From an optimization exercise on the open Yosys and OpenROAD flow, aimed at small area; shortcuts taken in it are not production practice.
Only simulation tests tie the RTL to the original design; equivalence was not proved.
Some runs may be left out. An edit can pass the tests and still lose a function that they never use.

File: design.v
module Multiplier #(parameter INT_BITS = 4) (
  input  [15:0] io_op1   ,
  input  [15:0] io_op2   ,
  output [15:0] io_output
);
  wire [16+INT_BITS:0] _zz__zz_io_output    ;
  wire [16+INT_BITS:0] _zz__zz_io_output_1  ;
  wire [         31:0] _zz__zz_io_output_2  ;
  wire [         47:0] _zz__zz_io_output_3  ;
  wire [         47:0] _zz__zz_io_output_4  ;
  wire [         31:0] _zz__zz_io_output_5  ;
  wire [         15:0] _zz__zz_io_output_6  ;
  wire [         15:0] _zz__zz_io_output_7  ;
  wire [16+INT_BITS:0] _zz_when_AFix_l756   ;
  wire [         15:0] _zz_when_AFix_l756_1 ;
  wire [16+INT_BITS:0] _zz_when_AFix_l756_2 ;
  wire [         15:0] _zz__zz_io_output_1_1;
  wire [         15:0] _zz__zz_io_output_1_2;
  wire [         15:0] _zz__zz_io_output_1_3;
  wire [         15:0] _zz__zz_io_output_1_4;
  wire [         15:0] _zz__zz_io_output_1_5;
  wire [16+INT_BITS:0] _zz__zz_io_output_1_6;
  wire [16+INT_BITS:0] _zz_when_AFix_l761   ;
  wire [16+INT_BITS:0] _zz_when_AFix_l761_1 ;
  wire [         15:0] _zz_when_AFix_l761_2 ;
  wire [         15:0] _zz_when_AFix_l761_3 ;
  wire [         15:0] _zz_io_output_2      ;
  wire [         15:0] _zz_io_output_3      ;
  wire [16+INT_BITS:0] _zz_io_output        ;
  reg  [         15:0] _zz_io_output_1      ;
  wire                 when_AFix_l756       ;
  wire                 when_AFix_l761       ;
  assign _zz__zz_io_output_1   = (_zz__zz_io_output_2 >>> (15-INT_BITS));
  assign _zz__zz_io_output     = _zz__zz_io_output_1;
  assign _zz__zz_io_output_2   = _zz__zz_io_output_3[31 : 0];
  assign _zz__zz_io_output_3   = _zz__zz_io_output_4;
  assign _zz__zz_io_output_4   = ($signed(_zz__zz_io_output_5) * $signed(_zz__zz_io_output_7));
  assign _zz__zz_io_output_6   = io_op1;
  assign _zz__zz_io_output_5   = {{16{_zz__zz_io_output_6[15]}}, _zz__zz_io_output_6};
  assign _zz__zz_io_output_7   = io_op2;
  assign _zz_when_AFix_l756_1  = {1'b0,15'h7fff};
  assign _zz_when_AFix_l756    = {{(1 + INT_BITS){_zz_when_AFix_l756_1[15]}}, _zz_when_AFix_l756_1};
  assign _zz_when_AFix_l756_2  = _zz_io_output;
  assign _zz__zz_io_output_1_2 = 16'h7fff;
  assign _zz__zz_io_output_1_1 = _zz__zz_io_output_1_2;
  assign _zz__zz_io_output_1_4 = 16'h8000;
  assign _zz__zz_io_output_1_3 = _zz__zz_io_output_1_4;
  assign _zz__zz_io_output_1_6 = _zz_io_output;
  assign _zz__zz_io_output_1_5 = _zz__zz_io_output_1_6[15:0];
  assign _zz_when_AFix_l761    = _zz_io_output;
  assign _zz_when_AFix_l761_2  = _zz_when_AFix_l761_3;
  assign _zz_when_AFix_l761_1  = {{(1 + INT_BITS){_zz_when_AFix_l761_2[15]}}, _zz_when_AFix_l761_2};
  assign _zz_when_AFix_l761_3  = 16'h8000;
  assign _zz_io_output_3       = _zz_io_output_1;
  assign _zz_io_output_2       = _zz_io_output_3;
  assign _zz_io_output         = _zz__zz_io_output;
  assign when_AFix_l756        = ($signed(_zz_when_AFix_l756) < $signed(_zz_when_AFix_l756_2));
  always @(*) begin
    if(when_AFix_l756) begin
      _zz_io_output_1 = _zz__zz_io_output_1_1;
    end else begin
      if(when_AFix_l761) begin
        _zz_io_output_1 = _zz__zz_io_output_1_3;
      end else begin
        _zz_io_output_1 = _zz__zz_io_output_1_5;
      end
    end
  end
  assign when_AFix_l761 = ($signed(_zz_when_AFix_l761) < $signed(_zz_when_AFix_l761_1));
  assign io_output      = _zz_io_output_2;
endmodule
module Serializer #(
  parameter POX = 3,
  parameter POY = 3
) (
  input                       clk             ,
  input                       rst             ,
  input      [POY*POX*16-1:0] mac_output      ,
  input                       mac_output_valid,
  input                       mux_sel         ,
  output reg [    POX*16-1:0] serializer_out
);
  reg [POY*POX*16-1:0] mac_output_reg     ;
  reg [POY*POX*16-1:0] mac_output_reg_next;  
  wire [POX*16-1:0] serializer_out_next;
  assign serializer_out_next = mac_output_reg[POX*16-1:0];
  always @(posedge clk or posedge rst) begin
    if (rst) begin
      serializer_out <= 0;
      mac_output_reg <= 0;
    end
    else begin
      serializer_out <= serializer_out_next;
      mac_output_reg <= mac_output_reg_next;
    end
  end
  genvar poy;
  generate
    for (poy = 0; poy < POY; poy = poy + 1) begin
      always @(*) begin
        if (mac_output_valid) begin
          mac_output_reg_next[(poy+1)*(POX*16)-1 : poy*(POX*16)]
            = mac_output[(poy+1)*(POX*16)-1 : poy*(POX*16)];
        end
        else begin
          if (mux_sel) begin
            if (poy < POY - 1)
              mac_output_reg_next[(poy+1)*(POX*16)-1 : poy*(POX*16)]
                = mac_output_reg[(poy+2)*(POX*16)-1 : (poy+1)*(POX*16)];
            else mac_output_reg_next[(poy+1)*(POX*16)-1 : poy*(POX*16)] = 0;
          end
          else mac_output_reg_next[(poy+1)*(POX*16)-1 : poy*(POX*16)]
            = mac_output_reg[(poy+1)*(POX*16)-1 : poy*(POX*16)];
        end
      end
    end
  endgenerate
endmodule
module Mux #(
  parameter CHANNEL_N = 2,
  parameter POX       = 4,
  parameter POY       = 4
) (
  input                              clk               ,
  input                              rst               ,
  input      [ CHANNEL_N*POX*16-1:0] all_serializer_out,
  input                              mac_output_valid  ,
  input      [      $clog2(POY)-1:0] mac_valid_number  ,
  output reg [$clog2(CHANNEL_N)-1:0] mux_sel           ,  
  output reg                         mux_active        ,  
  output reg [           POX*16-1:0] mux_out           ,
  output reg                         mux_out_valid
);
  wire [POX*16-1:0] all_serializer_out_array[CHANNEL_N-1:0];
  reg  [      $clog2(POY)-1:0] last_row    ;
  reg  [      $clog2(POY)-1:0] transmit_cnt;
  reg  [$clog2(CHANNEL_N)-1:0] out_sel     ;
  reg                          out_valid   ;
  genvar c;
  generate
    for (c = 0; c < CHANNEL_N; c = c + 1) begin
      assign all_serializer_out_array[c] = all_serializer_out[(c+1)*POX*16-1:c*POX*16];
    end
  endgenerate
  always @(posedge clk or posedge rst) begin
    if (rst) begin
      mux_sel       <= 0;
      mux_active    <= 0;
      transmit_cnt  <= 0;
      last_row      <= 0;
      out_sel       <= 0;
      out_valid     <= 0;
      mux_out       <= 0;
      mux_out_valid <= 0;
    end
    else begin
      if (mac_output_valid) begin
        mux_sel      <= 0;
        mux_active   <= 1'b1;
        transmit_cnt <= 0;
        last_row     <= mac_valid_number - 1'b1;
      end
      else if (mux_active) begin
        if (transmit_cnt == last_row) begin
          transmit_cnt <= 0;
          if (mux_sel == CHANNEL_N - 1) mux_active <= 1'b0;
          else mux_sel <= mux_sel + 1'b1;
        end
        else transmit_cnt <= transmit_cnt + 1'b1;
      end
      out_sel       <= mux_sel;
      out_valid     <= mux_active;
      mux_out       <= all_serializer_out_array[out_sel];
      mux_out_valid <= out_valid;
    end
  end
endmodule
module PostProcess #(
  parameter POX      = 4,
  parameter INT_BITS = 4
) (
  input                   clk                  ,
  input                   rst                  ,
  input      [POX*16-1:0] mux_postprocess_data ,
  input                   mux_postprocess_valid,
  input      [      15:0] K                    ,
  input      [      15:0] B                    ,
  input      [POX*16-1:0] bias                 ,
  output reg [POX*16-1:0] relu_out             ,
  output reg              relu_out_valid       ,
  output reg [POX*16-1:0] post_out             ,
  output reg              post_out_valid
);
  wire [POX*16-1:0] relu_out_next;
  wire [POX*16-1:0] post_out_next;
  wire [POX*16-1:0] bn_result    ;
  wire [POX*16-1:0] add_result   ;
  wire [POX*32-1:0] mul_results  ;  
  genvar pox;
  generate
    for (pox = 0; pox < POX; pox = pox + 1) begin
      assign add_result[(pox+1)*16-1:pox*16]    = mux_postprocess_data[(pox+1)*16-1:pox*16] + bias[(pox+1)*16-1:pox*16];
      assign relu_out_next[(pox+1)*16-1:pox*16] =
        (add_result[(pox+1)*16-1] == 1'b0) ? add_result[(pox+1)*16-1:pox*16] : 16'b0;  
      Multiplier #(.INT_BITS(INT_BITS)) U_Multiplier (
        .io_op1   (relu_out[(pox+1)*16-1:pox*16]     ),
        .io_op2   (K                                 ),
        .io_output(post_out_next[(pox+1)*16-1:pox*16])
      );
      assign bn_result[(pox+1)*16-1:pox*16] = post_out_next[(pox+1)*16-1:pox*16] + B;
    end
  endgenerate
  always @(posedge clk or posedge rst) begin
    if (rst) begin
      post_out <= 0;
      relu_out <= 0;
      relu_out_valid <= 0;
      post_out_valid <= 0;
    end
    else begin
      relu_out <= relu_out_next;
      post_out <= bn_result;
      relu_out_valid <= mux_postprocess_valid;
      post_out_valid <= relu_out_valid;
    end
  end
endmodule
module Pooling #(parameter POX = 4) (
  input                     clk              ,
  input                     rst              ,
  input      [  POX*16-1:0] post_to_pooling  ,
  input                     post_out_valid   ,
  output reg [POX/2*16-1:0] pooling_out      ,
  output reg                pooling_out_valid
);
  reg status;
  wire [POX/2*16-1:0] compare_results;
  reg  [POX/2*16-1:0] pooling_reg    ;
  always @(posedge clk or posedge rst) begin
    if (rst) begin
      status            <= 0;
      pooling_out_valid <= 0;
    end
    else begin
      status            <= post_out_valid ? status + 1'b1 : status;
      pooling_out_valid <= post_out_valid & status;
    end
  end
  genvar half_pox;
  generate
    for(half_pox = 0; half_pox < POX / 2; half_pox = half_pox + 1) begin
      assign compare_results[(half_pox+1)*16-1:half_pox*16] =
        $signed(post_to_pooling[(2*half_pox+1)*16-1:(2*half_pox)*16]) >
          $signed(post_to_pooling[(2*(half_pox+1))*16-1:(2*half_pox+1)*16]) ?
            post_to_pooling[(2*half_pox+1)*16-1:(2*half_pox)*16] :
              post_to_pooling[(2*(half_pox+1))*16-1:(2*half_pox+1)*16];
      always @(posedge clk or posedge rst) begin
        if (rst) begin
          pooling_reg[(half_pox+1)*16-1:half_pox*16] <= 0;
          pooling_out[(half_pox+1)*16-1:half_pox*16] <= 0;
        end
        else if (post_out_valid) begin
          case (status)
            1'b0 : begin
              pooling_reg[(half_pox+1)*16-1:half_pox*16] <=
                compare_results[(half_pox+1)*16-1:half_pox*16];
            end
            1'b1 : begin
              pooling_out[(half_pox+1)*16-1:half_pox*16] <=
                $signed(compare_results[(half_pox+1)*16-1:half_pox*16]) >
                  $signed(pooling_reg[(half_pox+1)*16-1:half_pox*16]) ?
                    compare_results[(half_pox+1)*16-1:half_pox*16]  :
                      pooling_reg[(half_pox+1)*16-1:half_pox*16];
            end
          endcase
        end
        else ;  
      end
    end
  endgenerate
endmodule
module Post_top #(
  parameter INT_BITS  = 4,  
  parameter POX       = 4,
  parameter POY       = 4,
  parameter CHANNEL_N = 2   
) (
  input                             clk              ,
  input                             rst              ,
  input  [CHANNEL_N*POY*POX*16-1:0] mac_to_serializer,  
  input                             mac_output_valid ,  
  input  [         $clog2(POY)-1:0] mac_valid_number ,  
  input  [                    15:0] K                ,  
  input  [                    15:0] B                ,  
  input  [              POX*16-1:0] bias             ,  
  output [              POX*16-1:0] relu_out         ,  
  output                            relu_out_valid   ,
  output [              POX*16-1:0] post_out         ,  
  output                            post_out_valid   ,
  output [            POX/2*16-1:0] pooling_out      ,  
  output                            pooling_out_valid
);
  wire [CHANNEL_N*POX*16-1:0] all_serializer_out;
  wire [$clog2(CHANNEL_N)-1:0] mux_sel        ;
  wire                         mux_active     ;
  wire [        CHANNEL_N-1:0] mux_sel_one_hot;
  wire [POX*16-1:0] mux_postprocess_data ;
  wire              mux_postprocess_valid;
  Mux #(
    .CHANNEL_N(CHANNEL_N),
    .POX      (POX      ),
    .POY      (POY      )
  ) U_Mux (
    .clk               (clk                  ),
    .rst               (rst                  ),
    .all_serializer_out(all_serializer_out   ),
    .mac_output_valid  (mac_output_valid     ),
    .mac_valid_number  (mac_valid_number     ),
    .mux_sel           (mux_sel              ),
    .mux_active        (mux_active           ),
    .mux_out           (mux_postprocess_data ),
    .mux_out_valid     (mux_postprocess_valid)
  );
  genvar c;
  generate
    for (c = 0; c < CHANNEL_N; c = c + 1) begin
      assign mux_sel_one_hot[c] = mux_active & (mux_sel == c);
      Serializer #(
        .POX(POX),
        .POY(POY)
      ) U_Serializer (
        .clk             (clk                                               ),
        .rst             (rst                                               ),
        .mac_output      (mac_to_serializer[(c+1)*POY*POX*16-1:c*POY*POX*16]),
        .mac_output_valid(mac_output_valid                                  ),
        .mux_sel         (mux_sel_one_hot[c]                                ),
        .serializer_out  (all_serializer_out[(c+1)*POX*16-1:c*POX*16]       )
      );
    end
  endgenerate
  PostProcess #(
    .POX     (POX     ),
    .INT_BITS(INT_BITS)
  ) U_PostProcess (
    .clk                  (clk                  ),
    .rst                  (rst                  ),
    .mux_postprocess_data (mux_postprocess_data ),
    .mux_postprocess_valid(mux_postprocess_valid),
    .K                    (K                    ),
    .B                    (B                    ),
    .bias                 (bias                 ),
    .relu_out             (relu_out             ),
    .relu_out_valid       (relu_out_valid       ),
    .post_out             (post_out             ),
    .post_out_valid       (post_out_valid       )
  );
  Pooling #(.POX(POX)) U_Pooling (
    .clk              (clk              ),
    .rst              (rst              ),
    .post_to_pooling  (post_out         ),
    .post_out_valid   (post_out_valid   ),
    .pooling_out      (pooling_out      ),
    .pooling_out_valid(pooling_out_valid)
  );
endmodule
File: run.sh
#!/bin/bash
# synth_recipe.tcl (not shown) runs the flow's synth.tcl, then flattens the netlist and writes it again
# the make line also repeats each setting of config.mk as NAME=value (left out here)
make -C /OpenROAD-flow-scripts/flow DESIGN_CONFIG=/design/flow/config.mk WORK_HOME=/design/flow/orfs CLKGATE_MAP_FILE= SYNTH_SCRIPT=/design/flow/synth_recipe.tcl finish
File: constraint.sdc
create_clock -name core_clock -period 12.0 [get_ports {clk}]
set_input_delay 2.4000 -clock core_clock [delete_from_list [all_inputs] [get_ports {clk}]]
set_output_delay 2.4000 -clock core_clock [all_outputs]
set_load 0.01 [all_outputs]
File: config.mk
export PLATFORM = sky130hd
export DESIGN_NAME = Post_top
export DESIGN_NICKNAME = Post_top
export VERILOG_FILES = /design/flow/design.v
export SDC_FILE = /design/flow/constraint.sdc
export NUM_CORES = 4
export LEC_CHECK = 0
export CAP_MARGIN = 20
export CORE_MARGIN = 2
export CORE_UTILIZATION = 40
export SLEW_MARGIN = 20
**Run 1: met1 routing**

The bar under the picture is 100 µm long. Cells faint in the background.
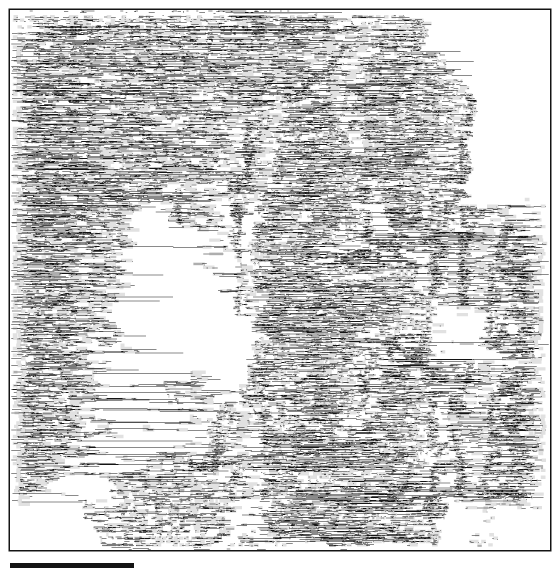
longest straight run	145 µm
wire length on this layer	94.8 mm
share of all routed wire	42%
main direction	horizontal
nets with wire on the layer	9,363
Detailed Route WL: 223,000 µm
met1 usage: 30.8%

**Run 1: cell density map**

The bar under the picture is 100 µm long. 22 x 22 tiles, from black (low) to pale yellow (high), 0 to 100% covered.
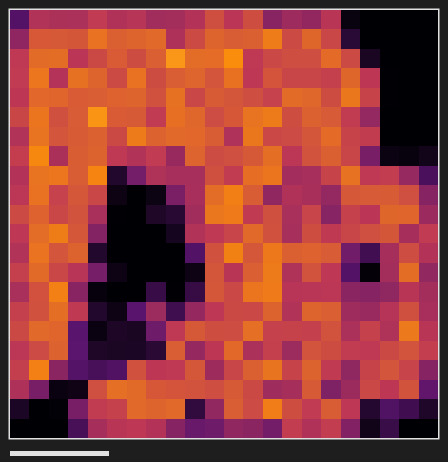
nearly empty tiles	9.9%
fullest tile	77%
emptiest ninth of the die	upper right
mean over tiles	45%
core footprint: 0.183 mm²
Starting Density: 40.3%
Final Core Density: 47.7%

==> impl_metrics.json, run 1 <==
{
  "cts.sink_count": 905,
  "cts_tree": "done",
  "dp_cells": 10500,
  "netlist_top_cells_count": "nand2_1 (1,214), inv_1 (1,018), dfrtp_1 (905)",
  "antenna_left": 0,
  "slew_headroom_pct": 24.4,
  "tightest_slew_ns": 1.13,
  "synthCells": 7614,
  "nWellTaps": 2464,
  "endpoint": "U_PostProcess.post_out[63]",
  "crit_fanout": 15,
  "drc": 0,
  "busiest_layer": "met2",
  "cp.arrival_ns": 11.93,
  "clock_buffers": 148,
  "nNetsFinal": 10200,
  "reg2reg_from": "U_PostProcess.relu_out[59]",
  "tns_ns": 0,
  "flops_and_latches": 905,
  "slew_violations": 0,
  "grt_usage_pct": 23.6,
  "critPathBufInv": 4,
  "synth_top_family_by_area": "adder cells",
  "initialDrtViolationCount": 3828,
  "cp_num_cells": 33,
  "synthMuxAreaShare_pct": 6.73,
  "top_layer": "met5",
  "startpoint_type": "primary input",
  "met3WireLength_um": 13000,
  "n_all_inverters": 1018,
  "gr-usage-met3_pct": 4.14,
  "period_share_pct": 94.4,
  "grt_antenna_before_repair": 71,
  "hold_depth": 0,
  "status": "timing/DRC/antenna clean",
  "hp-class": "register to register",
  "ys_top_cells_by_area": "dfrtp_1 (31%), fa_1 (20%), ha_1 (11%), nand2_1 (6.2%), mux2i_1 (5.5%)",
  "grtUsageMet2_pct": 39.2,
  "firstDrtPassIters": 6,
  "final_cells": 10800,
  "grt_max_degree": 251,
  "die-area_mm2": 0.188,
  "cap_violations": 0,
  "cp_top_family": "compound AO/OA/AOI/OAI gates",
  "syn_avg_cell_area_um2": 9.70,
  "grt_pass1_wl_um": 339000,
  "synth_top_area_cell": "dfrtp_1",
  "synth_area_mm2": 0.0739,
  "clockBufferDepth": 3,
  "vias_per_cell": 5.10,
  "clk_share_pct": 3.93,
  "hold_viol_final": 0,
  "rows": 157,
  "required_ns": 12.61,
  "synth.most_common_cell": "nand2_1"
}
**Run 1: top view of the die**

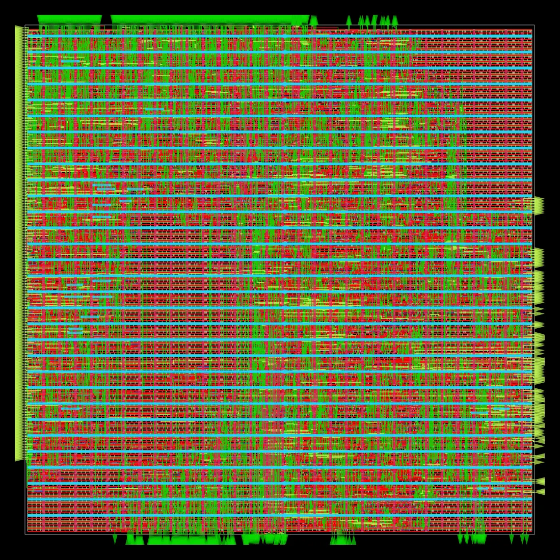
Ports: 776
Die Span X: 434 µm

## Run 2: files that changed since run 1, shown whole
==> design.v <==
module BnMul (
  input  [14:0] r  ,
  input  [ 7:0] one,
  input  [ 7:0] two,
  input  [ 7:0] neg,
  output [15:0] q
);
  wire n1 = (one[0] & r[0]) ^ neg[0];
  wire n2 = ((one[0] & r[1]) | (two[0] & r[0])) ^ neg[0];
  wire n3 = ((one[0] & r[2]) | (two[0] & r[1])) ^ neg[0];
  wire n4 = ((one[0] & r[3]) | (two[0] & r[2])) ^ neg[0];
  wire n5 = ((one[0] & r[4]) | (two[0] & r[3])) ^ neg[0];
  wire n6 = ((one[0] & r[5]) | (two[0] & r[4])) ^ neg[0];
  wire n7 = ((one[0] & r[6]) | (two[0] & r[5])) ^ neg[0];
  wire n8 = ((one[0] & r[7]) | (two[0] & r[6])) ^ neg[0];
  wire n9 = ((one[0] & r[8]) | (two[0] & r[7])) ^ neg[0];
  wire n10 = ((one[0] & r[9]) | (two[0] & r[8])) ^ neg[0];
  wire n11 = ((one[0] & r[10]) | (two[0] & r[9])) ^ neg[0];
  wire n12 = ((one[0] & r[11]) | (two[0] & r[10])) ^ neg[0];
  wire n13 = ((one[0] & r[12]) | (two[0] & r[11])) ^ neg[0];
  wire n14 = ((one[0] & r[13]) | (two[0] & r[12])) ^ neg[0];
  wire n15 = ((one[0] & r[14]) | (two[0] & r[13])) ^ neg[0];
  wire n16 = (two[0] & r[14]) ^ neg[0];
  wire n17 = ~neg[0];
  wire n18 = (one[1] & r[0]) ^ neg[1];
  wire n19 = ((one[1] & r[1]) | (two[1] & r[0])) ^ neg[1];
  wire n20 = ((one[1] & r[2]) | (two[1] & r[1])) ^ neg[1];
  wire n21 = ((one[1] & r[3]) | (two[1] & r[2])) ^ neg[1];
  wire n22 = ((one[1] & r[4]) | (two[1] & r[3])) ^ neg[1];
  wire n23 = ((one[1] & r[5]) | (two[1] & r[4])) ^ neg[1];
  wire n24 = ((one[1] & r[6]) | (two[1] & r[5])) ^ neg[1];
  wire n25 = ((one[1] & r[7]) | (two[1] & r[6])) ^ neg[1];
  wire n26 = ((one[1] & r[8]) | (two[1] & r[7])) ^ neg[1];
  wire n27 = ((one[1] & r[9]) | (two[1] & r[8])) ^ neg[1];
  wire n28 = ((one[1] & r[10]) | (two[1] & r[9])) ^ neg[1];
  wire n29 = ((one[1] & r[11]) | (two[1] & r[10])) ^ neg[1];
  wire n30 = ((one[1] & r[12]) | (two[1] & r[11])) ^ neg[1];
  wire n31 = ((one[1] & r[13]) | (two[1] & r[12])) ^ neg[1];
  wire n32 = ((one[1] & r[14]) | (two[1] & r[13])) ^ neg[1];
  wire n33 = (two[1] & r[14]) ^ neg[1];
  wire n34 = ~neg[1];
  wire n35 = (one[2] & r[0]) ^ neg[2];
  wire n36 = ((one[2] & r[1]) | (two[2] & r[0])) ^ neg[2];
  wire n37 = ((one[2] & r[2]) | (two[2] & r[1])) ^ neg[2];
  wire n38 = ((one[2] & r[3]) | (two[2] & r[2])) ^ neg[2];
  wire n39 = ((one[2] & r[4]) | (two[2] & r[3])) ^ neg[2];
  wire n40 = ((one[2] & r[5]) | (two[2] & r[4])) ^ neg[2];
  wire n41 = ((one[2] & r[6]) | (two[2] & r[5])) ^ neg[2];
  wire n42 = ((one[2] & r[7]) | (two[2] & r[6])) ^ neg[2];
  wire n43 = ((one[2] & r[8]) | (two[2] & r[7])) ^ neg[2];
  wire n44 = ((one[2] & r[9]) | (two[2] & r[8])) ^ neg[2];
  wire n45 = ((one[2] & r[10]) | (two[2] & r[9])) ^ neg[2];
  wire n46 = ((one[2] & r[11]) | (two[2] & r[10])) ^ neg[2];
  wire n47 = ((one[2] & r[12]) | (two[2] & r[11])) ^ neg[2];
  wire n48 = ((one[2] & r[13]) | (two[2] & r[12])) ^ neg[2];
  wire n49 = ((one[2] & r[14]) | (two[2] & r[13])) ^ neg[2];
  wire n50 = (two[2] & r[14]) ^ neg[2];
  wire n51 = ~neg[2];
  wire n52 = (one[3] & r[0]) ^ neg[3];
  wire n53 = ((one[3] & r[1]) | (two[3] & r[0])) ^ neg[3];
  wire n54 = ((one[3] & r[2]) | (two[3] & r[1])) ^ neg[3];
  wire n55 = ((one[3] & r[3]) | (two[3] & r[2])) ^ neg[3];
  wire n56 = ((one[3] & r[4]) | (two[3] & r[3])) ^ neg[3];
  wire n57 = ((one[3] & r[5]) | (two[3] & r[4])) ^ neg[3];
  wire n58 = ((one[3] & r[6]) | (two[3] & r[5])) ^ neg[3];
  wire n59 = ((one[3] & r[7]) | (two[3] & r[6])) ^ neg[3];
  wire n60 = ((one[3] & r[8]) | (two[3] & r[7])) ^ neg[3];
  wire n61 = ((one[3] & r[9]) | (two[3] & r[8])) ^ neg[3];
  wire n62 = ((one[3] & r[10]) | (two[3] & r[9])) ^ neg[3];
  wire n63 = ((one[3] & r[11]) | (two[3] & r[10])) ^ neg[3];
  wire n64 = ((one[3] & r[12]) | (two[3] & r[11])) ^ neg[3];
  wire n65 = ((one[3] & r[13]) | (two[3] & r[12])) ^ neg[3];
  wire n66 = ((one[3] & r[14]) | (two[3] & r[13])) ^ neg[3];
  wire n67 = (two[3] & r[14]) ^ neg[3];
  wire n68 = ~neg[3];
  wire n69 = (one[4] & r[0]) ^ neg[4];
  wire n70 = ((one[4] & r[1]) | (two[4] & r[0])) ^ neg[4];
  wire n71 = ((one[4] & r[2]) | (two[4] & r[1])) ^ neg[4];
  wire n72 = ((one[4] & r[3]) | (two[4] & r[2])) ^ neg[4];
  wire n73 = ((one[4] & r[4]) | (two[4] & r[3])) ^ neg[4];
  wire n74 = ((one[4] & r[5]) | (two[4] & r[4])) ^ neg[4];
  wire n75 = ((one[4] & r[6]) | (two[4] & r[5])) ^ neg[4];
  wire n76 = ((one[4] & r[7]) | (two[4] & r[6])) ^ neg[4];
  wire n77 = ((one[4] & r[8]) | (two[4] & r[7])) ^ neg[4];
  wire n78 = ((one[4] & r[9]) | (two[4] & r[8])) ^ neg[4];
  wire n79 = ((one[4] & r[10]) | (two[4] & r[9])) ^ neg[4];
  wire n80 = ((one[4] & r[11]) | (two[4] & r[10])) ^ neg[4];
  wire n81 = ((one[4] & r[12]) | (two[4] & r[11])) ^ neg[4];
  wire n82 = ((one[4] & r[13]) | (two[4] & r[12])) ^ neg[4];
  wire n83 = ((one[4] & r[14]) | (two[4] & r[13])) ^ neg[4];
  wire n84 = (two[4] & r[14]) ^ neg[4];
  wire n85 = ~neg[4];
  wire n86 = (one[5] & r[0]) ^ neg[5];
  wire n87 = ((one[5] & r[1]) | (two[5] & r[0])) ^ neg[5];
  wire n88 = ((one[5] & r[2]) | (two[5] & r[1])) ^ neg[5];
  wire n89 = ((one[5] & r[3]) | (two[5] & r[2])) ^ neg[5];
  wire n90 = ((one[5] & r[4]) | (two[5] & r[3])) ^ neg[5];
  wire n91 = ((one[5] & r[5]) | (two[5] & r[4])) ^ neg[5];
  wire n92 = ((one[5] & r[6]) | (two[5] & r[5])) ^ neg[5];
  wire n93 = ((one[5] & r[7]) | (two[5] & r[6])) ^ neg[5];
  wire n94 = ((one[5] & r[8]) | (two[5] & r[7])) ^ neg[5];
  wire n95 = ((one[5] & r[9]) | (two[5] & r[8])) ^ neg[5];
  wire n96 = ((one[5] & r[10]) | (two[5] & r[9])) ^ neg[5];
  wire n97 = ((one[5] & r[11]) | (two[5] & r[10])) ^ neg[5];
  wire n98 = ((one[5] & r[12]) | (two[5] & r[11])) ^ neg[5];
  wire n99 = ((one[5] & r[13]) | (two[5] & r[12])) ^ neg[5];
  wire n100 = ((one[5] & r[14]) | (two[5] & r[13])) ^ neg[5];
  wire n101 = (two[5] & r[14]) ^ neg[5];
  wire n102 = ~neg[5];
  wire n103 = (one[6] & r[0]) ^ neg[6];
  wire n104 = ((one[6] & r[1]) | (two[6] & r[0])) ^ neg[6];
  wire n105 = ((one[6] & r[2]) | (two[6] & r[1])) ^ neg[6];
  wire n106 = ((one[6] & r[3]) | (two[6] & r[2])) ^ neg[6];
  wire n107 = ((one[6] & r[4]) | (two[6] & r[3])) ^ neg[6];
  wire n108 = ((one[6] & r[5]) | (two[6] & r[4])) ^ neg[6];
  wire n109 = ((one[6] & r[6]) | (two[6] & r[5])) ^ neg[6];
  wire n110 = ((one[6] & r[7]) | (two[6] & r[6])) ^ neg[6];
  wire n111 = ((one[6] & r[8]) | (two[6] & r[7])) ^ neg[6];
  wire n112 = ((one[6] & r[9]) | (two[6] & r[8])) ^ neg[6];
  wire n113 = ((one[6] & r[10]) | (two[6] & r[9])) ^ neg[6];
  wire n114 = ((one[6] & r[11]) | (two[6] & r[10])) ^ neg[6];
  wire n115 = ((one[6] & r[12]) | (two[6] & r[11])) ^ neg[6];
  wire n116 = ((one[6] & r[13]) | (two[6] & r[12])) ^ neg[6];
  wire n117 = ((one[6] & r[14]) | (two[6] & r[13])) ^ neg[6];
  wire n118 = (two[6] & r[14]) ^ neg[6];
  wire n119 = ~neg[6];
  wire n120 = (one[7] & r[0]) ^ neg[7];
  wire n121 = ((one[7] & r[1]) | (two[7] & r[0])) ^ neg[7];
  wire n122 = ((one[7] & r[2]) | (two[7] & r[1])) ^ neg[7];
  wire n123 = ((one[7] & r[3]) | (two[7] & r[2])) ^ neg[7];
  wire n124 = ((one[7] & r[4]) | (two[7] & r[3])) ^ neg[7];
  wire n125 = ((one[7] & r[5]) | (two[7] & r[4])) ^ neg[7];
  wire n126 = ((one[7] & r[6]) | (two[7] & r[5])) ^ neg[7];
  wire n127 = ((one[7] & r[7]) | (two[7] & r[6])) ^ neg[7];
  wire n128 = ((one[7] & r[8]) | (two[7] & r[7])) ^ neg[7];
  wire n129 = ((one[7] & r[9]) | (two[7] & r[8])) ^ neg[7];
  wire n130 = ((one[7] & r[10]) | (two[7] & r[9])) ^ neg[7];
  wire n131 = ((one[7] & r[11]) | (two[7] & r[10])) ^ neg[7];
  wire n132 = ((one[7] & r[12]) | (two[7] & r[11])) ^ neg[7];
  wire n133 = ((one[7] & r[13]) | (two[7] & r[12])) ^ neg[7];
  wire n134 = ((one[7] & r[14]) | (two[7] & r[13])) ^ neg[7];
  wire n135 = (two[7] & r[14]) ^ neg[7];
  wire n136 = ~neg[7];
  wire n137 = n11 ^ n26;
  wire n138 = n11 & n26;
  wire n139 = n12 ^ n27;
  wire n140 = n12 & n27;
  wire n141 = n13 ^ n28 ^ n43;
  wire n142 = (n13 & n28) | (n13 & n43) | (n28 & n43);
  wire n143 = n58 ^ n73;
  wire n144 = n58 & n73;
  wire n145 = n14 ^ n29 ^ n44;
  wire n146 = (n14 & n29) | (n14 & n44) | (n29 & n44);
  wire n147 = n59 ^ n74;
  wire n148 = n59 & n74;
  wire n149 = n15 ^ n30 ^ n45;
  wire n150 = (n15 & n30) | (n15 & n45) | (n30 & n45);
  wire n151 = n60 ^ n75 ^ n90;
  wire n152 = (n60 & n75) | (n60 & n90) | (n75 & n90);
  wire n153 = n105 ^ n120;
  wire n154 = n105 & n120;
  wire n155 = n16 ^ n31 ^ n46;
  wire n156 = (n16 & n31) | (n16 & n46) | (n31 & n46);
  wire n157 = n61 ^ n76 ^ n91;
  wire n158 = (n61 & n76) | (n61 & n91) | (n76 & n91);
  wire n159 = n106 ^ n121;
  wire n160 = n106 & n121;
  wire n161 = n17 ^ n32 ^ n47;
  wire n162 = (n17 & n32) | (n17 & n47) | (n32 & n47);
  wire n163 = n62 ^ n77 ^ n92;
  wire n164 = (n62 & n77) | (n62 & n92) | (n77 & n92);
  wire n165 = n107 ^ n122 ^ 1'b1;
  wire n166 = (n107 & n122) | (n107 & 1'b1) | (n122 & 1'b1);
  wire n167 = n33 ^ n48 ^ n63;
  wire n168 = (n33 & n48) | (n33 & n63) | (n48 & n63);
  wire n169 = n78 ^ n93 ^ n108;
  wire n170 = (n78 & n93) | (n78 & n108) | (n93 & n108);
  wire n171 = n123 ^ 1'b1;
  wire n172 = n123 & 1'b1;
  wire n173 = n34 ^ n49 ^ n64;
  wire n174 = (n34 & n49) | (n34 & n64) | (n49 & n64);
  wire n175 = n79 ^ n94 ^ n109;
  wire n176 = (n79 & n94) | (n79 & n109) | (n94 & n109);
  wire n177 = n50 ^ n65 ^ n80;
  wire n178 = (n50 & n65) | (n50 & n80) | (n65 & n80);
  wire n179 = n95 ^ n110;
  wire n180 = n95 & n110;
  wire n181 = n51 ^ n66 ^ n81;
  wire n182 = (n51 & n66) | (n51 & n81) | (n66 & n81);
  wire n183 = n67 ^ n82;
  wire n184 = n67 & n82;
  wire n185 = n7 ^ n22;
  wire n186 = n7 & n22;
  wire n187 = n8 ^ n23;
  wire n188 = n8 & n23;
  wire n189 = n9 ^ n24 ^ n39;
  wire n190 = (n9 & n24) | (n9 & n39) | (n24 & n39);
  wire n191 = n54 ^ n69;
  wire n192 = n54 & n69;
  wire n193 = n10 ^ n25 ^ n40;
  wire n194 = (n10 & n25) | (n10 & n40) | (n25 & n40);
  wire n195 = n55 ^ n70;
  wire n196 = n55 & n70;
  wire n197 = n137 ^ n41 ^ n56;
  wire n198 = (n137 & n41) | (n137 & n56) | (n41 & n56);
  wire n199 = n71 ^ n86 ^ neg[5];
  wire n200 = (n71 & n86) | (n71 & neg[5]) | (n86 & neg[5]);
  wire n201 = n138 ^ n139 ^ n42;
  wire n202 = (n138 & n139) | (n138 & n42) | (n139 & n42);
  wire n203 = n57 ^ n72 ^ n87;
  wire n204 = (n57 & n72) | (n57 & n87) | (n72 & n87);
  wire n205 = n140 ^ n141 ^ n143;
  wire n206 = (n140 & n141) | (n140 & n143) | (n141 & n143);
  wire n207 = n88 ^ n103 ^ neg[6];
  wire n208 = (n88 & n103) | (n88 & neg[6]) | (n103 & neg[6]);
  wire n209 = n142 ^ n144 ^ n145;
  wire n210 = (n142 & n144) | (n142 & n145) | (n144 & n145);
  wire n211 = n147 ^ n89 ^ n104;
  wire n212 = (n147 & n89) | (n147 & n104) | (n89 & n104);
  wire n213 = n146 ^ n148 ^ n149;
  wire n214 = (n146 & n148) | (n146 & n149) | (n148 & n149);
  wire n215 = n151 ^ n153 ^ neg[7];
  wire n216 = (n151 & n153) | (n151 & neg[7]) | (n153 & neg[7]);
  wire n217 = n150 ^ n152 ^ n154;
  wire n218 = (n150 & n152) | (n150 & n154) | (n152 & n154);
  wire n219 = n155 ^ n157 ^ n159;
  wire n220 = (n155 & n157) | (n155 & n159) | (n157 & n159);
  wire n221 = n156 ^ n158 ^ n160;
  wire n222 = (n156 & n158) | (n156 & n160) | (n158 & n160);
  wire n223 = n161 ^ n163 ^ n165;
  wire n224 = (n161 & n163) | (n161 & n165) | (n163 & n165);
  wire n225 = n162 ^ n164 ^ n166;
  wire n226 = (n162 & n164) | (n162 & n166) | (n164 & n166);
  wire n227 = n167 ^ n169 ^ n171;
  wire n228 = (n167 & n169) | (n167 & n171) | (n169 & n171);
  wire n229 = n168 ^ n170 ^ n172;
  wire n230 = (n168 & n170) | (n168 & n172) | (n170 & n172);
  wire n231 = n173 ^ n175 ^ n124;
  wire n232 = (n173 & n175) | (n173 & n124) | (n175 & n124);
  wire n233 = n174 ^ n176 ^ n177;
  wire n234 = (n174 & n176) | (n174 & n177) | (n176 & n177);
  wire n235 = n179 ^ n125 ^ 1'b1;
  wire n236 = (n179 & n125) | (n179 & 1'b1) | (n125 & 1'b1);
  wire n237 = n178 ^ n180 ^ n181;
  wire n238 = (n178 & n180) | (n178 & n181) | (n180 & n181);
  wire n239 = n96 ^ n111 ^ n126;
  wire n240 = (n96 & n111) | (n96 & n126) | (n111 & n126);
  wire n241 = n182 ^ n183 ^ n97;
  wire n242 = (n182 & n183) | (n182 & n97) | (n183 & n97);
  wire n243 = n112 ^ n127 ^ 1'b1;
  wire n244 = (n112 & n127) | (n112 & 1'b1) | (n127 & 1'b1);
  wire n245 = n184 ^ n68 ^ n83;
  wire n246 = (n184 & n68) | (n184 & n83) | (n68 & n83);
  wire n247 = n98 ^ n113 ^ n128;
  wire n248 = (n98 & n113) | (n98 & n128) | (n113 & n128);
  wire n249 = n84 ^ n99 ^ n114;
  wire n250 = (n84 & n99) | (n84 & n114) | (n99 & n114);
  wire n251 = n129 ^ 1'b1;
  wire n252 = n129 & 1'b1;
  wire n253 = n85 ^ n100 ^ n115;
  wire n254 = (n85 & n100) | (n85 & n115) | (n100 & n115);
  wire n255 = n101 ^ n116;
  wire n256 = n101 & n116;
  wire n257 = n5 ^ n20;
  wire n258 = n5 & n20;
  wire n259 = n6 ^ n21;
  wire n260 = n6 & n21;
  wire n261 = n185 ^ n37 ^ n52;
  wire n262 = (n185 & n37) | (n185 & n52) | (n37 & n52);
  wire n263 = n186 ^ n187 ^ n38;
  wire n264 = (n186 & n187) | (n186 & n38) | (n187 & n38);
  wire n265 = n188 ^ n189 ^ n191;
  wire n266 = (n188 & n189) | (n188 & n191) | (n189 & n191);
  wire n267 = n190 ^ n192 ^ n193;
  wire n268 = (n190 & n192) | (n190 & n193) | (n192 & n193);
  wire n269 = n194 ^ n196 ^ n197;
  wire n270 = (n194 & n196) | (n194 & n197) | (n196 & n197);
  wire n271 = n198 ^ n200 ^ n201;
  wire n272 = (n198 & n200) | (n198 & n201) | (n200 & n201);
  wire n273 = n202 ^ n204 ^ n205;
  wire n274 = (n202 & n204) | (n202 & n205) | (n204 & n205);
  wire n275 = n206 ^ n208 ^ n209;
  wire n276 = (n206 & n208) | (n206 & n209) | (n208 & n209);
  wire n277 = n210 ^ n212 ^ n213;
  wire n278 = (n210 & n212) | (n210 & n213) | (n212 & n213);
  wire n279 = n214 ^ n216 ^ n217;
  wire n280 = (n214 & n216) | (n214 & n217) | (n216 & n217);
  wire n281 = n218 ^ n220 ^ n221;
  wire n282 = (n218 & n220) | (n218 & n221) | (n220 & n221);
  wire n283 = n222 ^ n224 ^ n225;
  wire n284 = (n222 & n224) | (n222 & n225) | (n224 & n225);
  wire n285 = n226 ^ n228 ^ n229;
  wire n286 = (n226 & n228) | (n226 & n229) | (n228 & n229);
  wire n287 = n230 ^ n232 ^ n233;
  wire n288 = (n230 & n232) | (n230 & n233) | (n232 & n233);
  wire n289 = n234 ^ n236 ^ n237;
  wire n290 = (n234 & n236) | (n234 & n237) | (n236 & n237);
  wire n291 = n238 ^ n240 ^ n241;
  wire n292 = (n238 & n240) | (n238 & n241) | (n240 & n241);
  wire n293 = n242 ^ n244 ^ n245;
  wire n294 = (n242 & n244) | (n242 & n245) | (n244 & n245);
  wire n295 = n246 ^ n248 ^ n249;
  wire n296 = (n246 & n248) | (n246 & n249) | (n248 & n249);
  wire n297 = n250 ^ n252 ^ n253;
  wire n298 = (n250 & n252) | (n250 & n253) | (n252 & n253);
  wire n299 = n254 ^ n255 ^ n131;
  wire n300 = (n254 & n255) | (n254 & n131) | (n255 & n131);
  wire n301 = n256 ^ n102 ^ n117;
  wire n302 = (n256 & n102) | (n256 & n117) | (n102 & n117);
  wire n303 = n118 ^ n133;
  wire n304 = n118 & n133;
  wire n305 = n3 ^ n18;
  wire n306 = n3 & n18;
  wire n307 = n4 ^ n19;
  wire n308 = n4 & n19;
  wire n309 = n257 ^ n35 ^ neg[2];
  wire n310 = (n257 & n35) | (n257 & neg[2]) | (n35 & neg[2]);
  wire n311 = n258 ^ n259 ^ n36;
  wire n312 = (n258 & n259) | (n258 & n36) | (n259 & n36);
  wire n313 = n260 ^ n261 ^ neg[3];
  wire n314 = (n260 & n261) | (n260 & neg[3]) | (n261 & neg[3]);
  wire n315 = n262 ^ n263 ^ n53;
  wire n316 = (n262 & n263) | (n262 & n53) | (n263 & n53);
  wire n317 = n264 ^ n265 ^ neg[4];
  wire n318 = (n264 & n265) | (n264 & neg[4]) | (n265 & neg[4]);
  wire n319 = n266 ^ n267 ^ n195;
  wire n320 = (n266 & n267) | (n266 & n195) | (n267 & n195);
  wire n321 = n268 ^ n269 ^ n199;
  wire n322 = (n268 & n269) | (n268 & n199) | (n269 & n199);
  wire n323 = n270 ^ n271 ^ n203;
  wire n324 = (n270 & n271) | (n270 & n203) | (n271 & n203);
  wire n325 = n272 ^ n273 ^ n207;
  wire n326 = (n272 & n273) | (n272 & n207) | (n273 & n207);
  wire n327 = n274 ^ n275 ^ n211;
  wire n328 = (n274 & n275) | (n274 & n211) | (n275 & n211);
  wire n329 = n276 ^ n277 ^ n215;
  wire n330 = (n276 & n277) | (n276 & n215) | (n277 & n215);
  wire n331 = n278 ^ n279 ^ n219;
  wire n332 = (n278 & n279) | (n278 & n219) | (n279 & n219);
  wire n333 = n280 ^ n281 ^ n223;
  wire n334 = (n280 & n281) | (n280 & n223) | (n281 & n223);
  wire n335 = n282 ^ n283 ^ n227;
  wire n336 = (n282 & n283) | (n282 & n227) | (n283 & n227);
  wire n337 = n284 ^ n285 ^ n231;
  wire n338 = (n284 & n285) | (n284 & n231) | (n285 & n231);
  wire n339 = n286 ^ n287 ^ n235;
  wire n340 = (n286 & n287) | (n286 & n235) | (n287 & n235);
  wire n341 = n288 ^ n289 ^ n239;
  wire n342 = (n288 & n289) | (n288 & n239) | (n289 & n239);
  wire n343 = n290 ^ n291 ^ n243;
  wire n344 = (n290 & n291) | (n290 & n243) | (n291 & n243);
  wire n345 = n292 ^ n293 ^ n247;
  wire n346 = (n292 & n293) | (n292 & n247) | (n293 & n247);
  wire n347 = n294 ^ n295 ^ n251;
  wire n348 = (n294 & n295) | (n294 & n251) | (n295 & n251);
  wire n349 = n296 ^ n297 ^ n130;
  wire n350 = (n296 & n297) | (n296 & n130) | (n297 & n130);
  wire n351 = n298 ^ n299 ^ 1'b1;
  wire n352 = (n298 & n299) | (n298 & 1'b1) | (n299 & 1'b1);
  wire n353 = n300 ^ n301 ^ n132;
  wire n354 = (n300 & n301) | (n300 & n132) | (n301 & n132);
  wire n355 = n302 ^ n303 ^ 1'b1;
  wire n356 = (n302 & n303) | (n302 & 1'b1) | (n303 & 1'b1);
  wire n357 = n304 ^ n119 ^ n134;
  wire n358 = (n304 & n119) | (n304 & n134) | (n119 & n134);
  wire n359 = n135 ^ 1'b1;
  wire n360 = n135 & 1'b1;
  wire n361 = n1 ^ neg[0];
  wire n362 = n1 & neg[0];
  wire n363 = n2 ^ n362;
  wire n364 = n2 & n362;
  wire n365 = n305 ^ neg[1] ^ n364;
  wire n366 = (n305 & neg[1]) | (n305 & n364) | (neg[1] & n364);
  wire n367 = n306 ^ n307 ^ n366;
  wire n368 = (n306 & n307) | (n306 & n366) | (n307 & n366);
  wire n369 = n308 ^ n309 ^ n368;
  wire n370 = (n308 & n309) | (n308 & n368) | (n309 & n368);
  wire n371 = n310 ^ n311 ^ n370;
  wire n372 = (n310 & n311) | (n310 & n370) | (n311 & n370);
  wire n373 = n312 ^ n313 ^ n372;
  wire n374 = (n312 & n313) | (n312 & n372) | (n313 & n372);
  wire n375 = n314 ^ n315 ^ n374;
  wire n376 = (n314 & n315) | (n314 & n374) | (n315 & n374);
  wire n377 = n316 ^ n317 ^ n376;
  wire n378 = (n316 & n317) | (n316 & n376) | (n317 & n376);
  wire n379 = n318 ^ n319 ^ n378;
  wire n380 = (n318 & n319) | (n318 & n378) | (n319 & n378);
  wire n381 = n320 ^ n321 ^ n380;
  wire n382 = (n320 & n321) | (n320 & n380) | (n321 & n380);
  wire n383 = n322 ^ n323 ^ n382;
  wire n384 = (n322 & n323) | (n322 & n382) | (n323 & n382);
  wire n385 = n324 ^ n325 ^ n384;
  wire n386 = (n324 & n325) | (n324 & n384) | (n325 & n384);
  wire n387 = n326 ^ n327 ^ n386;
  wire n388 = (n326 & n327) | (n326 & n386) | (n327 & n386);
  wire n389 = n328 ^ n329 ^ n388;
  wire n390 = (n328 & n329) | (n328 & n388) | (n329 & n388);
  wire n391 = n330 ^ n331 ^ n390;
  wire n392 = (n330 & n331) | (n330 & n390) | (n331 & n390);
  wire n393 = n332 ^ n333 ^ n392;
  wire n394 = (n332 & n333) | (n332 & n392) | (n333 & n392);
  wire n395 = n334 ^ n335 ^ n394;
  wire n396 = (n334 & n335) | (n334 & n394) | (n335 & n394);
  wire n397 = n336 ^ n337 ^ n396;
  wire n398 = (n336 & n337) | (n336 & n396) | (n337 & n396);
  wire n399 = n338 ^ n339 ^ 1'b0;
  wire n400 = (n338 & n339) | (n338 & 1'b0) | (n339 & 1'b0);
  wire n401 = n340 ^ n341 ^ n400;
  wire n402 = (n340 & n341) | (n340 & n400) | (n341 & n400);
  wire n403 = n342 ^ n343 ^ n402;
  wire n404 = (n342 & n343) | (n342 & n402) | (n343 & n402);
  wire n405 = n344 ^ n345 ^ n404;
  wire n406 = (n344 & n345) | (n344 & n404) | (n345 & n404);
  wire n407 = n346 ^ n347 ^ n406;
  wire n408 = (n346 & n347) | (n346 & n406) | (n347 & n406);
  wire n409 = n348 ^ n349 ^ n408;
  wire n410 = (n348 & n349) | (n348 & n408) | (n349 & n408);
  wire n411 = n350 ^ n351 ^ n410;
  wire n412 = (n350 & n351) | (n350 & n410) | (n351 & n410);
  wire n413 = n352 ^ n353 ^ n412;
  wire n414 = (n352 & n353) | (n352 & n412) | (n353 & n412);
  wire n415 = n354 ^ n355 ^ n414;
  wire n416 = (n354 & n355) | (n354 & n414) | (n355 & n414);
  wire n417 = n356 ^ n357 ^ n416;
  wire n418 = (n356 & n357) | (n356 & n416) | (n357 & n416);
  wire n419 = n358 ^ n359 ^ n418;
  wire n420 = (n358 & n359) | (n358 & n418) | (n359 & n418);
  wire n421 = n360 ^ n136 ^ n420;
  wire n422 = (n360 & n136) | (n360 & n420) | (n136 & n420);
  wire n423 = n338 ^ n339 ^ 1'b1;
  wire n424 = (n338 & n339) | (n338 & 1'b1) | (n339 & 1'b1);
  wire n425 = n340 ^ n341 ^ n424;
  wire n426 = (n340 & n341) | (n340 & n424) | (n341 & n424);
  wire n427 = n342 ^ n343 ^ n426;
  wire n428 = (n342 & n343) | (n342 & n426) | (n343 & n426);
  wire n429 = n344 ^ n345 ^ n428;
  wire n430 = (n344 & n345) | (n344 & n428) | (n345 & n428);
  wire n431 = n346 ^ n347 ^ n430;
  wire n432 = (n346 & n347) | (n346 & n430) | (n347 & n430);
  wire n433 = n348 ^ n349 ^ n432;
  wire n434 = (n348 & n349) | (n348 & n432) | (n349 & n432);
  wire n435 = n350 ^ n351 ^ n434;
  wire n436 = (n350 & n351) | (n350 & n434) | (n351 & n434);
  wire n437 = n352 ^ n353 ^ n436;
  wire n438 = (n352 & n353) | (n352 & n436) | (n353 & n436);
  wire n439 = n354 ^ n355 ^ n438;
  wire n440 = (n354 & n355) | (n354 & n438) | (n355 & n438);
  wire n441 = n356 ^ n357 ^ n440;
  wire n442 = (n356 & n357) | (n356 & n440) | (n357 & n440);
  wire n443 = n358 ^ n359 ^ n442;
  wire n444 = (n358 & n359) | (n358 & n442) | (n359 & n442);
  wire n445 = n360 ^ n136 ^ n444;
  wire n446 = (n360 & n136) | (n360 & n444) | (n136 & n444);
  wire n447 = n398 ? n423 : n399;
  wire n448 = n398 ? n425 : n401;
  wire n449 = n398 ? n427 : n403;
  wire n450 = n398 ? n429 : n405;
  wire n451 = n398 ? n431 : n407;
  wire n452 = n398 ? n433 : n409;
  wire n453 = n398 ? n435 : n411;
  wire n454 = n398 ? n437 : n413;
  wire n455 = n398 ? n439 : n415;
  wire n456 = n398 ? n441 : n417;
  wire n457 = n398 ? n443 : n419;
  wire n458 = n398 ? n445 : n421;
  wire [30:0] p = {n458, n457, n456, n455, n454, n453, n452, n451, n450, n449, n448, n447, n397, n395, n393, n391, n389, n387, n385, n383, n381, n379, n377, n375, n373, n371, n369, n367, n365, n363, n361};
  wire        ovf = p[30:26] != {5{p[30]}};
  assign q = ovf ? {p[30], {15{~p[30]}}} : p[26:11];
endmodule
module Post_top #(
  parameter INT_BITS  = 4,
  parameter POX       = 4,
  parameter POY       = 4,
  parameter CHANNEL_N = 2
) (
  input                             clk              ,
  input                             rst              ,
  input  [CHANNEL_N*POY*POX*16-1:0] mac_to_serializer,
  input                             mac_output_valid ,
  input  [         $clog2(POY)-1:0] mac_valid_number ,
  input  [                    15:0] K                ,
  input  [                    15:0] B                ,
  input  [              POX*16-1:0] bias             ,
  output [              POX*16-1:0] relu_out         ,
  output                            relu_out_valid   ,
  output [              POX*16-1:0] post_out         ,
  output                            post_out_valid   ,
  output [            POX/2*16-1:0] pooling_out      ,
  output                            pooling_out_valid
);
  reg  [447:0] chain;
  reg          active;
  reg  [  2:0] cnt;        
  reg  [  1:0] rm1;        
  always @(posedge clk) begin
    if (mac_output_valid) chain[383:0] <= mac_to_serializer[447:64];
    else                  chain[383:0] <= chain[447:64];
    chain[447:384] <= mac_to_serializer[511:448];
  end
  always @(posedge clk or posedge rst) begin
    if (rst) begin
      active <= 1'b0;
      cnt    <= 3'd0;
      rm1    <= 2'd0;
    end
    else if (mac_output_valid) begin
      active <= 1'b1;
      cnt    <= 3'd1;
      rm1    <= mac_valid_number - 1'b1;
    end
    else if (active) begin
      cnt <= cnt + 1'b1;
      if (cnt == {rm1, 1'b1}) active <= 1'b0;
    end
  end
  wire [ 1:0] slot = (cnt > {1'b0, rm1}) ? ~rm1 : 2'd0;
  reg  [63:0] chain_row;
  always @(*) begin
    case (slot)
      2'd0:    chain_row = chain[ 63:  0];
      2'd1:    chain_row = chain[127: 64];
      2'd2:    chain_row = chain[191:128];
      default: chain_row = chain[255:192];
    endcase
  end
  wire [63:0] row    = mac_output_valid ? mac_to_serializer[63:0] : chain_row;
  wire        row_ok = mac_output_valid | active;
  reg  [59:0] relu_r;
  reg         v1, v2;
  genvar x, i;
  generate
    for (x = 0; x < POX; x = x + 1) begin : g_relu
      wire [15:0] a = row[16*x +: 16];
      wire [15:0] b = bias[16*x +: 16];
      wire [16:0] c;
      assign c[0] = 1'b0;
      for (i = 0; i < 16; i = i + 1) begin : g_c
        assign c[i+1] = (a[i] & b[i]) | (a[i] & c[i]) | (b[i] & c[i]);
      end
      wire [15:0] s = a ^ b ^ c[15:0];
      always @(posedge clk) relu_r[15*x +: 15] <= s[15] ? 15'd0 : s[14:0];
      assign relu_out[16*x +: 16] = {1'b0, relu_r[15*x +: 15]};
    end
  endgenerate
  always @(posedge clk or posedge rst) begin
    if (rst) begin
      v1 <= 1'b0;
      v2 <= 1'b0;
    end
    else begin
      v1 <= row_ok;
      v2 <= v1;
    end
  end
  assign relu_out_valid = v1;
  wire [16:0] kx = {K, 1'b0};
  wire [ 7:0] one, two, neg;
  generate
    for (i = 0; i < 8; i = i + 1) begin : g_booth
      assign one[i] = kx[2*i+1] ^ kx[2*i];
      assign two[i] = (kx[2*i+2] & ~kx[2*i+1] & ~kx[2*i]) | (~kx[2*i+2] & kx[2*i+1] & kx[2*i]);
      assign neg[i] = kx[2*i+2];
    end
  endgenerate
  reg [63:0] q_r;
  generate
    for (x = 0; x < POX; x = x + 1) begin : g_mul
      wire [15:0] q;
      BnMul U_BnMul (
        .r  (relu_r[15*x +: 15]),
        .one(one               ),
        .two(two               ),
        .neg(neg               ),
        .q  (q                 )
      );
      always @(posedge clk) q_r[16*x +: 16] <= q;
    end
  endgenerate
  generate
    for (x = 0; x < POX; x = x + 1) begin : g_bn
      wire [15:0] a = q_r[16*x +: 16];
      wire [16:0] c;
      assign c[0] = 1'b0;
      for (i = 0; i < 16; i = i + 1) begin : g_c
        assign c[i+1] = (a[i] & B[i]) | (a[i] & c[i]) | (B[i] & c[i]);
      end
      assign post_out[16*x +: 16] = a ^ B ^ c[15:0];
    end
  endgenerate
  assign post_out_valid = v2;
  reg        second;
  reg [31:0] pool_r;
  reg        pool_valid;
  generate
    for (x = 0; x < POX/2; x = x + 1) begin : g_pool
      wire [15:0] a = post_out[32*x +: 16];
      wire [15:0] b = post_out[32*x+16 +: 16];
      wire [15:0] m = pool_r[16*x +: 16];
      wire [16:0] ab, ma, mb;
      assign ab[0] = 1'b0;
      assign ma[0] = 1'b0;
      assign mb[0] = 1'b0;
      for (i = 0; i < 16; i = i + 1) begin : g_cmp
        if (i < 15) begin : g_lo
          assign ab[i+1] = (a[i] & ~b[i]) | (a[i] & ab[i]) | (~b[i] & ab[i]);
          assign ma[i+1] = (m[i] & ~a[i]) | (m[i] & ma[i]) | (~a[i] & ma[i]);
          assign mb[i+1] = (m[i] & ~b[i]) | (m[i] & mb[i]) | (~b[i] & mb[i]);
        end
        else begin : g_hi
          assign ab[i+1] = (~a[i] & b[i]) | (~a[i] & ab[i]) | (b[i] & ab[i]);
          assign ma[i+1] = (~m[i] & a[i]) | (~m[i] & ma[i]) | (a[i] & ma[i]);
          assign mb[i+1] = (~m[i] & b[i]) | (~m[i] & mb[i]) | (b[i] & mb[i]);
        end
      end
      wire [15:0] ab_max = ab[16] ? a : b;
      always @(posedge clk)
        pool_r[16*x +: 16] <= (second & ma[16] & mb[16]) ? m : ab_max;
    end
  endgenerate
  always @(posedge clk or posedge rst) begin
    if (rst) begin
      second     <= 1'b0;
      pool_valid <= 1'b0;
    end
    else begin
      if (v2) second <= ~second;
      pool_valid <= v2 & second;
    end
  end
  assign pooling_out       = pool_r;
  assign pooling_out_valid = pool_valid;
endmodule
**Run 2: cell density map**

The bar under the picture is 100 µm long. 38 x 38 tiles, from black (low) to pale yellow (high), 0 to 100% covered.
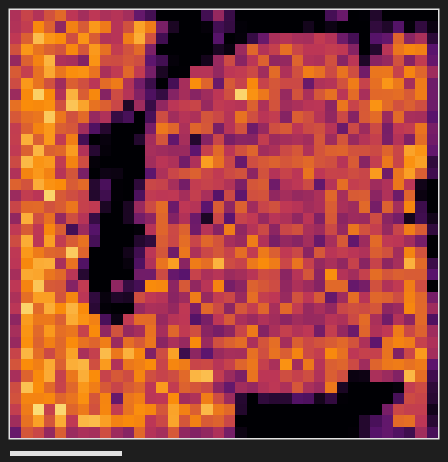
fullest tile	93%
mean over tiles	46%
nearly empty tiles	10%
tiles over 75% full	7.3%
densest ninth of the die	lower left
Final Core Density: 48.8%
core footprint: 0.143 mm²
Starting Density: 40.2%

**Run 2: top view of the die**

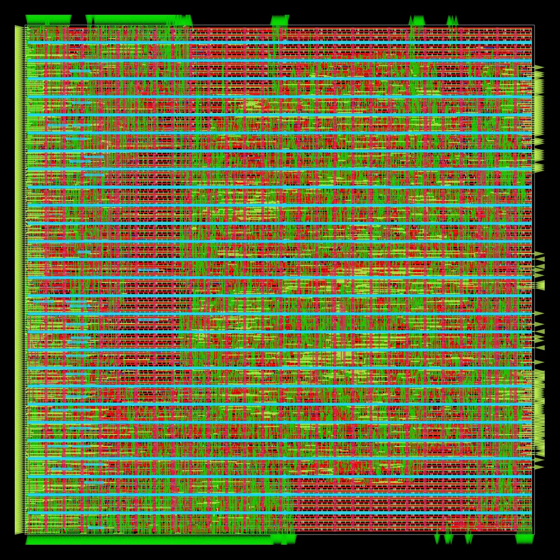
fin area: 0.0699 mm²
die area: 0.147 mm²
Die Span X: 383 µm
Detailed Route WL: 222,000 µm
Final Instance Count excl. Fillers: 9,217

==> run 2 against run 1 <==
Still clean on timing, DRC and antenna. Critical path depth down 11. Cell count down 14%. Final area down 20%. Register-to-register slack worse by 0.48 ns. Fmax down 3.9%. Critical path type is now primary input to primary output. Critical endpoint is now post_out[46].
==> impl_metrics.json, run 2 <==
{
  "status": "timing/DRC/antenna clean",
  "top_layer": "met5",
  "hold_depth": 0,
  "met3WireLength_um": 17800,
  "nNetsFinal": 8457,
  "cts.sink_count": 614,
  "slew_headroom_pct": 37.8,
  "crit_fanout": 5,
  "clockBufferDepth": 3,
  "grtUsageMet2_pct": 49.3,
  "area.growth.synth_to_final_pct": 21.6,
  "cp_top_family": "adder cells",
  "cap_violations": 0,
  "tns_ns": 0,
  "netlist_top_cells_count": "a21oi_1 (582), clkbuf_1 (578), dfxtp_1 (572)",
  "antenna_left": 0,
  "period_share_pct": 98.2,
  "grt_max_degree": 143,
  "reg2reg_from": "relu_r[2]",
  "endpoint": "post_out[46]",
  "grt_antenna_before_repair": 68,
  "cp_num_cells": 22,
  "startpoint_type": "primary input",
  "slew_violations": 0,
  "tightest_slew_ns": 0.933,
  "synthCells": 6826,
  "synth_compound_area_share_pct": 23.3,
  "synth.most_common_cell": "a21oi_1",
  "n_all_inverters": 567,
  "busiest_layer": "met2",
  "vias_per_cell": 5.79,
  "dp_cells": 9058,
  "synth_top_area_cell": "dfxtp_1",
  "num_io_pins": 776,
  "ys_top_cells_by_area": "dfxtp_1 (20%), fa_1 (16%), mux2_2 (8.0%), a21oi_1 (5.1%), maj3_1 (4.4%)",
  "hp-class": "register to register",
  "firstDrtPassIters": 9,
  "diodes": 29,
  "grt_util_met1_pct": 36.7,
  "initialDrtViolationCount": 4960,
  "synth_area_mm2": 0.0575,
  "grt_usage_pct": 29.3,
  "critPathBufInv": 7,
  "rows": 139,
  "nWellTaps": 1903,
  "drc": 0,
  "required_ns": 9.60,
  "clock_buffers": 101,
  "cp.arrival_ns": 9.39,
  "cts-root-buf": "clkbuf_16",
  "synth_top_family_by_area": "adder cells",
  "gr-usage-met3_pct": 6.28
}
**Run 2: met1 routing**

The bar under the picture is 100 µm long. Cells faint in the background.
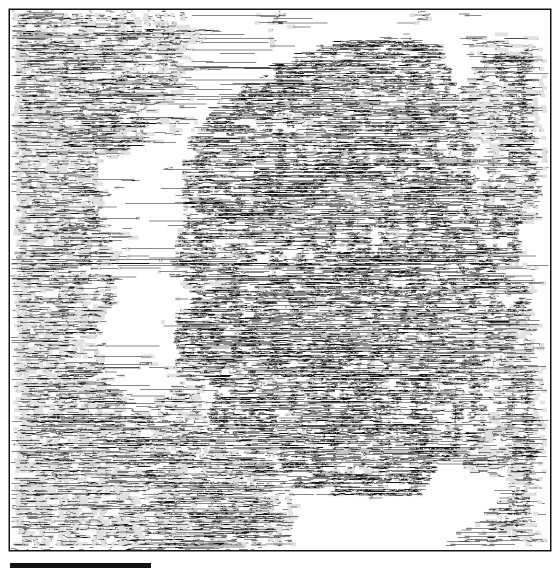

==> inputs of run 3 (changes only) <==
--- a/design.v
+++ b/design.v
@@ -554,5 +554,7 @@
   end
   assign relu_out_valid = v1;
-  wire [16:0] kx = {K, 1'b0};
+  reg  [15:0] k_r;
+  always @(posedge clk) k_r <= K;
+  wire [16:0] kx = {k_r, 1'b0};
   wire [ 7:0] one, two, neg;
   generate
--- a/config.mk
+++ b/config.mk
@@ -6,4 +6,5 @@
 export NUM_CORES = 4
 export LEC_CHECK = 0
+export ABC_AREA = 1
 export CAP_MARGIN = 20
 export CORE_MARGIN = 2
**Run 3: met1 routing**

The bar under the picture is 100 µm long. Cells faint in the background.
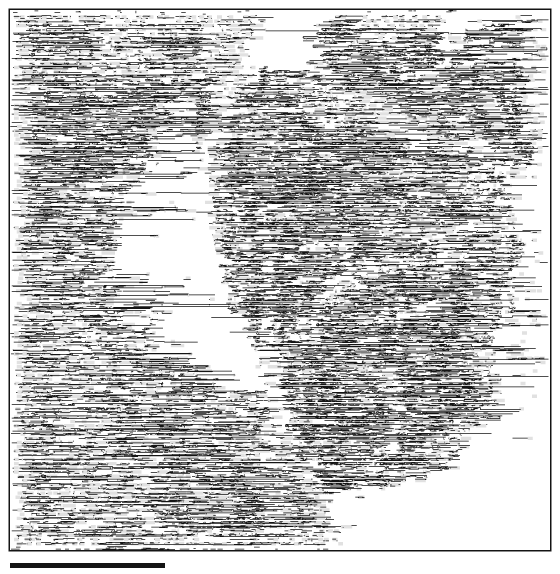
share of all routed wire	39%
longest straight run	85.1 µm
nets with wire on the layer	7,072
main direction	horizontal
wire length on this layer	71.9 mm

**Run 3: cell density map**

The bar under the picture is 100 µm long. 35 x 35 tiles, from black (low) to pale yellow (high), 0 to 100% covered.
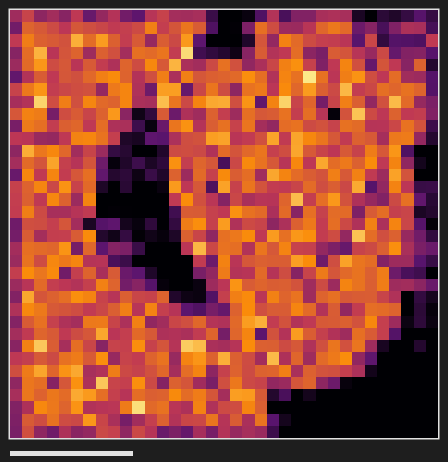
Final Core Density: 50.2%
core footprint: 0.118 mm²
Starting Density: 40.3%

==> run 3 against run 2 <==
Fmax grew 1.1%. Count of clock-buffer cells in the layout is 2 higher. Sequential share of layout area is 3.8 points higher. Area after synthesis fell by 17%. Still clean on timing, DRC and antenna. Sequential cell count grew 16. Highest routed layer unchanged.
==> impl_metrics.json, run 3 <==
{
  "dr_wl_met2_um": 87900,
  "firstDrtPassIters": 6,
  "nWellTaps": 1536,
  "drc": 0,
  "vias_per_cell": 5.22,
  "ys_top_cells_by_area": "dfxtp_1 (25%), fa_1 (20%), nand2_1 (11%), xor2_1 (9.5%), inv_1 (7.0%)",
  "rsz0062_at_grt": "no",
  "area.growth.synth_to_final_pct": 24.5,
  "grtUsageMet2_pct": 50.1,
  "wl_met1_um": 71900,
  "yosysTopAreaCellShare_pct": 24.8,
  "largest_reg_flops": 448,
  "finClkSkew_ns": 0.0402,
  "regArea_mm2": 0.0130,
  "timing.fmax_ghz": 0.0857,
  "gp_congestion": 0.937,
  "cp.arrival_ns": 9.26,
  "grt_util_met1_pct": 37.0,
  "final_cells": 8061,
  "met3WireLength_um": 16900,
  "rows": 126,
  "cp_num_cells": 21,
  "die-area_mm2": 0.122,
  "num_io_pins": 776,
  "die_h_um": 349,
  "critPathBufInv": 5,
  "ys_ff_latch": 630,
  "nNetsFinal": 7664,
  "cp_top_family": "adder cells",
  "final_cell_area_mm2": 0.0592,
  "cap_violations": 0,
  "gr-usage-met3_pct": 7.40,
  "layout_min_cycle_time_ns": 11.66,
  "startpoint_type": "primary input",
  "tns_ns": 0,
  "status": "timing/DRC/antenna clean",
  "top_layer": "met5",
  "synth-seq-area-share_pct": 27.3,
  "synth_area_mm2": 0.0475,
  "multi_input_area_share_pct": 50.1,
  "required_ns": 9.60,
  "initialDrtViolationCount": 3518,
  "clock_buffers": 103,
  "area_share_nonclk_buffers_pct": 14.5,
  "grt_usage_pct": 30.0,
  "hold_end": "chain[263]",
  "die_w_um": 349,
  "reg2reg_from": "k_r[5]",
  "grt_max_degree": 181,
  "synth_compound_area_share_pct": 13.1,
  "dp_cells": 7895,
  "netlist_top_cells_count": "nand2_1 (1,394), inv_1 (888), dfxtp_1 (588)",
  "antenna_left": 0,
  "endpoint_kind": "primary output",
  "synth_top_area_cell": "dfxtp_1",
  "grt_antenna_before_repair": 54,
  "place_area_mm2": 0.0565,
  "hold_depth": 2,
  "hp-class": "register to register",
  "endpoint": "post_out[63]",
  "cts-root-buf": "clkbuf_16",
  "wirelength_um": 185000,
  "seq_share_pct": 22.0,
  "clockBufferDepth": 3,
  "diodes": 38,
  "synth.most_common_cell": "nand2_1",
  "slew_violations": 0,
  "n_all_inverters": 900,
  "period_share_pct": 97.2,
  "busiest_layer": "met2",
  "slew_headroom_pct": 29.0,
  "async_flop_share_pct": 1.59,
  "syn_avg_cell_area_um2": 8.12,
  "tightest_slew_ns": 1.06,
  "dominant_cells": "multi-input gates",
  "cts.sink_count": 630,
  "synthCells": 5850,
  "synth_top_family_by_area": "adder cells",
  "crit_fanout": 4
}
**Run 3: top view of the die**

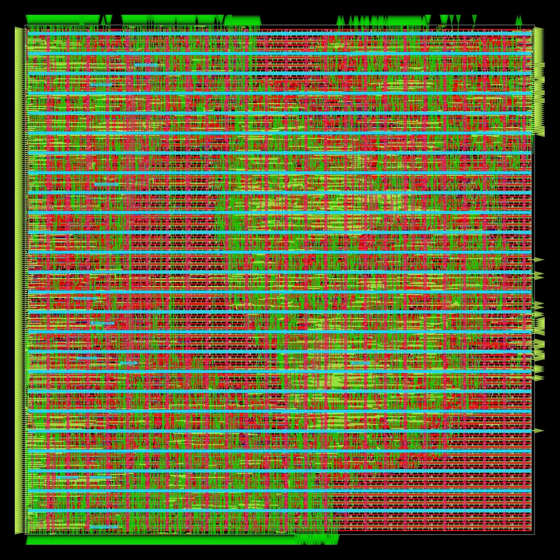

==> inputs of run 4 (changes only) <==
==> flow/run.sh (new file) <==
#!/bin/bash
# The standard layout, except that the port buffers are the smallest
# buffer (buf_1) rather than the one buffer_ports picks by default.
# make's output (and every ORFS step's log under orfs/logs/) stays in this
# folder.
set -euo pipefail
bash standard.sh "BUFFER_PORTS_ARGS=-buffer_cell sky130_fd_sc_hd__buf_1" finish > make_finish.log 2>&1
==> standard.sh (new file) <==
#!/bin/bash
# synth_recipe.tcl (not shown) runs the flow's synth.tcl, then flattens the netlist and writes it again
# the make line also repeats each setting of config.mk as NAME=value (left out here)
make -C /OpenROAD-flow-scripts/flow DESIGN_CONFIG=/design/flow/config.mk WORK_HOME=/design/flow/orfs CLKGATE_MAP_FILE= SYNTH_SCRIPT=/design/flow/synth_recipe.tcl "${@:-finish}"
--- a/config.mk
+++ b/config.mk
@@ -10,3 +10,4 @@
 export CORE_MARGIN = 2
 export CORE_UTILIZATION = 40
+export CTS_BUF_LIST = sky130_fd_sc_hd__clkbuf_4 sky130_fd_sc_hd__clkbuf_8
 export SLEW_MARGIN = 20
removed: run.sh
**Run 4: top view of the die**

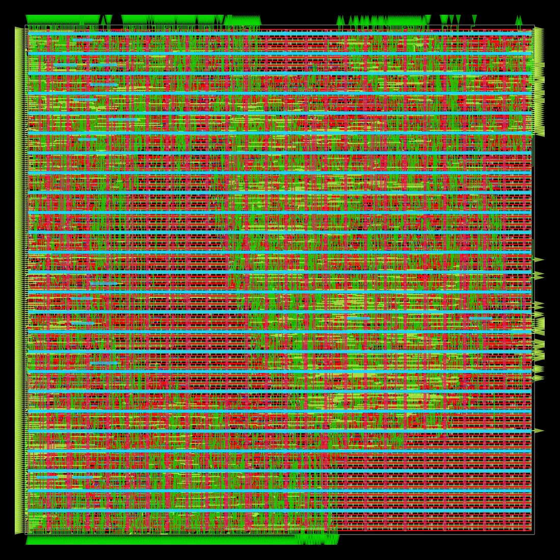
Detailed Route WL: 180,000 µm
Final Core Density: 45.9%
Final Instance Count excl. Fillers: 8,102

**Run 4: met1 routing**

The bar under the picture is 100 µm long. Cells faint in the background.
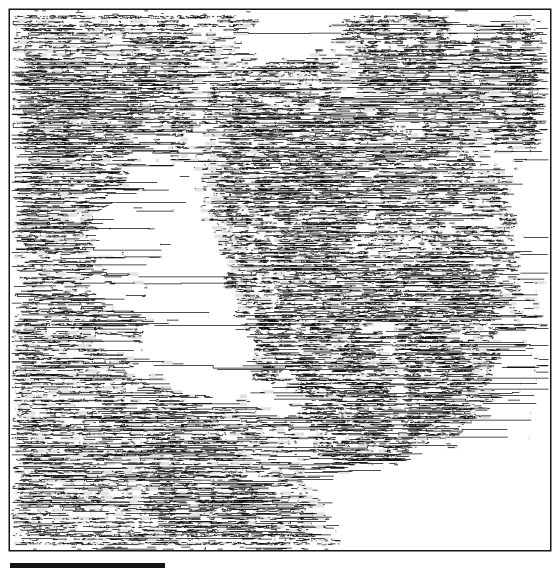
main direction	horizontal
wire length on this layer	71.5 mm
longest straight run	94.3 µm
share of all routed wire	40%
nets with wire on the layer	7,049
via count: 42,400
met1 usage: 36.8%

==> run 4 against run 3 <==
Global-route usage is 0.94 points lower. Fmax is 6.5% higher. Area after synthesis stayed put. Critical path depth stayed put. Count of clock-buffer cells in the layout is 59 higher. Sequential cell count stayed put. Synthesized cell count stayed put.
==> impl_metrics.json, run 4 <==
{
  "gp_congestion": 0.941,
  "area_share_nonclk_buffers_pct": 6.83,
  "synthCells": 5850,
  "status": "timing/DRC/antenna clean",
  "slew_violations": 0,
  "num_io_pins": 776,
  "place_area_mm2": 0.0516,
  "synth_top_family_by_area": "adder cells",
  "hold_end": "chain[279]",
  "multi_input_area_share_pct": 54.8,
  "initial_core_util_pct": 40.3,
  "synth_top_area_cell": "dfxtp_1",
  "firstDrtPassIters": 6,
  "n_all_inverters": 900,
  "finClkSkew_ns": 0.0546,
  "cp_top_family": "adder cells",
  "required_ns": 9.60,
  "cap_violations": 0,
  "reg2reg_from": "k_r[5]",
  "synth.most_common_cell": "nand2_1",
  "synth_compound_area_share_pct": 13.1,
  "met3WireLength_um": 14900,
  "worstHoldStart": "chain[343]",
  "endpoint": "post_out[63]",
  "slew_headroom_pct": 30.7,
  "die_w_um": 349,
  "drc": 0,
  "dr_wl_met2_um": 84700,
  "critPathBufInv": 5,
  "hp-class": "register to register",
  "startpoint_type": "primary input",
  "clock_buffers": 162,
  "wl_met1_um": 71500,
  "yosysTopAreaCellShare_pct": 24.8,
  "antenna_left": 0,
  "tightest_slew_ns": 1.04,
  "die-area_mm2": 0.122,
  "top_layer": "met5",
  "dominant_cells": "multi-input gates",
  "gr-usage-met3_pct": 6.00,
  "rows": 126,
  "nWellTaps": 1536,
  "busiest_layer": "met2",
  "clockBufferDepth": 3,
  "cts-root-buf": "clkbuf_8",
  "cp.arrival_ns": 8.55,
  "final_cell_area_mm2": 0.0541,
  "crit_fanout": 4,
  "nNetsFinal": 7687,
  "dp_cells": 7884,
  "die_h_um": 349,
  "largest_reg_flops": 448,
  "vias_per_cell": 5.24,
  "cp_num_cells": 21,
  "endpoint_kind": "primary output",
  "period_share_pct": 91.2,
  "async_flop_share_pct": 1.59,
  "synth_area_mm2": 0.0475,
  "grtUsageMet2_pct": 48.3,
  "coreArea_mm2": 0.118,
  "ys_top_cells_by_area": "dfxtp_1 (25%), fa_1 (20%), nand2_1 (11%), xor2_1 (9.5%), inv_1 (7.0%)",
  "cts.sink_count": 630,
  "ys_ff_latch": 630,
  "netlist_top_cells_count": "nand2_1 (1,394), inv_1 (888), dfxtp_1 (588)",
  "hold_depth": 2,
  "diodes": 29,
  "syn_avg_cell_area_um2": 8.12,
  "layout_min_cycle_time_ns": 10.95,
  "regArea_mm2": 0.0130,
  "timing.fmax_ghz": 0.0913,
  "initialDrtViolationCount": 4193
}
**Run 4: cell density map**

The bar under the picture is 100 µm long. 35 x 35 tiles, from black (low) to pale yellow (high), 0 to 100% covered.
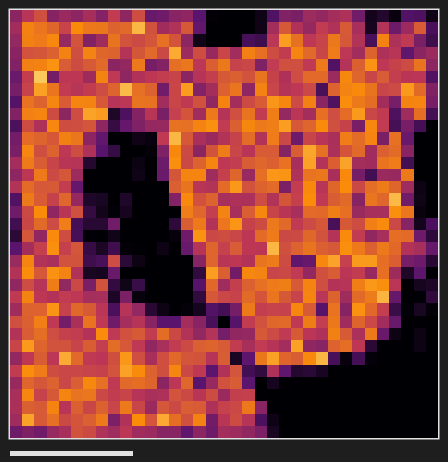

==> inputs of run 5 (changes only) <==
--- a/config.mk
+++ b/config.mk
@@ -9,5 +9,5 @@
 export CAP_MARGIN = 20
 export CORE_MARGIN = 2
-export CORE_UTILIZATION = 40
-export CTS_BUF_LIST = sky130_fd_sc_hd__clkbuf_4 sky130_fd_sc_hd__clkbuf_8
+export CORE_UTILIZATION = 60
+export CTS_BUF_LIST = sky130_fd_sc_hd__clkbuf_4
 export SLEW_MARGIN = 20
**Run 5: cell density map**

The bar under the picture is 100 µm long. 29 x 29 tiles, from black (low) to pale yellow (high), 0 to 100% covered.
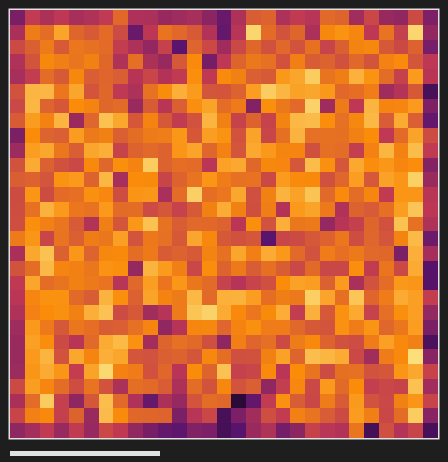
Final Core Density: 67.6%
Starting Density: 60.3%
core footprint: 0.0787 mm²

==> run 5 against run 4 <==
Still clean on timing, DRC and antenna. Final area down 1.6%. Count of clock-buffer cells in the layout up 76. Global-route usage up 14 points. Register-to-register slack better by 0.17 ns. Non-clock buffer count up 2. Clock skew up 0.058 ns. Sequential share of layout area up 0.40 points. Critical path type unchanged. Largest cell class unchanged. Highest routed layer unchanged.
==> impl_metrics.json, run 5 <==
{
  "synth_compound_area_share_pct": 13.1,
  "synthCells": 5850,
  "required_ns": 9.60,
  "wl_met1_um": 66200,
  "die_w_um": 285,
  "vias_per_cell": 5.69,
  "top_layer": "met5",
  "place_area_mm2": 0.0510,
  "cp_num_cells": 21,
  "initialDrtViolationCount": 4471,
  "yosysTopAreaCellShare_pct": 24.8,
  "endpoint_kind": "primary output",
  "finClkSkew_ns": 0.112,
  "ys_ff_latch": 630,
  "endpoint": "post_out[31]",
  "crit_fanout": 4,
  "met3WireLength_um": 20900,
  "r2r-end": "q_r[61]",
  "cts-root-buf": "clkbuf_4",
  "gp_congestion": 1.01,
  "clock_buffers": 238,
  "signal_buffers": 869,
  "hold_depth": 2,
  "async_flop_share_pct": 1.59,
  "timing.fmax_ghz": 0.0923,
  "diodes": 27,
  "busiest_layer": "met2",
  "dominant_cells": "multi-input gates",
  "grtUsageMet2_pct": 66.1,
  "num_io_pins": 776,
  "gr-usage-met3_pct": 12.9,
  "die-area_mm2": 0.0814,
  "dr_wl_met2_um": 79100,
  "synth_top_family_by_area": "adder cells",
  "ys_top_cells_by_area": "dfxtp_1 (25%), fa_1 (20%), nand2_1 (11%), xor2_1 (9.5%), inv_1 (7.0%)",
  "status": "timing/DRC/antenna clean",
  "multi_input_area_share_pct": 55.7,
  "synth_top_area_cell": "dfxtp_1",
  "nNetsFinal": 7744,
  "slew_violations": 0,
  "drc": 0,
  "worstHoldStart": "chain[387]",
  "period_share_pct": 90.3,
  "rows": 103,
  "cp_top_family": "adder cells",
  "cts.sink_count": 630,
  "critPathBufInv": 5,
  "final_cells": 7708,
  "wirelength_um": 178000,
  "dp_cells": 7399,
  "syn_avg_cell_area_um2": 8.12,
  "netlist_top_cells_count": "nand2_1 (1,394), inv_1 (888), dfxtp_1 (588)",
  "final_cell_area_mm2": 0.0532,
  "cap_violations": 0,
  "slew_headroom_pct": 30.0,
  "hold_end": "chain[323]",
  "nWellTaps": 1050,
  "synth_area_mm2": 0.0475,
  "largest_reg_flops": 448,
  "antenna_left": 0,
  "regArea_mm2": 0.0130,
  "num_vias": 43900,
  "grt_util_met1_pct": 54.2,
  "synth.most_common_cell": "nand2_1",
  "n_all_inverters": 900
}
**Run 5: met1 routing**

The bar under the picture is 100 µm long. Cells faint in the background.
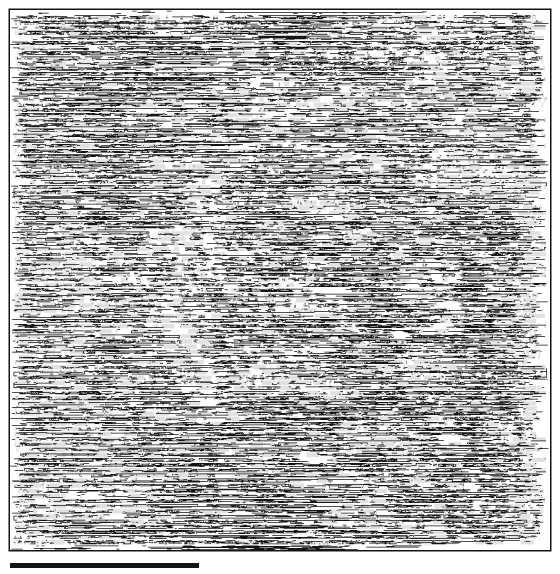
main direction	horizontal
share of all routed wire	37%
wire length on this layer	66.2 mm
longest straight run	108 µm

**Run 5: top view of the die**

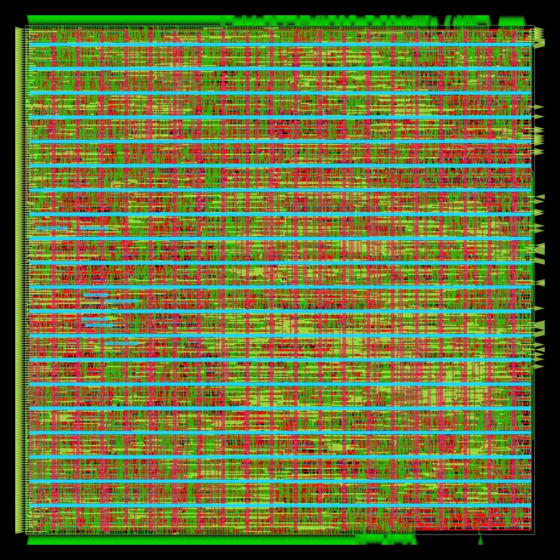

==> inputs of run 6 (changes only) <==
==> flow/run.sh (replaced) <==
#!/bin/bash
# The standard layout with two changes:
#  - synthesis maps with an area-oriented ABC script (amap) and skips the
#    generic pre-mapping ABC pass (synth -noabc); the registers, their names
#    and cell types are those of the standard synthesis;
#  - the port buffers are the smallest buffer (buf_1) rather than the one
#    buffer_ports picks by default.
# make's output goes to a log per step here; ORFS's step logs are under orfs/logs/.
set -euo pipefail
rm -rf scripts_local
cp -r "$FLOW_HOME/scripts" scripts_local
cp flow/abc_area.script scripts_local/abc_area.script
bash standard.sh "SCRIPTS_DIR=$PWD/scripts_local" "SYNTH_ARGS=-noabc" synth > make_synth.log 2>&1
bash standard.sh "BUFFER_PORTS_ARGS=-buffer_cell sky130_fd_sc_hd__buf_1" finish > make_finish.log 2>&1
==> flow/abc_area.script (new file) <==
strash
dch
amap
topo
--- a/config.mk
+++ b/config.mk
@@ -9,5 +9,5 @@
 export CAP_MARGIN = 20
 export CORE_MARGIN = 2
-export CORE_UTILIZATION = 60
-export CTS_BUF_LIST = sky130_fd_sc_hd__clkbuf_4
+export CORE_UTILIZATION = 40
+export CTS_BUF_LIST = sky130_fd_sc_hd__clkbuf_4 sky130_fd_sc_hd__clkbuf_8
 export SLEW_MARGIN = 20
**Run 6: top view of the die**

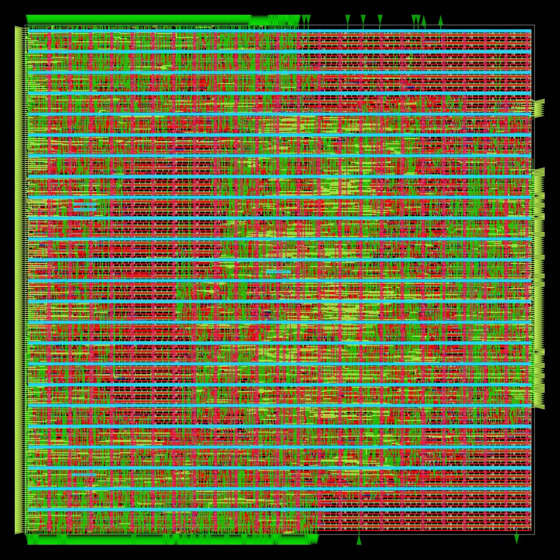
Die H: 333 µm
row cnt: 120
die area: 0.111 mm²
fin area: 0.0519 mm²
Die Span X: 333 µm

**Run 6: met1 routing**

The bar under the picture is 100 µm long. Cells faint in the background.
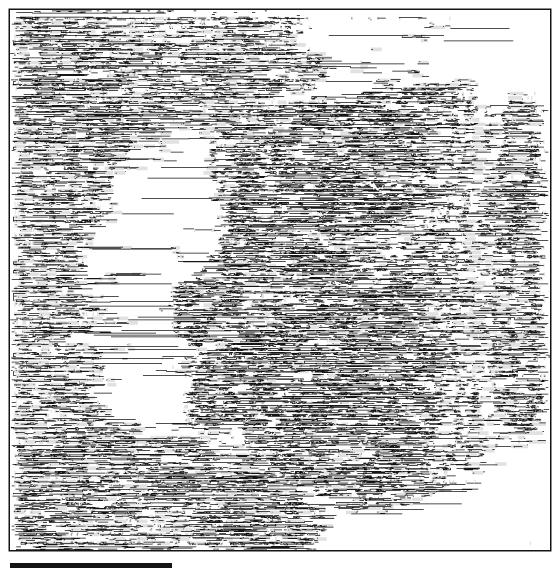
main direction	horizontal
longest straight run	101 µm
met1 usage: 36.9%
via count: 41,300
Detailed Route WL: 163,000 µm

==> run 6 against run 5 <==
Still clean on timing, DRC and antenna. First-iteration DRC count decreased by 16%. Area after synthesis down 8.9%. Sequential cell count unchanged. Synthesized cell count fell by 17%. Fmax shrank 6.8%. Clock skew down 0.056 ns. Core utilization fell by 19 points. Largest cell class unchanged. Highest routed layer unchanged.
==> impl_metrics.json, run 6 <==
{
  "multi_input_area_share_pct": 55.3,
  "gr-usage-met3_pct": 6.04,
  "ys_ff_latch": 630,
  "final_cells": 7406,
  "status": "timing/DRC/antenna clean",
  "signal_buffers": 928,
  "async_flop_share_pct": 1.59,
  "nNetsFinal": 7178,
  "busiest_layer": "met2",
  "diodes": 22,
  "synth_top_area_cell": "dfxtp_1",
  "regArea_mm2": 0.0130,
  "dominant_cells": "multi-input gates",
  "vias_per_cell": 5.57,
  "dr_wl_met2_um": 77500,
  "synth_top_family_by_area": "adder cells",
  "cp_num_cells": 21,
  "hold_end": "v2",
  "drc": 0,
  "largest_reg_flops": 448,
  "n_all_inverters": 526,
  "synthCells": 4873,
  "worstHoldStart": "v1",
  "netlist_top_cells_count": "nor2_1 (667), dfxtp_1 (588), clkinv_1 (526)",
  "cts.sink_count": 630,
  "dp_cells": 7193,
  "r2r-end": "q_r[1]",
  "cts-root-buf": "clkbuf_8",
  "ys_top_cells_by_area": "dfxtp_1 (27%), fa_1 (23%), o22ai_1 (7.4%), nor2_1 (5.8%), o21ai_0 (5.6%)",
  "syn_avg_cell_area_um2": 8.88,
  "clock_buffers": 156,
  "required_ns": 9.60,
  "synth_compound_area_share_pct": 27.2,
  "num_io_pins": 776,
  "grtUsageMet2_pct": 47.4,
  "final_util_pct": 48.4,
  "initialDrtViolationCount": 3760,
  "finClkSkew_ns": 0.0568,
  "slew_violations": 0,
  "cap_violations": 0,
  "timing.fmax_ghz": 0.0861,
  "synth.most_common_cell": "nor2_1"
}
**Run 6: cell density map**

The bar under the picture is 100 µm long. 33 x 33 tiles, from black (low) to pale yellow (high), 0 to 100% covered.
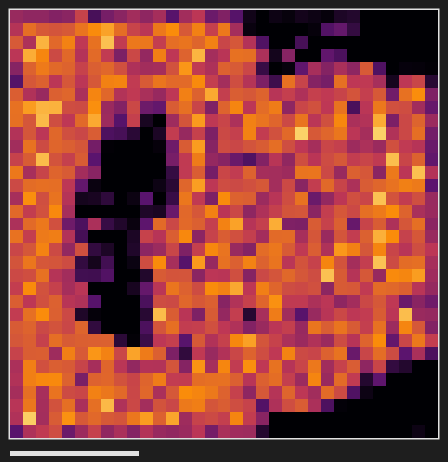

==> run 7: too many edits to list; what changed since run 6 <==
design.v: 634 -> 767 lines; modules unchanged: 0
  BnMul: edited, 469 -> 601 lines
  Post_top: edited, 165 -> 166 lines
==> module Post_top as of run 7 <==
module Post_top #(
  parameter INT_BITS  = 4,
  parameter POX       = 4,
  parameter POY       = 4,
  parameter CHANNEL_N = 2
) (
  input                             clk              ,
  input                             rst              ,
  input  [CHANNEL_N*POY*POX*16-1:0] mac_to_serializer,
  input                             mac_output_valid ,
  input  [         $clog2(POY)-1:0] mac_valid_number ,
  input  [                    15:0] K                ,
  input  [                    15:0] B                ,
  input  [              POX*16-1:0] bias             ,
  output [              POX*16-1:0] relu_out         ,
  output                            relu_out_valid   ,
  output [              POX*16-1:0] post_out         ,
  output                            post_out_valid   ,
  output [            POX/2*16-1:0] pooling_out      ,
  output                            pooling_out_valid
);
  reg  [447:0] chain;
  reg          active;
  reg  [  2:0] cnt;        
  reg  [  1:0] rm1;        
  always @(posedge clk) begin
    if (mac_output_valid) chain[383:0] <= mac_to_serializer[447:64];
    else                  chain[383:0] <= chain[447:64];
    chain[447:384] <= mac_to_serializer[511:448];
  end
  always @(posedge clk or posedge rst) begin
    if (rst) begin
      active <= 1'b0;
      cnt    <= 3'd0;
      rm1    <= 2'd0;
    end
    else if (mac_output_valid) begin
      active <= 1'b1;
      cnt    <= 3'd1;
      rm1    <= mac_valid_number - 1'b1;
    end
    else if (active) begin
      cnt <= cnt + 1'b1;
      if (cnt == {rm1, 1'b1}) active <= 1'b0;
    end
  end
  wire [ 1:0] slot = (cnt > {1'b0, rm1}) ? ~rm1 : 2'd0;
  reg  [63:0] chain_row;
  always @(*) begin
    case (slot)
      2'd0:    chain_row = chain[ 63:  0];
      2'd1:    chain_row = chain[127: 64];
      2'd2:    chain_row = chain[191:128];
      default: chain_row = chain[255:192];
    endcase
  end
  wire [63:0] row    = mac_output_valid ? mac_to_serializer[63:0] : chain_row;
  wire        row_ok = mac_output_valid | active;
  reg  [59:0] relu_r;
  reg         v1, v2;
  genvar x, i;
  generate
    for (x = 0; x < POX; x = x + 1) begin : g_relu
      wire [15:0] a = row[16*x +: 16];
      wire [15:0] b = bias[16*x +: 16];
      wire [15:0] h = a ^ b;
      wire [16:0] c;
      assign c[0] = 1'b0;
      for (i = 0; i < 16; i = i + 1) begin : g_c
        assign c[i+1] = (a[i] & b[i]) | (h[i] & c[i]);
      end
      wire [15:0] s = h ^ c[15:0];
      always @(posedge clk) relu_r[15*x +: 15] <= s[15] ? 15'd0 : s[14:0];
      assign relu_out[16*x +: 16] = {1'b0, relu_r[15*x +: 15]};
    end
  endgenerate
  always @(posedge clk or posedge rst) begin
    if (rst) begin
      v1 <= 1'b0;
      v2 <= 1'b0;
    end
    else begin
      v1 <= row_ok;
      v2 <= v1;
    end
  end
  assign relu_out_valid = v1;
  wire [16:0] kx = {K, 1'b0};
  reg  [ 7:0] one, two, neg;
  always @(posedge clk) begin : p_booth
    integer j;
    for (j = 0; j < 8; j = j + 1) begin
      one[j] <= kx[2*j+1] ^ kx[2*j];
      two[j] <= (kx[2*j+2] & ~kx[2*j+1] & ~kx[2*j]) | (~kx[2*j+2] & kx[2*j+1] & kx[2*j]);
      neg[j] <= kx[2*j+2];
    end
  end
  reg [63:0] q_r;
  generate
    for (x = 0; x < POX; x = x + 1) begin : g_mul
      wire [15:0] q;
      BnMul U_BnMul (
        .r  (relu_r[15*x +: 15]),
        .one(one               ),
        .two(two               ),
        .neg(neg               ),
        .q  (q                 )
      );
      always @(posedge clk) q_r[16*x +: 16] <= q;
    end
  endgenerate
  generate
    for (x = 0; x < POX; x = x + 1) begin : g_bn
      wire [15:0] a = q_r[16*x +: 16];
      wire [15:0] h = a ^ B;
      wire [16:0] c;
      assign c[0] = 1'b0;
      for (i = 0; i < 16; i = i + 1) begin : g_c
        assign c[i+1] = (a[i] & B[i]) | (h[i] & c[i]);
      end
      assign post_out[16*x +: 16] = h ^ c[15:0];
    end
  endgenerate
  assign post_out_valid = v2;
  reg        second;
  reg [31:0] pool_r;
  reg        pool_valid;
  generate
    for (x = 0; x < POX/2; x = x + 1) begin : g_pool
      wire [15:0] a = post_out[32*x +: 16];
      wire [15:0] b = post_out[32*x+16 +: 16];
      wire [15:0] m = pool_r[16*x +: 16];
      wire [16:0] ab, ma, mb;
      assign ab[0] = 1'b0;
      assign ma[0] = 1'b0;
      assign mb[0] = 1'b0;
      for (i = 0; i < 16; i = i + 1) begin : g_cmp
        if (i < 15) begin : g_lo
          assign ab[i+1] = (a[i] & ~b[i]) | (a[i] & ab[i]) | (~b[i] & ab[i]);
          assign ma[i+1] = (m[i] & ~a[i]) | (m[i] & ma[i]) | (~a[i] & ma[i]);
          assign mb[i+1] = (m[i] & ~b[i]) | (m[i] & mb[i]) | (~b[i] & mb[i]);
        end
        else begin : g_hi
          assign ab[i+1] = (~a[i] & b[i]) | (~a[i] & ab[i]) | (b[i] & ab[i]);
          assign ma[i+1] = (~m[i] & a[i]) | (~m[i] & ma[i]) | (a[i] & ma[i]);
          assign mb[i+1] = (~m[i] & b[i]) | (~m[i] & mb[i]) | (b[i] & mb[i]);
        end
      end
      wire [15:0] ab_max = ab[16] ? a : b;
      always @(posedge clk)
        pool_r[16*x +: 16] <= (second & ma[16] & mb[16]) ? m : ab_max;
    end
  endgenerate
  always @(posedge clk or posedge rst) begin
    if (rst) begin
      second     <= 1'b0;
      pool_valid <= 1'b0;
    end
    else begin
      if (v2) second <= ~second;
      pool_valid <= v2 & second;
    end
  end
  assign pooling_out       = pool_r;
  assign pooling_out_valid = pool_valid;
endmodule
==> flow/abc_area.script (replaced) <==
strash
dc2
dch -f
amap
topo
--- a/config.mk
+++ b/config.mk
@@ -9,5 +9,5 @@
 export CAP_MARGIN = 20
 export CORE_MARGIN = 2
-export CORE_UTILIZATION = 40
+export CORE_UTILIZATION = 60
 export CTS_BUF_LIST = sky130_fd_sc_hd__clkbuf_4 sky130_fd_sc_hd__clkbuf_8
 export SLEW_MARGIN = 20
**Run 7: cell density map**

The bar under the picture is 100 µm long. 27 x 27 tiles, from black (low) to pale yellow (high), 0 to 100% covered.
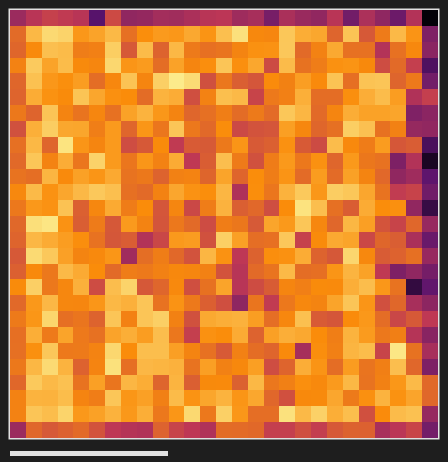
mean over tiles	70%
tiles over 75% full	41%
nearly empty tiles	0.10%
fullest tile	96%
core footprint: 0.0701 mm²
Final Core Density: 74.5%
Starting Density: 60.8%

**Run 7: sizing map**

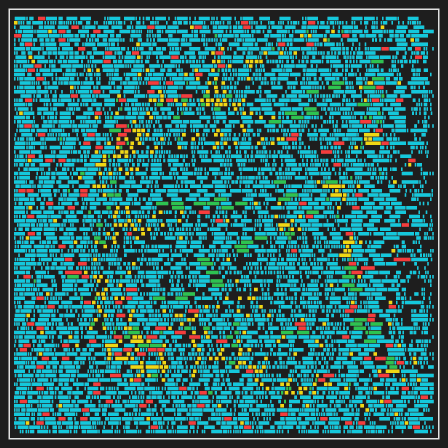
size	colour	cells
x6 and larger	red	164
x3 and x4	yellow	363
x2	green	138
x1 and smaller	cyan	5,076

==> run 7 against run 6 <==
Still clean on timing, DRC and antenna. Worst setup slack improved by 0.00082 ns. Core utilization increased by 26 points. Clock skew increased by 0.0039 ns. Wire length decreased by 7.7%. Cell count decreased by 9.6%. Fmax about the same.
==> impl_metrics.json, run 7 <==
{
  "cts.sink_count": 638,
  "async_flop_share_pct": 1.57,
  "synth-seq-area-share_pct": 30.8,
  "r2r-end": "q_r[23]",
  "required_ns": 12.65,
  "ys_top_cells_by_area": "dfxtp_1 (28%), fa_1 (25%), a22o_1 (7.8%), o22ai_1 (7.1%), o21ai_0 (6.6%)",
  "multi_input_area_share_pct": 54.3,
  "final_cell_area_mm2": 0.0523,
  "synth_top_family_by_area": "adder cells",
  "seq_share_pct": 25.2,
  "vias_per_cell": 6.15,
  "grt_util_met1_pct": 51.5,
  "slew_violations": 0,
  "die_w_um": 271,
  "r2r_slack_ns": 0.38,
  "finClkSkew_ns": 0.0607,
  "num_io_pins": 776,
  "initialDrtViolationCount": 4753,
  "drc": 0,
  "signal_buffers": 1088,
  "clock_buffers": 167,
  "regArea_mm2": 0.0132,
  "dr_wl_met2_um": 69100,
  "hold_end": "v2",
  "die-area_mm2": 0.0732,
  "n_all_inverters": 410,
  "synthXorXnorAreaFrac_pct": 0,
  "numPortBuffers": 771,
  "cap_violations": 0,
  "period_share_pct": 96.8,
  "timing.fmax_ghz": 0.0861,
  "cts-root-buf": "clkbuf_8",
  "dp_cells": 6478,
  "num_vias": 41200,
  "synth_top_area_cell": "dfxtp_1",
  "synthCells": 4470,
  "busiest_layer": "met2",
  "gr-usage-met3_pct": 10.2,
  "synth.most_common_cell": "dfxtp_1",
  "grtUsageMet2_pct": 63.7,
  "wirelength_um": 151000,
  "ys_ff_latch": 638,
  "die_h_um": 271,
  "status": "timing/DRC/antenna clean",
  "syn_avg_cell_area_um2": 9.54,
  "rows": 97,
  "synth_compound_area_share_pct": 27.2,
  "diodes": 16,
  "n_fill_cell": 5382,
  "dominant_cells": "multi-input gates",
  "grt_max_degree": 156,
  "largest_reg_flops": 448,
  "final_cells": 6697,
  "worstHoldStart": "v1",
  "nNetsFinal": 6954,
  "netlist_top_cells_count": "dfxtp_1 (596), o21ai_0 (565), nand2_1 (564)",
  "flops_and_latches": 638,
  "cp_num_cells": 41,
  "layout-drive-gt1-share_pct": 11.6
}
**Run 7: top view of the die**

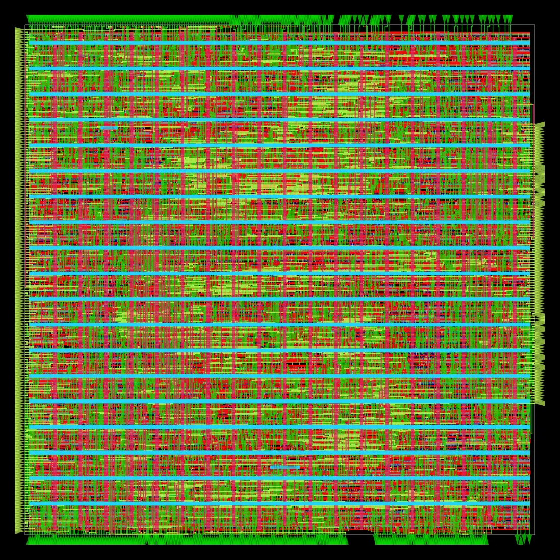

==> inputs of run 8 (changes only) <==
--- a/config.mk
+++ b/config.mk
@@ -9,5 +9,6 @@
 export CAP_MARGIN = 20
 export CORE_MARGIN = 2
-export CORE_UTILIZATION = 60
+export CORE_UTILIZATION = 40
 export CTS_BUF_LIST = sky130_fd_sc_hd__clkbuf_4 sky130_fd_sc_hd__clkbuf_8
+export GPL_TIMING_DRIVEN = 0
 export SLEW_MARGIN = 20
**Run 8: top view of the die**

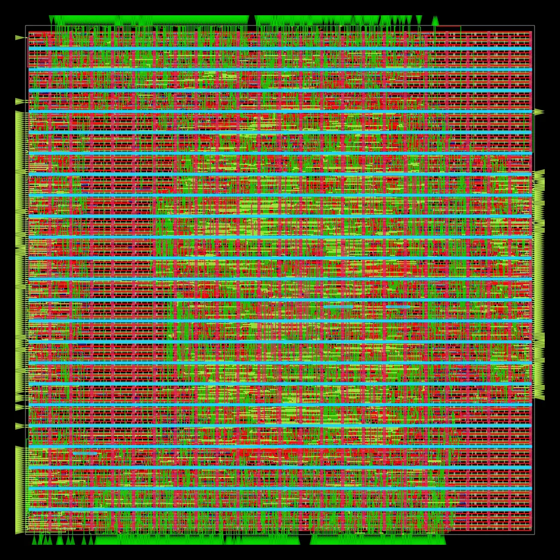
row cnt: 119
Detailed Route WL: 155,000 µm
Final Core Density: 49.9%
Final Instance Count excl. Fillers: 6,969
Die H: 331 µm

==> run 8 against run 7 <==
Critical path depth is 20 lower. Final area is 0.72% higher. Cell count is 4.1% higher. Hold slack better by 0.0046 ns. Area after synthesis stayed put. Sequential cell count stayed put.
==> impl_metrics.json, run 8 <==
{
  "status": "timing/DRC/antenna clean",
  "slew_violations": 0,
  "slew_headroom_pct": 17.2,
  "cts.sink_count": 638,
  "synth.most_common_cell": "dfxtp_1",
  "vias_per_cell": 5.71,
  "numPortBuffers": 771,
  "layout_common_cells": "buf_1 (770), dfxtp_1 (577), nand2_1 (563), o21ai_0 (526), fa_1 (478)",
  "cp.arrival_ns": 9.30,
  "synthCells": 4470,
  "wire_per_inst_um": 22.3,
  "diodes": 4,
  "num_io_pins": 776,
  "cp_common_cell": "fa_1",
  "r2r-end": "q_r[59]",
  "ys_top_cells_by_area": "dfxtp_1 (28%), fa_1 (25%), a22o_1 (7.8%), o22ai_1 (7.1%), o21ai_0 (6.6%)",
  "cp_slowest_cell": "o21ai_1",
  "synth_top_family_by_area": "adder cells",
  "ctsHoldBuffers": 0,
  "cp_num_cells": 21,
  "grt_max_degree": 129,
  "synthXorXnorAreaFrac_pct": 0,
  "worst_r2r_path_depth": 44,
  "gr-usage-met3_pct": 5.96,
  "n_fill_cell": 9977,
  "dp_hpwl_um": 97700,
  "final_common_cell": "buf_1",
  "dr_wl_met2_um": 73000,
  "nWellTaps": 1391,
  "largest_reg_flops": 448,
  "syn_avg_cell_area_um2": 9.54,
  "final_cell_area_mm2": 0.0527,
  "initial_core_util_pct": 40.4,
  "synthAdderAreaFrac_pct": 29.3,
  "ys_ff_latch": 638,
  "async_flop_share_pct": 1.57,
  "tns_ns": 0,
  "cts-root-buf": "clkbuf_8",
  "cp_top_family": "adder cells",
  "hold_end": "v2",
  "clkTransAtPathRegs_ns": 0.06,
  "reg2reg_from": "one[0]",
  "cts_setup_buffers": 58,
  "grt_pass1_wl_um": 232000,
  "coreArea_mm2": 0.106,
  "die_w_um": 331,
  "worstHoldStart": "v1",
  "drc": 0,
  "r2r_slack_ns": 0.41,
  "multi_input_area_share_pct": 54.5,
  "finalWorstSetupSlack_ns": 0.304,
  "layout-drive-gt1-share_pct": 10.1,
  "n_all_inverters": 427,
  "required_ns": 9.60,
  "dominant_cells": "multi-input gates",
  "nNetsFinal": 6777,
  "cap_violations": 0,
  "regArea_mm2": 0.0132,
  "finClkSkew_ns": 0.0344,
  "period_share_pct": 97.5,
  "signal_buffers": 883,
  "clock_buffers": 176,
  "flops_and_latches": 638,
  "grtUsageMet2_pct": 44.2,
  "dp_cells": 6662,
  "seq_share_pct": 25.1,
  "layout_min_cycle_time_ns": 11.70,
  "timing.fmax_ghz": 0.0855,
  "synth_top_area_cell": "dfxtp_1",
  "initialDrtViolationCount": 3873,
  "netlist_top_cells_count": "dfxtp_1 (596), o21ai_0 (565), nand2_1 (564)",
  "die-area_mm2": 0.109,
  "numCtsBuffers": 111,
  "busiest_layer": "met2",
  "synth-seq-area-share_pct": 30.8,
  "slowest_delay_ns": 0.43,
  "grt_antenna_before_repair": 7,
  "synth_compound_area_share_pct": 27.2
}
**Run 8: met1 routing**

The bar under the picture is 100 µm long. Cells faint in the background.
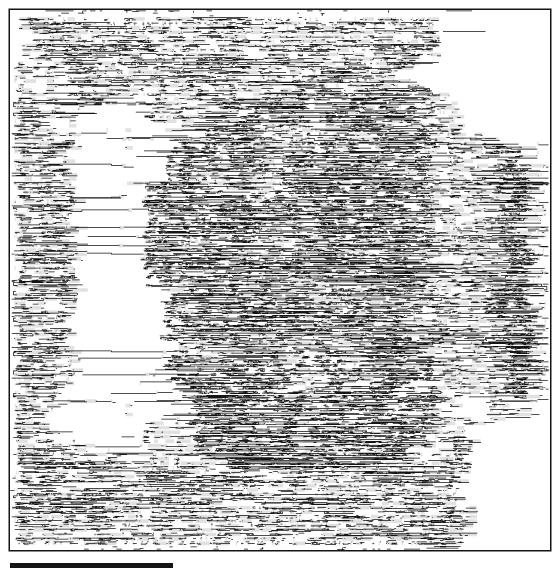
via count: 39,800
met1 usage: 35.6%

**Run 8: cell density map**

The bar under the picture is 100 µm long. 33 x 33 tiles, from black (low) to pale yellow (high), 0 to 100% covered.
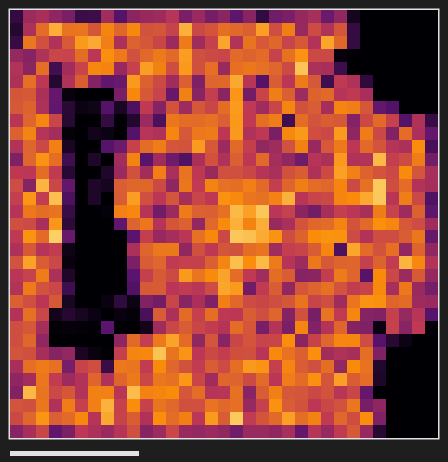

==> inputs of run 9 (changes only) <==
==> flow/run.sh (replaced) <==
#!/bin/bash
# The standard layout with these changes:
#  - synthesis maps with an area-oriented ABC script (flow/abc_area.script)
#    and skips the generic pre-mapping ABC pass (synth -noabc); the
#    registers, their names and cell types are those of the standard
#    synthesis;
#  - the port buffers are the smallest buffer (buf_1) rather than the one
#    buffer_ports picks by default;
#  - CTS uses clkbuf_8 for larger sink clusters and no dummy loads.
# make's output goes to a log per call here; ORFS's step logs are under orfs/logs/.
set -euo pipefail
rm -rf scripts_local
cp -r "$FLOW_HOME/scripts" scripts_local
cp flow/abc_area.script scripts_local/abc_area.script
bash standard.sh "SCRIPTS_DIR=$PWD/scripts_local" "SYNTH_ARGS=-noabc" synth > make_synth.log 2>&1
bash standard.sh "BUFFER_PORTS_ARGS=-buffer_cell sky130_fd_sc_hd__buf_1" \
  "CTS_ARGS=-sink_clustering_enable -repair_clock_nets -buf_list sky130_fd_sc_hd__clkbuf_8 -sink_clustering_size 18 -sink_clustering_max_diameter 60 -dont_use_dummy_load" \
  finish > make_finish.log 2>&1
--- a/config.mk
+++ b/config.mk
@@ -9,6 +9,5 @@
 export CAP_MARGIN = 20
 export CORE_MARGIN = 2
-export CORE_UTILIZATION = 40
-export CTS_BUF_LIST = sky130_fd_sc_hd__clkbuf_4 sky130_fd_sc_hd__clkbuf_8
+export CORE_UTILIZATION = 50
 export GPL_TIMING_DRIVEN = 0
 export SLEW_MARGIN = 20
**Run 9: cell density map**

The bar under the picture is 100 µm long. 30 x 30 tiles, from black (low) to pale yellow (high), 0 to 100% covered.
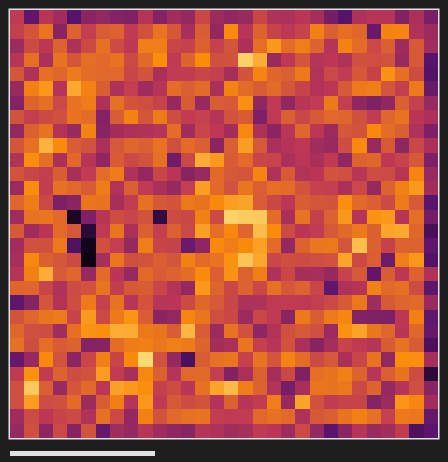
fullest tile	92%
tiles over 75% full	7.1%
mean over tiles	56%
Starting Density: 50.2%
core footprint: 0.0849 mm²

**Run 9: top view of the die**

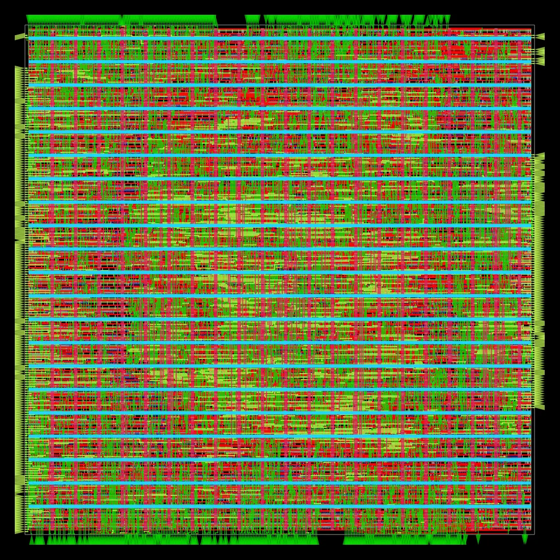
Detailed Route WL: 157,000 µm
Die H: 296 µm
fin area: 0.0506 mm²
die area: 0.0877 mm²
Final Core Density: 59.6%

==> run 9 against run 8 <==
Still clean on timing, DRC and antenna. Global-route usage increased by 7.1 points. Cell count decreased by 5.8%. First-iteration DRC count decreased by 6.2%. Sequential share of layout area increased by 1.0 points. Sequential cell count unchanged. Count of clock-buffer cells in the layout decreased by 121. Wire length increased by 0.98%.
==> impl_metrics.json, run 9 <==
{
  "slew_headroom_pct": 24.8,
  "largest_reg_flops": 448,
  "clkTransAtPathRegs_ns": 0.11,
  "multi_input_area_share_pct": 56.4,
  "finClkSkew_ns": 0.129,
  "globalRouteOverflowTotal": 0,
  "reg2reg_from": "one[0]",
  "clock_buffers": 55,
  "cp_slowest_cell": "fa_1",
  "grt_pass1_wl_um": 230000,
  "cp.arrival_ns": 12.30,
  "slowest_delay_ns": 0.56,
  "grt_antenna_before_repair": 4,
  "dp_cells": 6421,
  "n_all_inverters": 430,
  "synthCells": 4470,
  "diodes": 5,
  "syn_avg_cell_area_um2": 9.54,
  "finalWorstSetupSlack_ns": 0.335,
  "required_ns": 12.64,
  "numPortBuffers": 771,
  "final_cells": 6566,
  "synth_compound_area_share_pct": 27.2,
  "cts_resized": 185,
  "cp_num_cells": 45,
  "async_flop_share_pct": 1.57,
  "post-place-ws_ns": -1.71,
  "nNetsFinal": 6715,
  "r2r-end": "q_r[50]",
  "layout_common_cells": "buf_1 (770), dfxtp_1 (579), nand2_1 (564), o21ai_0 (528), fa_1 (477)",
  "netlist_top_cells_count": "dfxtp_1 (596), o21ai_0 (565), nand2_1 (564)",
  "wire_per_inst_um": 23.9,
  "grt_max_degree": 129,
  "grt_util_met1_pct": 45.7,
  "worstHoldStart": "chain[372]",
  "num_io_pins": 776,
  "vias_per_cell": 6.02,
  "synth.most_common_cell": "dfxtp_1",
  "comb.multi_input.count": 3420,
  "signal_buffers": 874,
  "top_layer": "met4",
  "busiest_layer": "met2",
  "synthXorXnorAreaFrac_pct": 0,
  "clk_share_pct": 1.50,
  "layout_min_cycle_time_ns": 11.66,
  "hold_end": "chain[308]",
  "cts-root-buf": "clkbuf_8",
  "num_vias": 39500,
  "cts.sink_count": 638,
  "period_share_pct": 97.2,
  "final_common_cell": "buf_1",
  "ctsHoldBuffers": 0,
  "tns_ns": 0,
  "n_fill_cell": 7658,
  "dp_hpwl_um": 99900,
  "rows": 107,
  "r2r_slack_ns": 0.34,
  "cp_top_family": "adder cells",
  "flops_and_latches": 638,
  "ys_ff_latch": 638,
  "drc": 0,
  "timing.fmax_ghz": 0.0857,
  "slew_violations": 0,
  "startpoint": "one[0]",
  "cts_setup_buffers": 25,
  "area.growth.synth_to_final_pct": 18.6,
  "synth-seq-area-share_pct": 30.8,
  "numCtsBuffers": 55,
  "status": "timing/DRC/antenna clean",
  "synth_top_family_by_area": "adder cells",
  "synth_top_area_cell": "dfxtp_1",
  "cp_common_cell": "fa_2",
  "gr-usage-met3_pct": 8.39,
  "endpoint_kind": "register",
  "regArea_mm2": 0.0132,
  "grtUsageMet2_pct": 54.3,
  "hold_viol_final": 0,
  "initialDrtViolationCount": 3633,
  "ys_top_cells_by_area": "dfxtp_1 (28%), fa_1 (25%), a22o_1 (7.8%), o22ai_1 (7.1%), o21ai_0 (6.6%)",
  "synthAdderAreaFrac_pct": 29.3,
  "nWellTaps": 1144,
  "worst_r2r_path_depth": 45,
  "dominant_cells": "multi-input gates",
  "die_w_um": 296,
  "synthMuxAreaShare_pct": 0,
  "seq_share_pct": 26.1,
  "cap_violations": 0,
  "layout-drive-gt1-share_pct": 7.18,
  "dr_wl_met2_um": 71000
}
**Run 9: gate-type map**

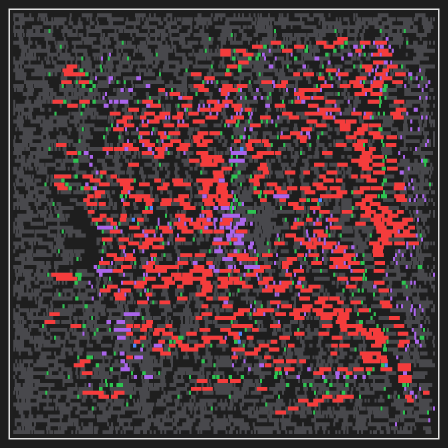

==> inputs of run 10 (changes only) <==
--- a/flow/run.sh
+++ b/flow/run.sh
@@ -15,4 +15,4 @@
 bash standard.sh "SCRIPTS_DIR=$PWD/scripts_local" "SYNTH_ARGS=-noabc" synth > make_synth.log 2>&1
 bash standard.sh "BUFFER_PORTS_ARGS=-buffer_cell sky130_fd_sc_hd__buf_1" \
-  "CTS_ARGS=-sink_clustering_enable -repair_clock_nets -buf_list sky130_fd_sc_hd__clkbuf_8 -sink_clustering_size 18 -sink_clustering_max_diameter 60 -dont_use_dummy_load" \
+  "CTS_ARGS=-sink_clustering_enable -repair_clock_nets -buf_list sky130_fd_sc_hd__clkbuf_8 -sink_clustering_size 16 -sink_clustering_max_diameter 60 -dont_use_dummy_load" \
   finish > make_finish.log 2>&1
--- a/config.mk
+++ b/config.mk
@@ -9,5 +9,5 @@
 export CAP_MARGIN = 20
 export CORE_MARGIN = 2
-export CORE_UTILIZATION = 50
+export CORE_UTILIZATION = 60
 export GPL_TIMING_DRIVEN = 0
 export SLEW_MARGIN = 20
**Run 10: gate-type map**

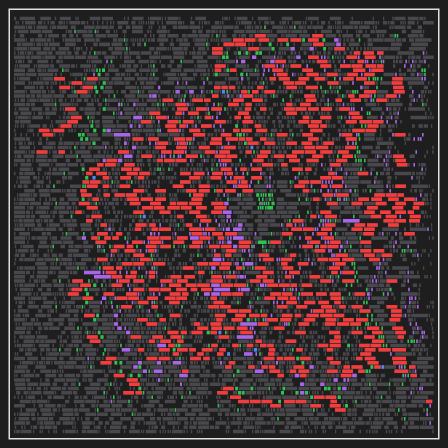
family	colour	cells
nor cells	green	386
fa/ha/maj cells	red	683
and/or cells	blue	8
inv cells	purple	428

==> run 10 against run 9 <==
Core utilization increased by 12 points. Cell count down 2.6%. Final area decreased by 0.28%. Area after synthesis unchanged. Sequential cell count unchanged. Global-route usage up 6.7 points.
==> impl_metrics.json, run 10 <==
{
  "post-place-ws_ns": -1.58,
  "grt_antenna_before_repair": 18,
  "finalWorstSetupSlack_ns": 0.266,
  "seq_share_pct": 26.2,
  "diodes": 14,
  "vias_per_cell": 6.38,
  "final_util_pct": 71.9,
  "r2r_slack_ns": 0.31,
  "cp_top_family": "adder cells",
  "regArea_mm2": 0.0132,
  "worst_r2r_path_depth": 39,
  "layout_min_cycle_time_ns": 11.73,
  "cts-root-buf": "clkbuf_8",
  "endpoint_kind": "primary output",
  "clkTransAtPathRegs_ns": 0.10,
  "cts_resized": 180,
  "grt_max_degree": 129,
  "n_fill_cell": 5598,
  "synthAdderAreaFrac_pct": 29.3,
  "globalRouteOverflowTotal": 0,
  "multi_input_area_share_pct": 56.6,
  "coreArea_mm2": 0.0701,
  "status": "timing/DRC/antenna clean",
  "worstHoldStart": "v1",
  "dominant_cells": "multi-input gates",
  "grt_util_met1_pct": 52.6,
  "busiest_layer": "met2",
  "hold_viol_final": 0,
  "grtUsageMet2_pct": 63.8,
  "clk_share_pct": 1.45,
  "die-area_mm2": 0.0732,
  "synth_compound_area_share_pct": 27.2,
  "required_ns": 9.60,
  "area.growth.synth_to_final_pct": 18.3,
  "dr_wl_met2_um": 70200,
  "netlist_top_cells_count": "dfxtp_1 (596), o21ai_0 (565), nand2_1 (564)",
  "cts_setup_buffers": 50,
  "final_cells": 6396,
  "ctsHoldBuffers": 0,
  "n_all_inverters": 428,
  "die_h_um": 271,
  "dp_cells": 6219,
  "layout_common_cells": "buf_1 (770), dfxtp_1 (574), nand2_1 (563), o21ai_0 (532), fa_1 (477)",
  "slew_headroom_pct": 20.4,
  "layout-drive-gt1-share_pct": 7.72,
  "final_cell_area_mm2": 0.0504,
  "synthCells": 4470,
  "die_w_um": 271,
  "numPortBuffers": 771,
  "reg2reg_from": "neg[5]",
  "timing.fmax_ghz": 0.0852,
  "synthMuxAreaShare_pct": 0,
  "cts.sink_count": 638,
  "cap_violations": 0,
  "async_flop_share_pct": 1.57,
  "final_common_cell": "buf_1",
  "num_io_pins": 776,
  "flops_and_latches": 638
}
**Run 10: met1 routing**

The bar under the picture is 100 µm long. Cells faint in the background.
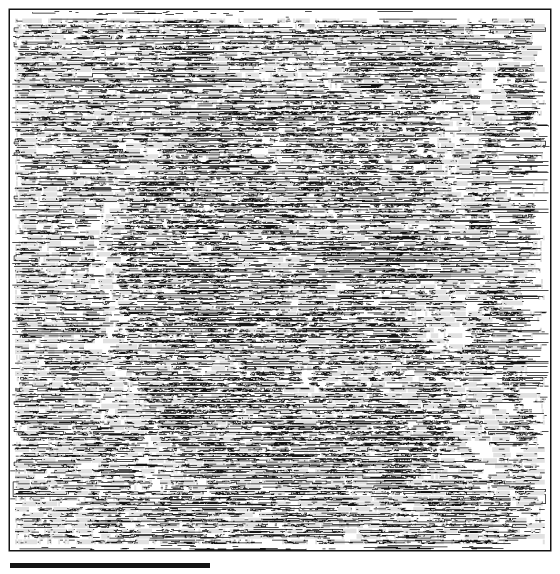
wire length on this layer	55.8 mm
longest straight run	71.3 µm
nets with wire on the layer	6,146
main direction	horizontal

**Run 10: sizing map**

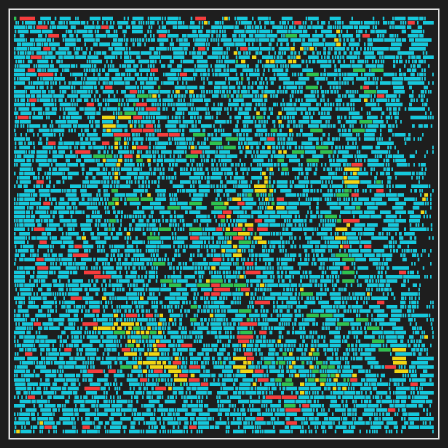

## Run 11: large edit since run 10, in outline
design.v: 767 -> 759 lines; modules unchanged: 1
  BnMul: edited, 601 -> 593 lines
--- a/config.mk
+++ b/config.mk
@@ -9,5 +9,5 @@
 export CAP_MARGIN = 20
 export CORE_MARGIN = 2
-export CORE_UTILIZATION = 60
+export CORE_UTILIZATION = 50
 export GPL_TIMING_DRIVEN = 0
 export SLEW_MARGIN = 20
**Run 11: sizing map**

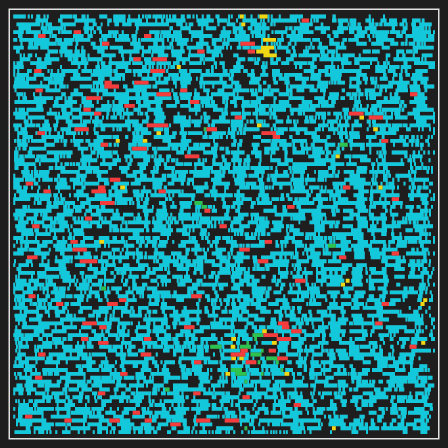
size	colour	cells
x3 and x4	yellow	33
x2	green	23
x6 and larger	red	104
x1 and smaller	cyan	5,267
PnR worst setup slack: 0.283 ns
fin area: 0.0503 mm²
Layout area overhead: 14.9%
count of plain and timing-repair buffers: 828

**Run 11: top view of the die**

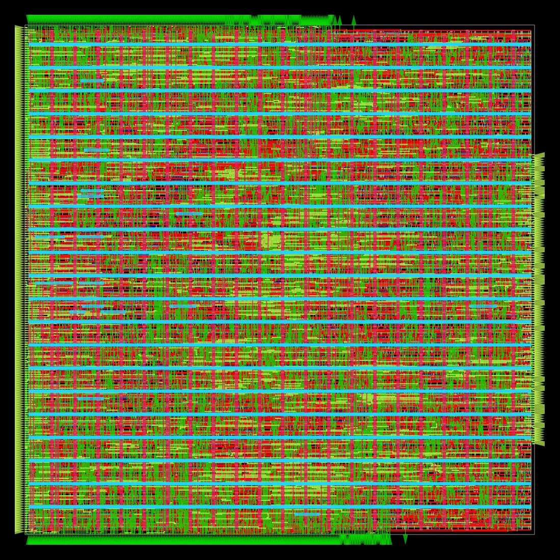
Final Core Density: 57.9%
Detailed Route WL: 168,000 µm
Die H: 300 µm

==> run 11 against run 10 <==
Area after synthesis is 2.5% higher. Non-clock buffer count is 75 lower. Sequential cell count is the same. Worst setup slack gained 0.017 ns. Register-to-register slack improved by 0.26 ns. Via count decreased by 1.3%. Critical path type unchanged.
==> impl_metrics.json, run 11 <==
{
  "gr-usage-met3_pct": 8.90,
  "yosys_warnings": 1,
  "numPortBuffers": 771,
  "hold_depth": 0,
  "initialDrtViolationCount": 4937,
  "grt_pass1_wl_um": 248000,
  "async_flop_share_pct": 1.57,
  "diodes": 38,
  "cts-root-buf": "clkbuf_8",
  "antenna_left": 0,
  "synth_cell_type_count": 38,
  "synth-seq-area-share_pct": 30.1,
  "startpoint": "B[0]",
  "synth_compound_area_share_pct": 27.2,
  "grt_util_met1_pct": 51.3,
  "timing.fmax_ghz": 0.0853,
  "cts_resized": 0,
  "flops_and_latches": 638,
  "period_share_pct": 97.6,
  "post-place-ws_ns": 0.138,
  "holdWs_ns": 0.394,
  "synthSimpleGateAreaFrac_pct": 8.78,
  "regArea_mm2": 0.0132,
  "cts.sink_count": 638,
  "worstHoldStart": "v1",
  "cp_top_family": "adder cells",
  "endpoint_kind": "primary output",
  "drc": 0,
  "multi_input_area_share_pct": 57.7,
  "cp_common_cell": "fa_1",
  "dominant_cells": "multi-input gates",
  "cp_num_cells": 21,
  "synthMuxAreaShare_pct": 0,
  "critPathBufInv": 3,
  "multi_input_area_mm2": 0.0290,
  "dp_cells": 6522,
  "synth_top_family_by_area": "adder cells",
  "seq_share_pct": 26.2,
  "dr_wl_met2_um": 74200,
  "path_cells": "buf_1, ha_1, fa_1, fa_1, fa_1, fa_1, fa_1, fa_1, fa_1, fa_1, fa_1, fa_1, fa_1, fa_1, fa_1, fa_1, a21oi_1, nand2_1, o21ai_1, clkinv_1, buf_1",
  "vias_per_cell": 6.09,
  "final_cells": 6620,
  "die-area_mm2": 0.0898,
  "synthAdderAreaFrac_pct": 30.2,
  "syn_avg_cell_area_um2": 9.62,
  "finalSetupViolCount": 0,
  "worst_r2r_path_depth": 27,
  "status": "timing/DRC/antenna clean",
  "layout_common_cells": "buf_1 (770), dfxtp_1 (589), nand2_1 (576), fa_1 (560), o21ai_0 (537)",
  "cp.arrival_ns": 9.32,
  "grt_antenna_before_repair": 60,
  "cap_violations": 0,
  "final_common_cell": "buf_1",
  "rsz0062_at_grt": "no",
  "clkTransAtPathRegs_ns": 0.05,
  "r2r-end": "q_r[26]",
  "slew_headroom_pct": 21.7,
  "hold_viol_final": 0,
  "grtUsageMet2_pct": 55.9,
  "r2r_slack_ns": 0.57,
  "die_w_um": 300,
  "layout_min_cycle_time_ns": 11.72,
  "crit_fanout": 5,
  "largest_reg_flops": 448,
  "netlist_top_cells_count": "dfxtp_1 (596), nand2_1 (576), fa_1 (560)",
  "top_layer": "met5",
  "grt_max_degree": 113,
  "dp_hpwl_um": 125000,
  "globalRouteOverflowTotal": 0,
  "clk_share_pct": 1.64,
  "n_all_inverters": 424,
  "firstDrtPassIters": 7,
  "slew_violations": 0,
  "grt_usage_pct": 36.5,
  "cp_slowest_cell": "fa_1",
  "gp_congestion": 0.963,
  "layout-drive-gt1-share_pct": 2.95,
  "synthCells": 4544,
  "reg2reg_from": "one[0]",
  "grt_pass1_vias": 37800,
  "ctsHoldBuffers": 0,
  "numCtsBuffers": 60,
  "coreArea_mm2": 0.0868,
  "yosysTopAreaCellShare_pct": 27.3,
  "n_fill_cell": 8000,
  "required_ns": 9.60,
  "num_io_pins": 776,
  "busiest_layer": "met2",
  "cts_setup_buffers": 0
}

## Gallery

Gate-type map.
(a)
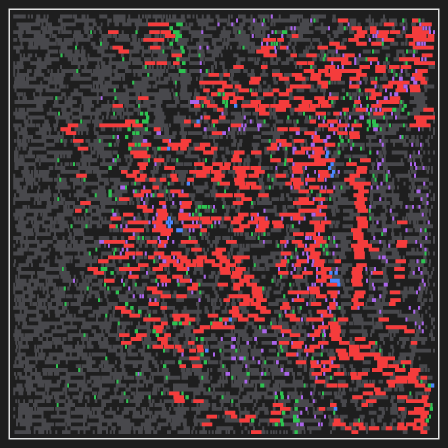
(b)
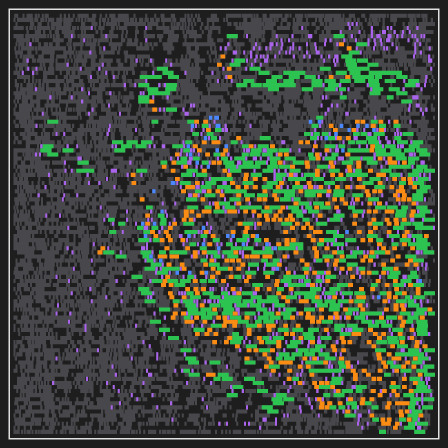
(c)
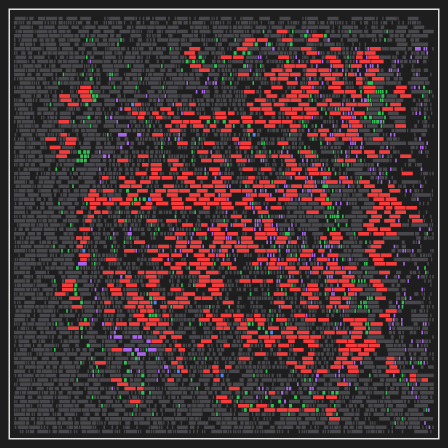
(a) is run 11.
(c) is run 7.
(b) is run 5.
- most cells: (b)


## Gallery

Met1 routing.
The bar under the picture is 100 µm long. Cells faint in the background.
Plate I
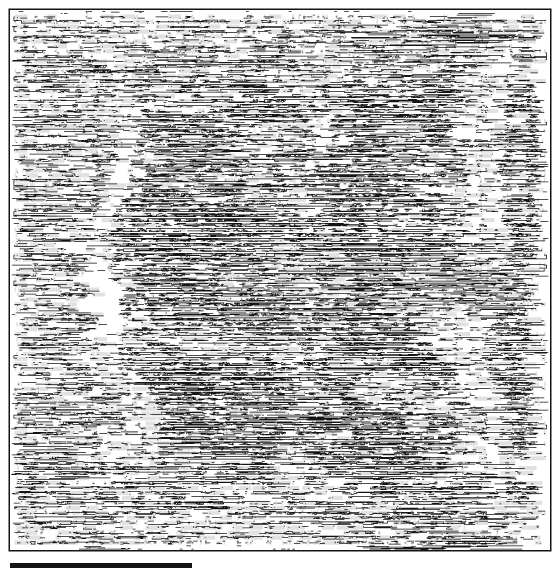
Plate II
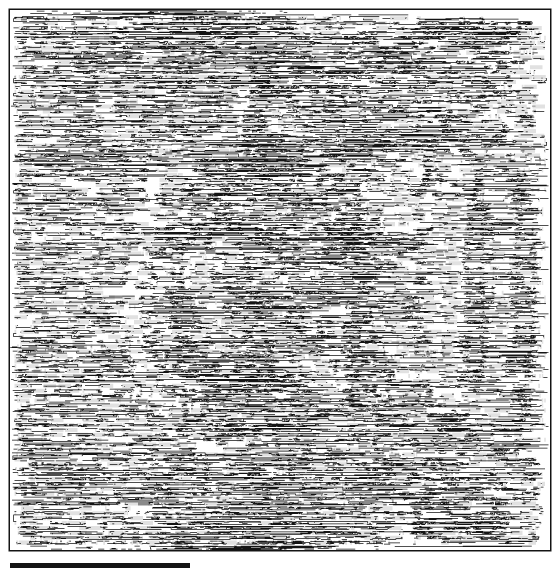
Run 11 is Plate II.
Run 9 is Plate I.

Key to Plate I:
main direction	horizontal
longest straight run	73.1 µm

## static timing again, ports no longer ideal
In the flow no input, the clock included, has a driving cell. The finished layouts below were timed again as built, in two steps. Step 1: set_driving_cell puts a clkbuf_16 on clk and a buf_2 on each other input, an assumption about the parent block. Step 2 also shifts input and output timing later by t, the mid clock arrival at the registers, as if the neighbouring blocks saw the same clock. Three values: ideal, step 1, step 2; two values: the first two.
run | shift t [ns] | setup WS [ns] | hold slack, ns | worst setup path after step 2 | clock arrival spread, ns
run 1 | 0.810 | 0.676 / 0.696 / -0.114 | 0.345 / 0.345 / 0.345 | input to register | 0.072 / 0.073
run 2 | 0.762 | 0.215 / 0.191 / -0.308 | 0.411 / 0.411 / 0.411 | input to register | 0.052 / 0.052
run 3 | 0.740 | 0.338 / 0.292 / 0.292 | 0.414 / 0.414 / 0.414 | input to output | 0.042 / 0.042
run 4 | 0.889 | 1.051 / 1.012 / 1.012 | 0.405 / 0.405 / 0.405 | input to output | 0.060 / 0.059
run 5 | 1.063 | 1.164 / 1.113 / 1.113 | 0.374 / 0.374 / 0.374 | input to output | 0.118 / 0.117
run 6 | 0.847 | 0.379 / 0.356 / 0.356 | 0.391 / 0.391 / 0.391 | input to output | 0.066 / 0.066
run 7 | 0.809 | 0.380 / 0.369 / 0.369 | 0.390 / 0.390 / 0.390 | input to output | 0.062 / 0.061
run 8 | 0.847 | 0.304 / 0.266 / 0.266 | 0.394 / 0.394 / 0.394 | input to output | 0.043 / 0.042
run 9 | 0.783 | 0.335 / 0.326 / 0.326 | 0.370 / 0.370 / 0.370 | input to output | 0.133 / 0.133
run 10 | 0.744 | 0.266 / 0.246 / 0.246 | 0.395 / 0.395 / 0.395 | input to output | 0.109 / 0.109
run 11 | 0.805 | 0.283 / 0.252 / 0.252 | 0.394 / 0.394 / 0.394 | input to output | 0.101 / 0.100
With both steps, setup timing fails in run 1 and run 2, where it was met with ideal ports. For run 1, which loses most, drivers alone change the setup slack by +0.020 ns; drivers and shift together by -0.790 ns.
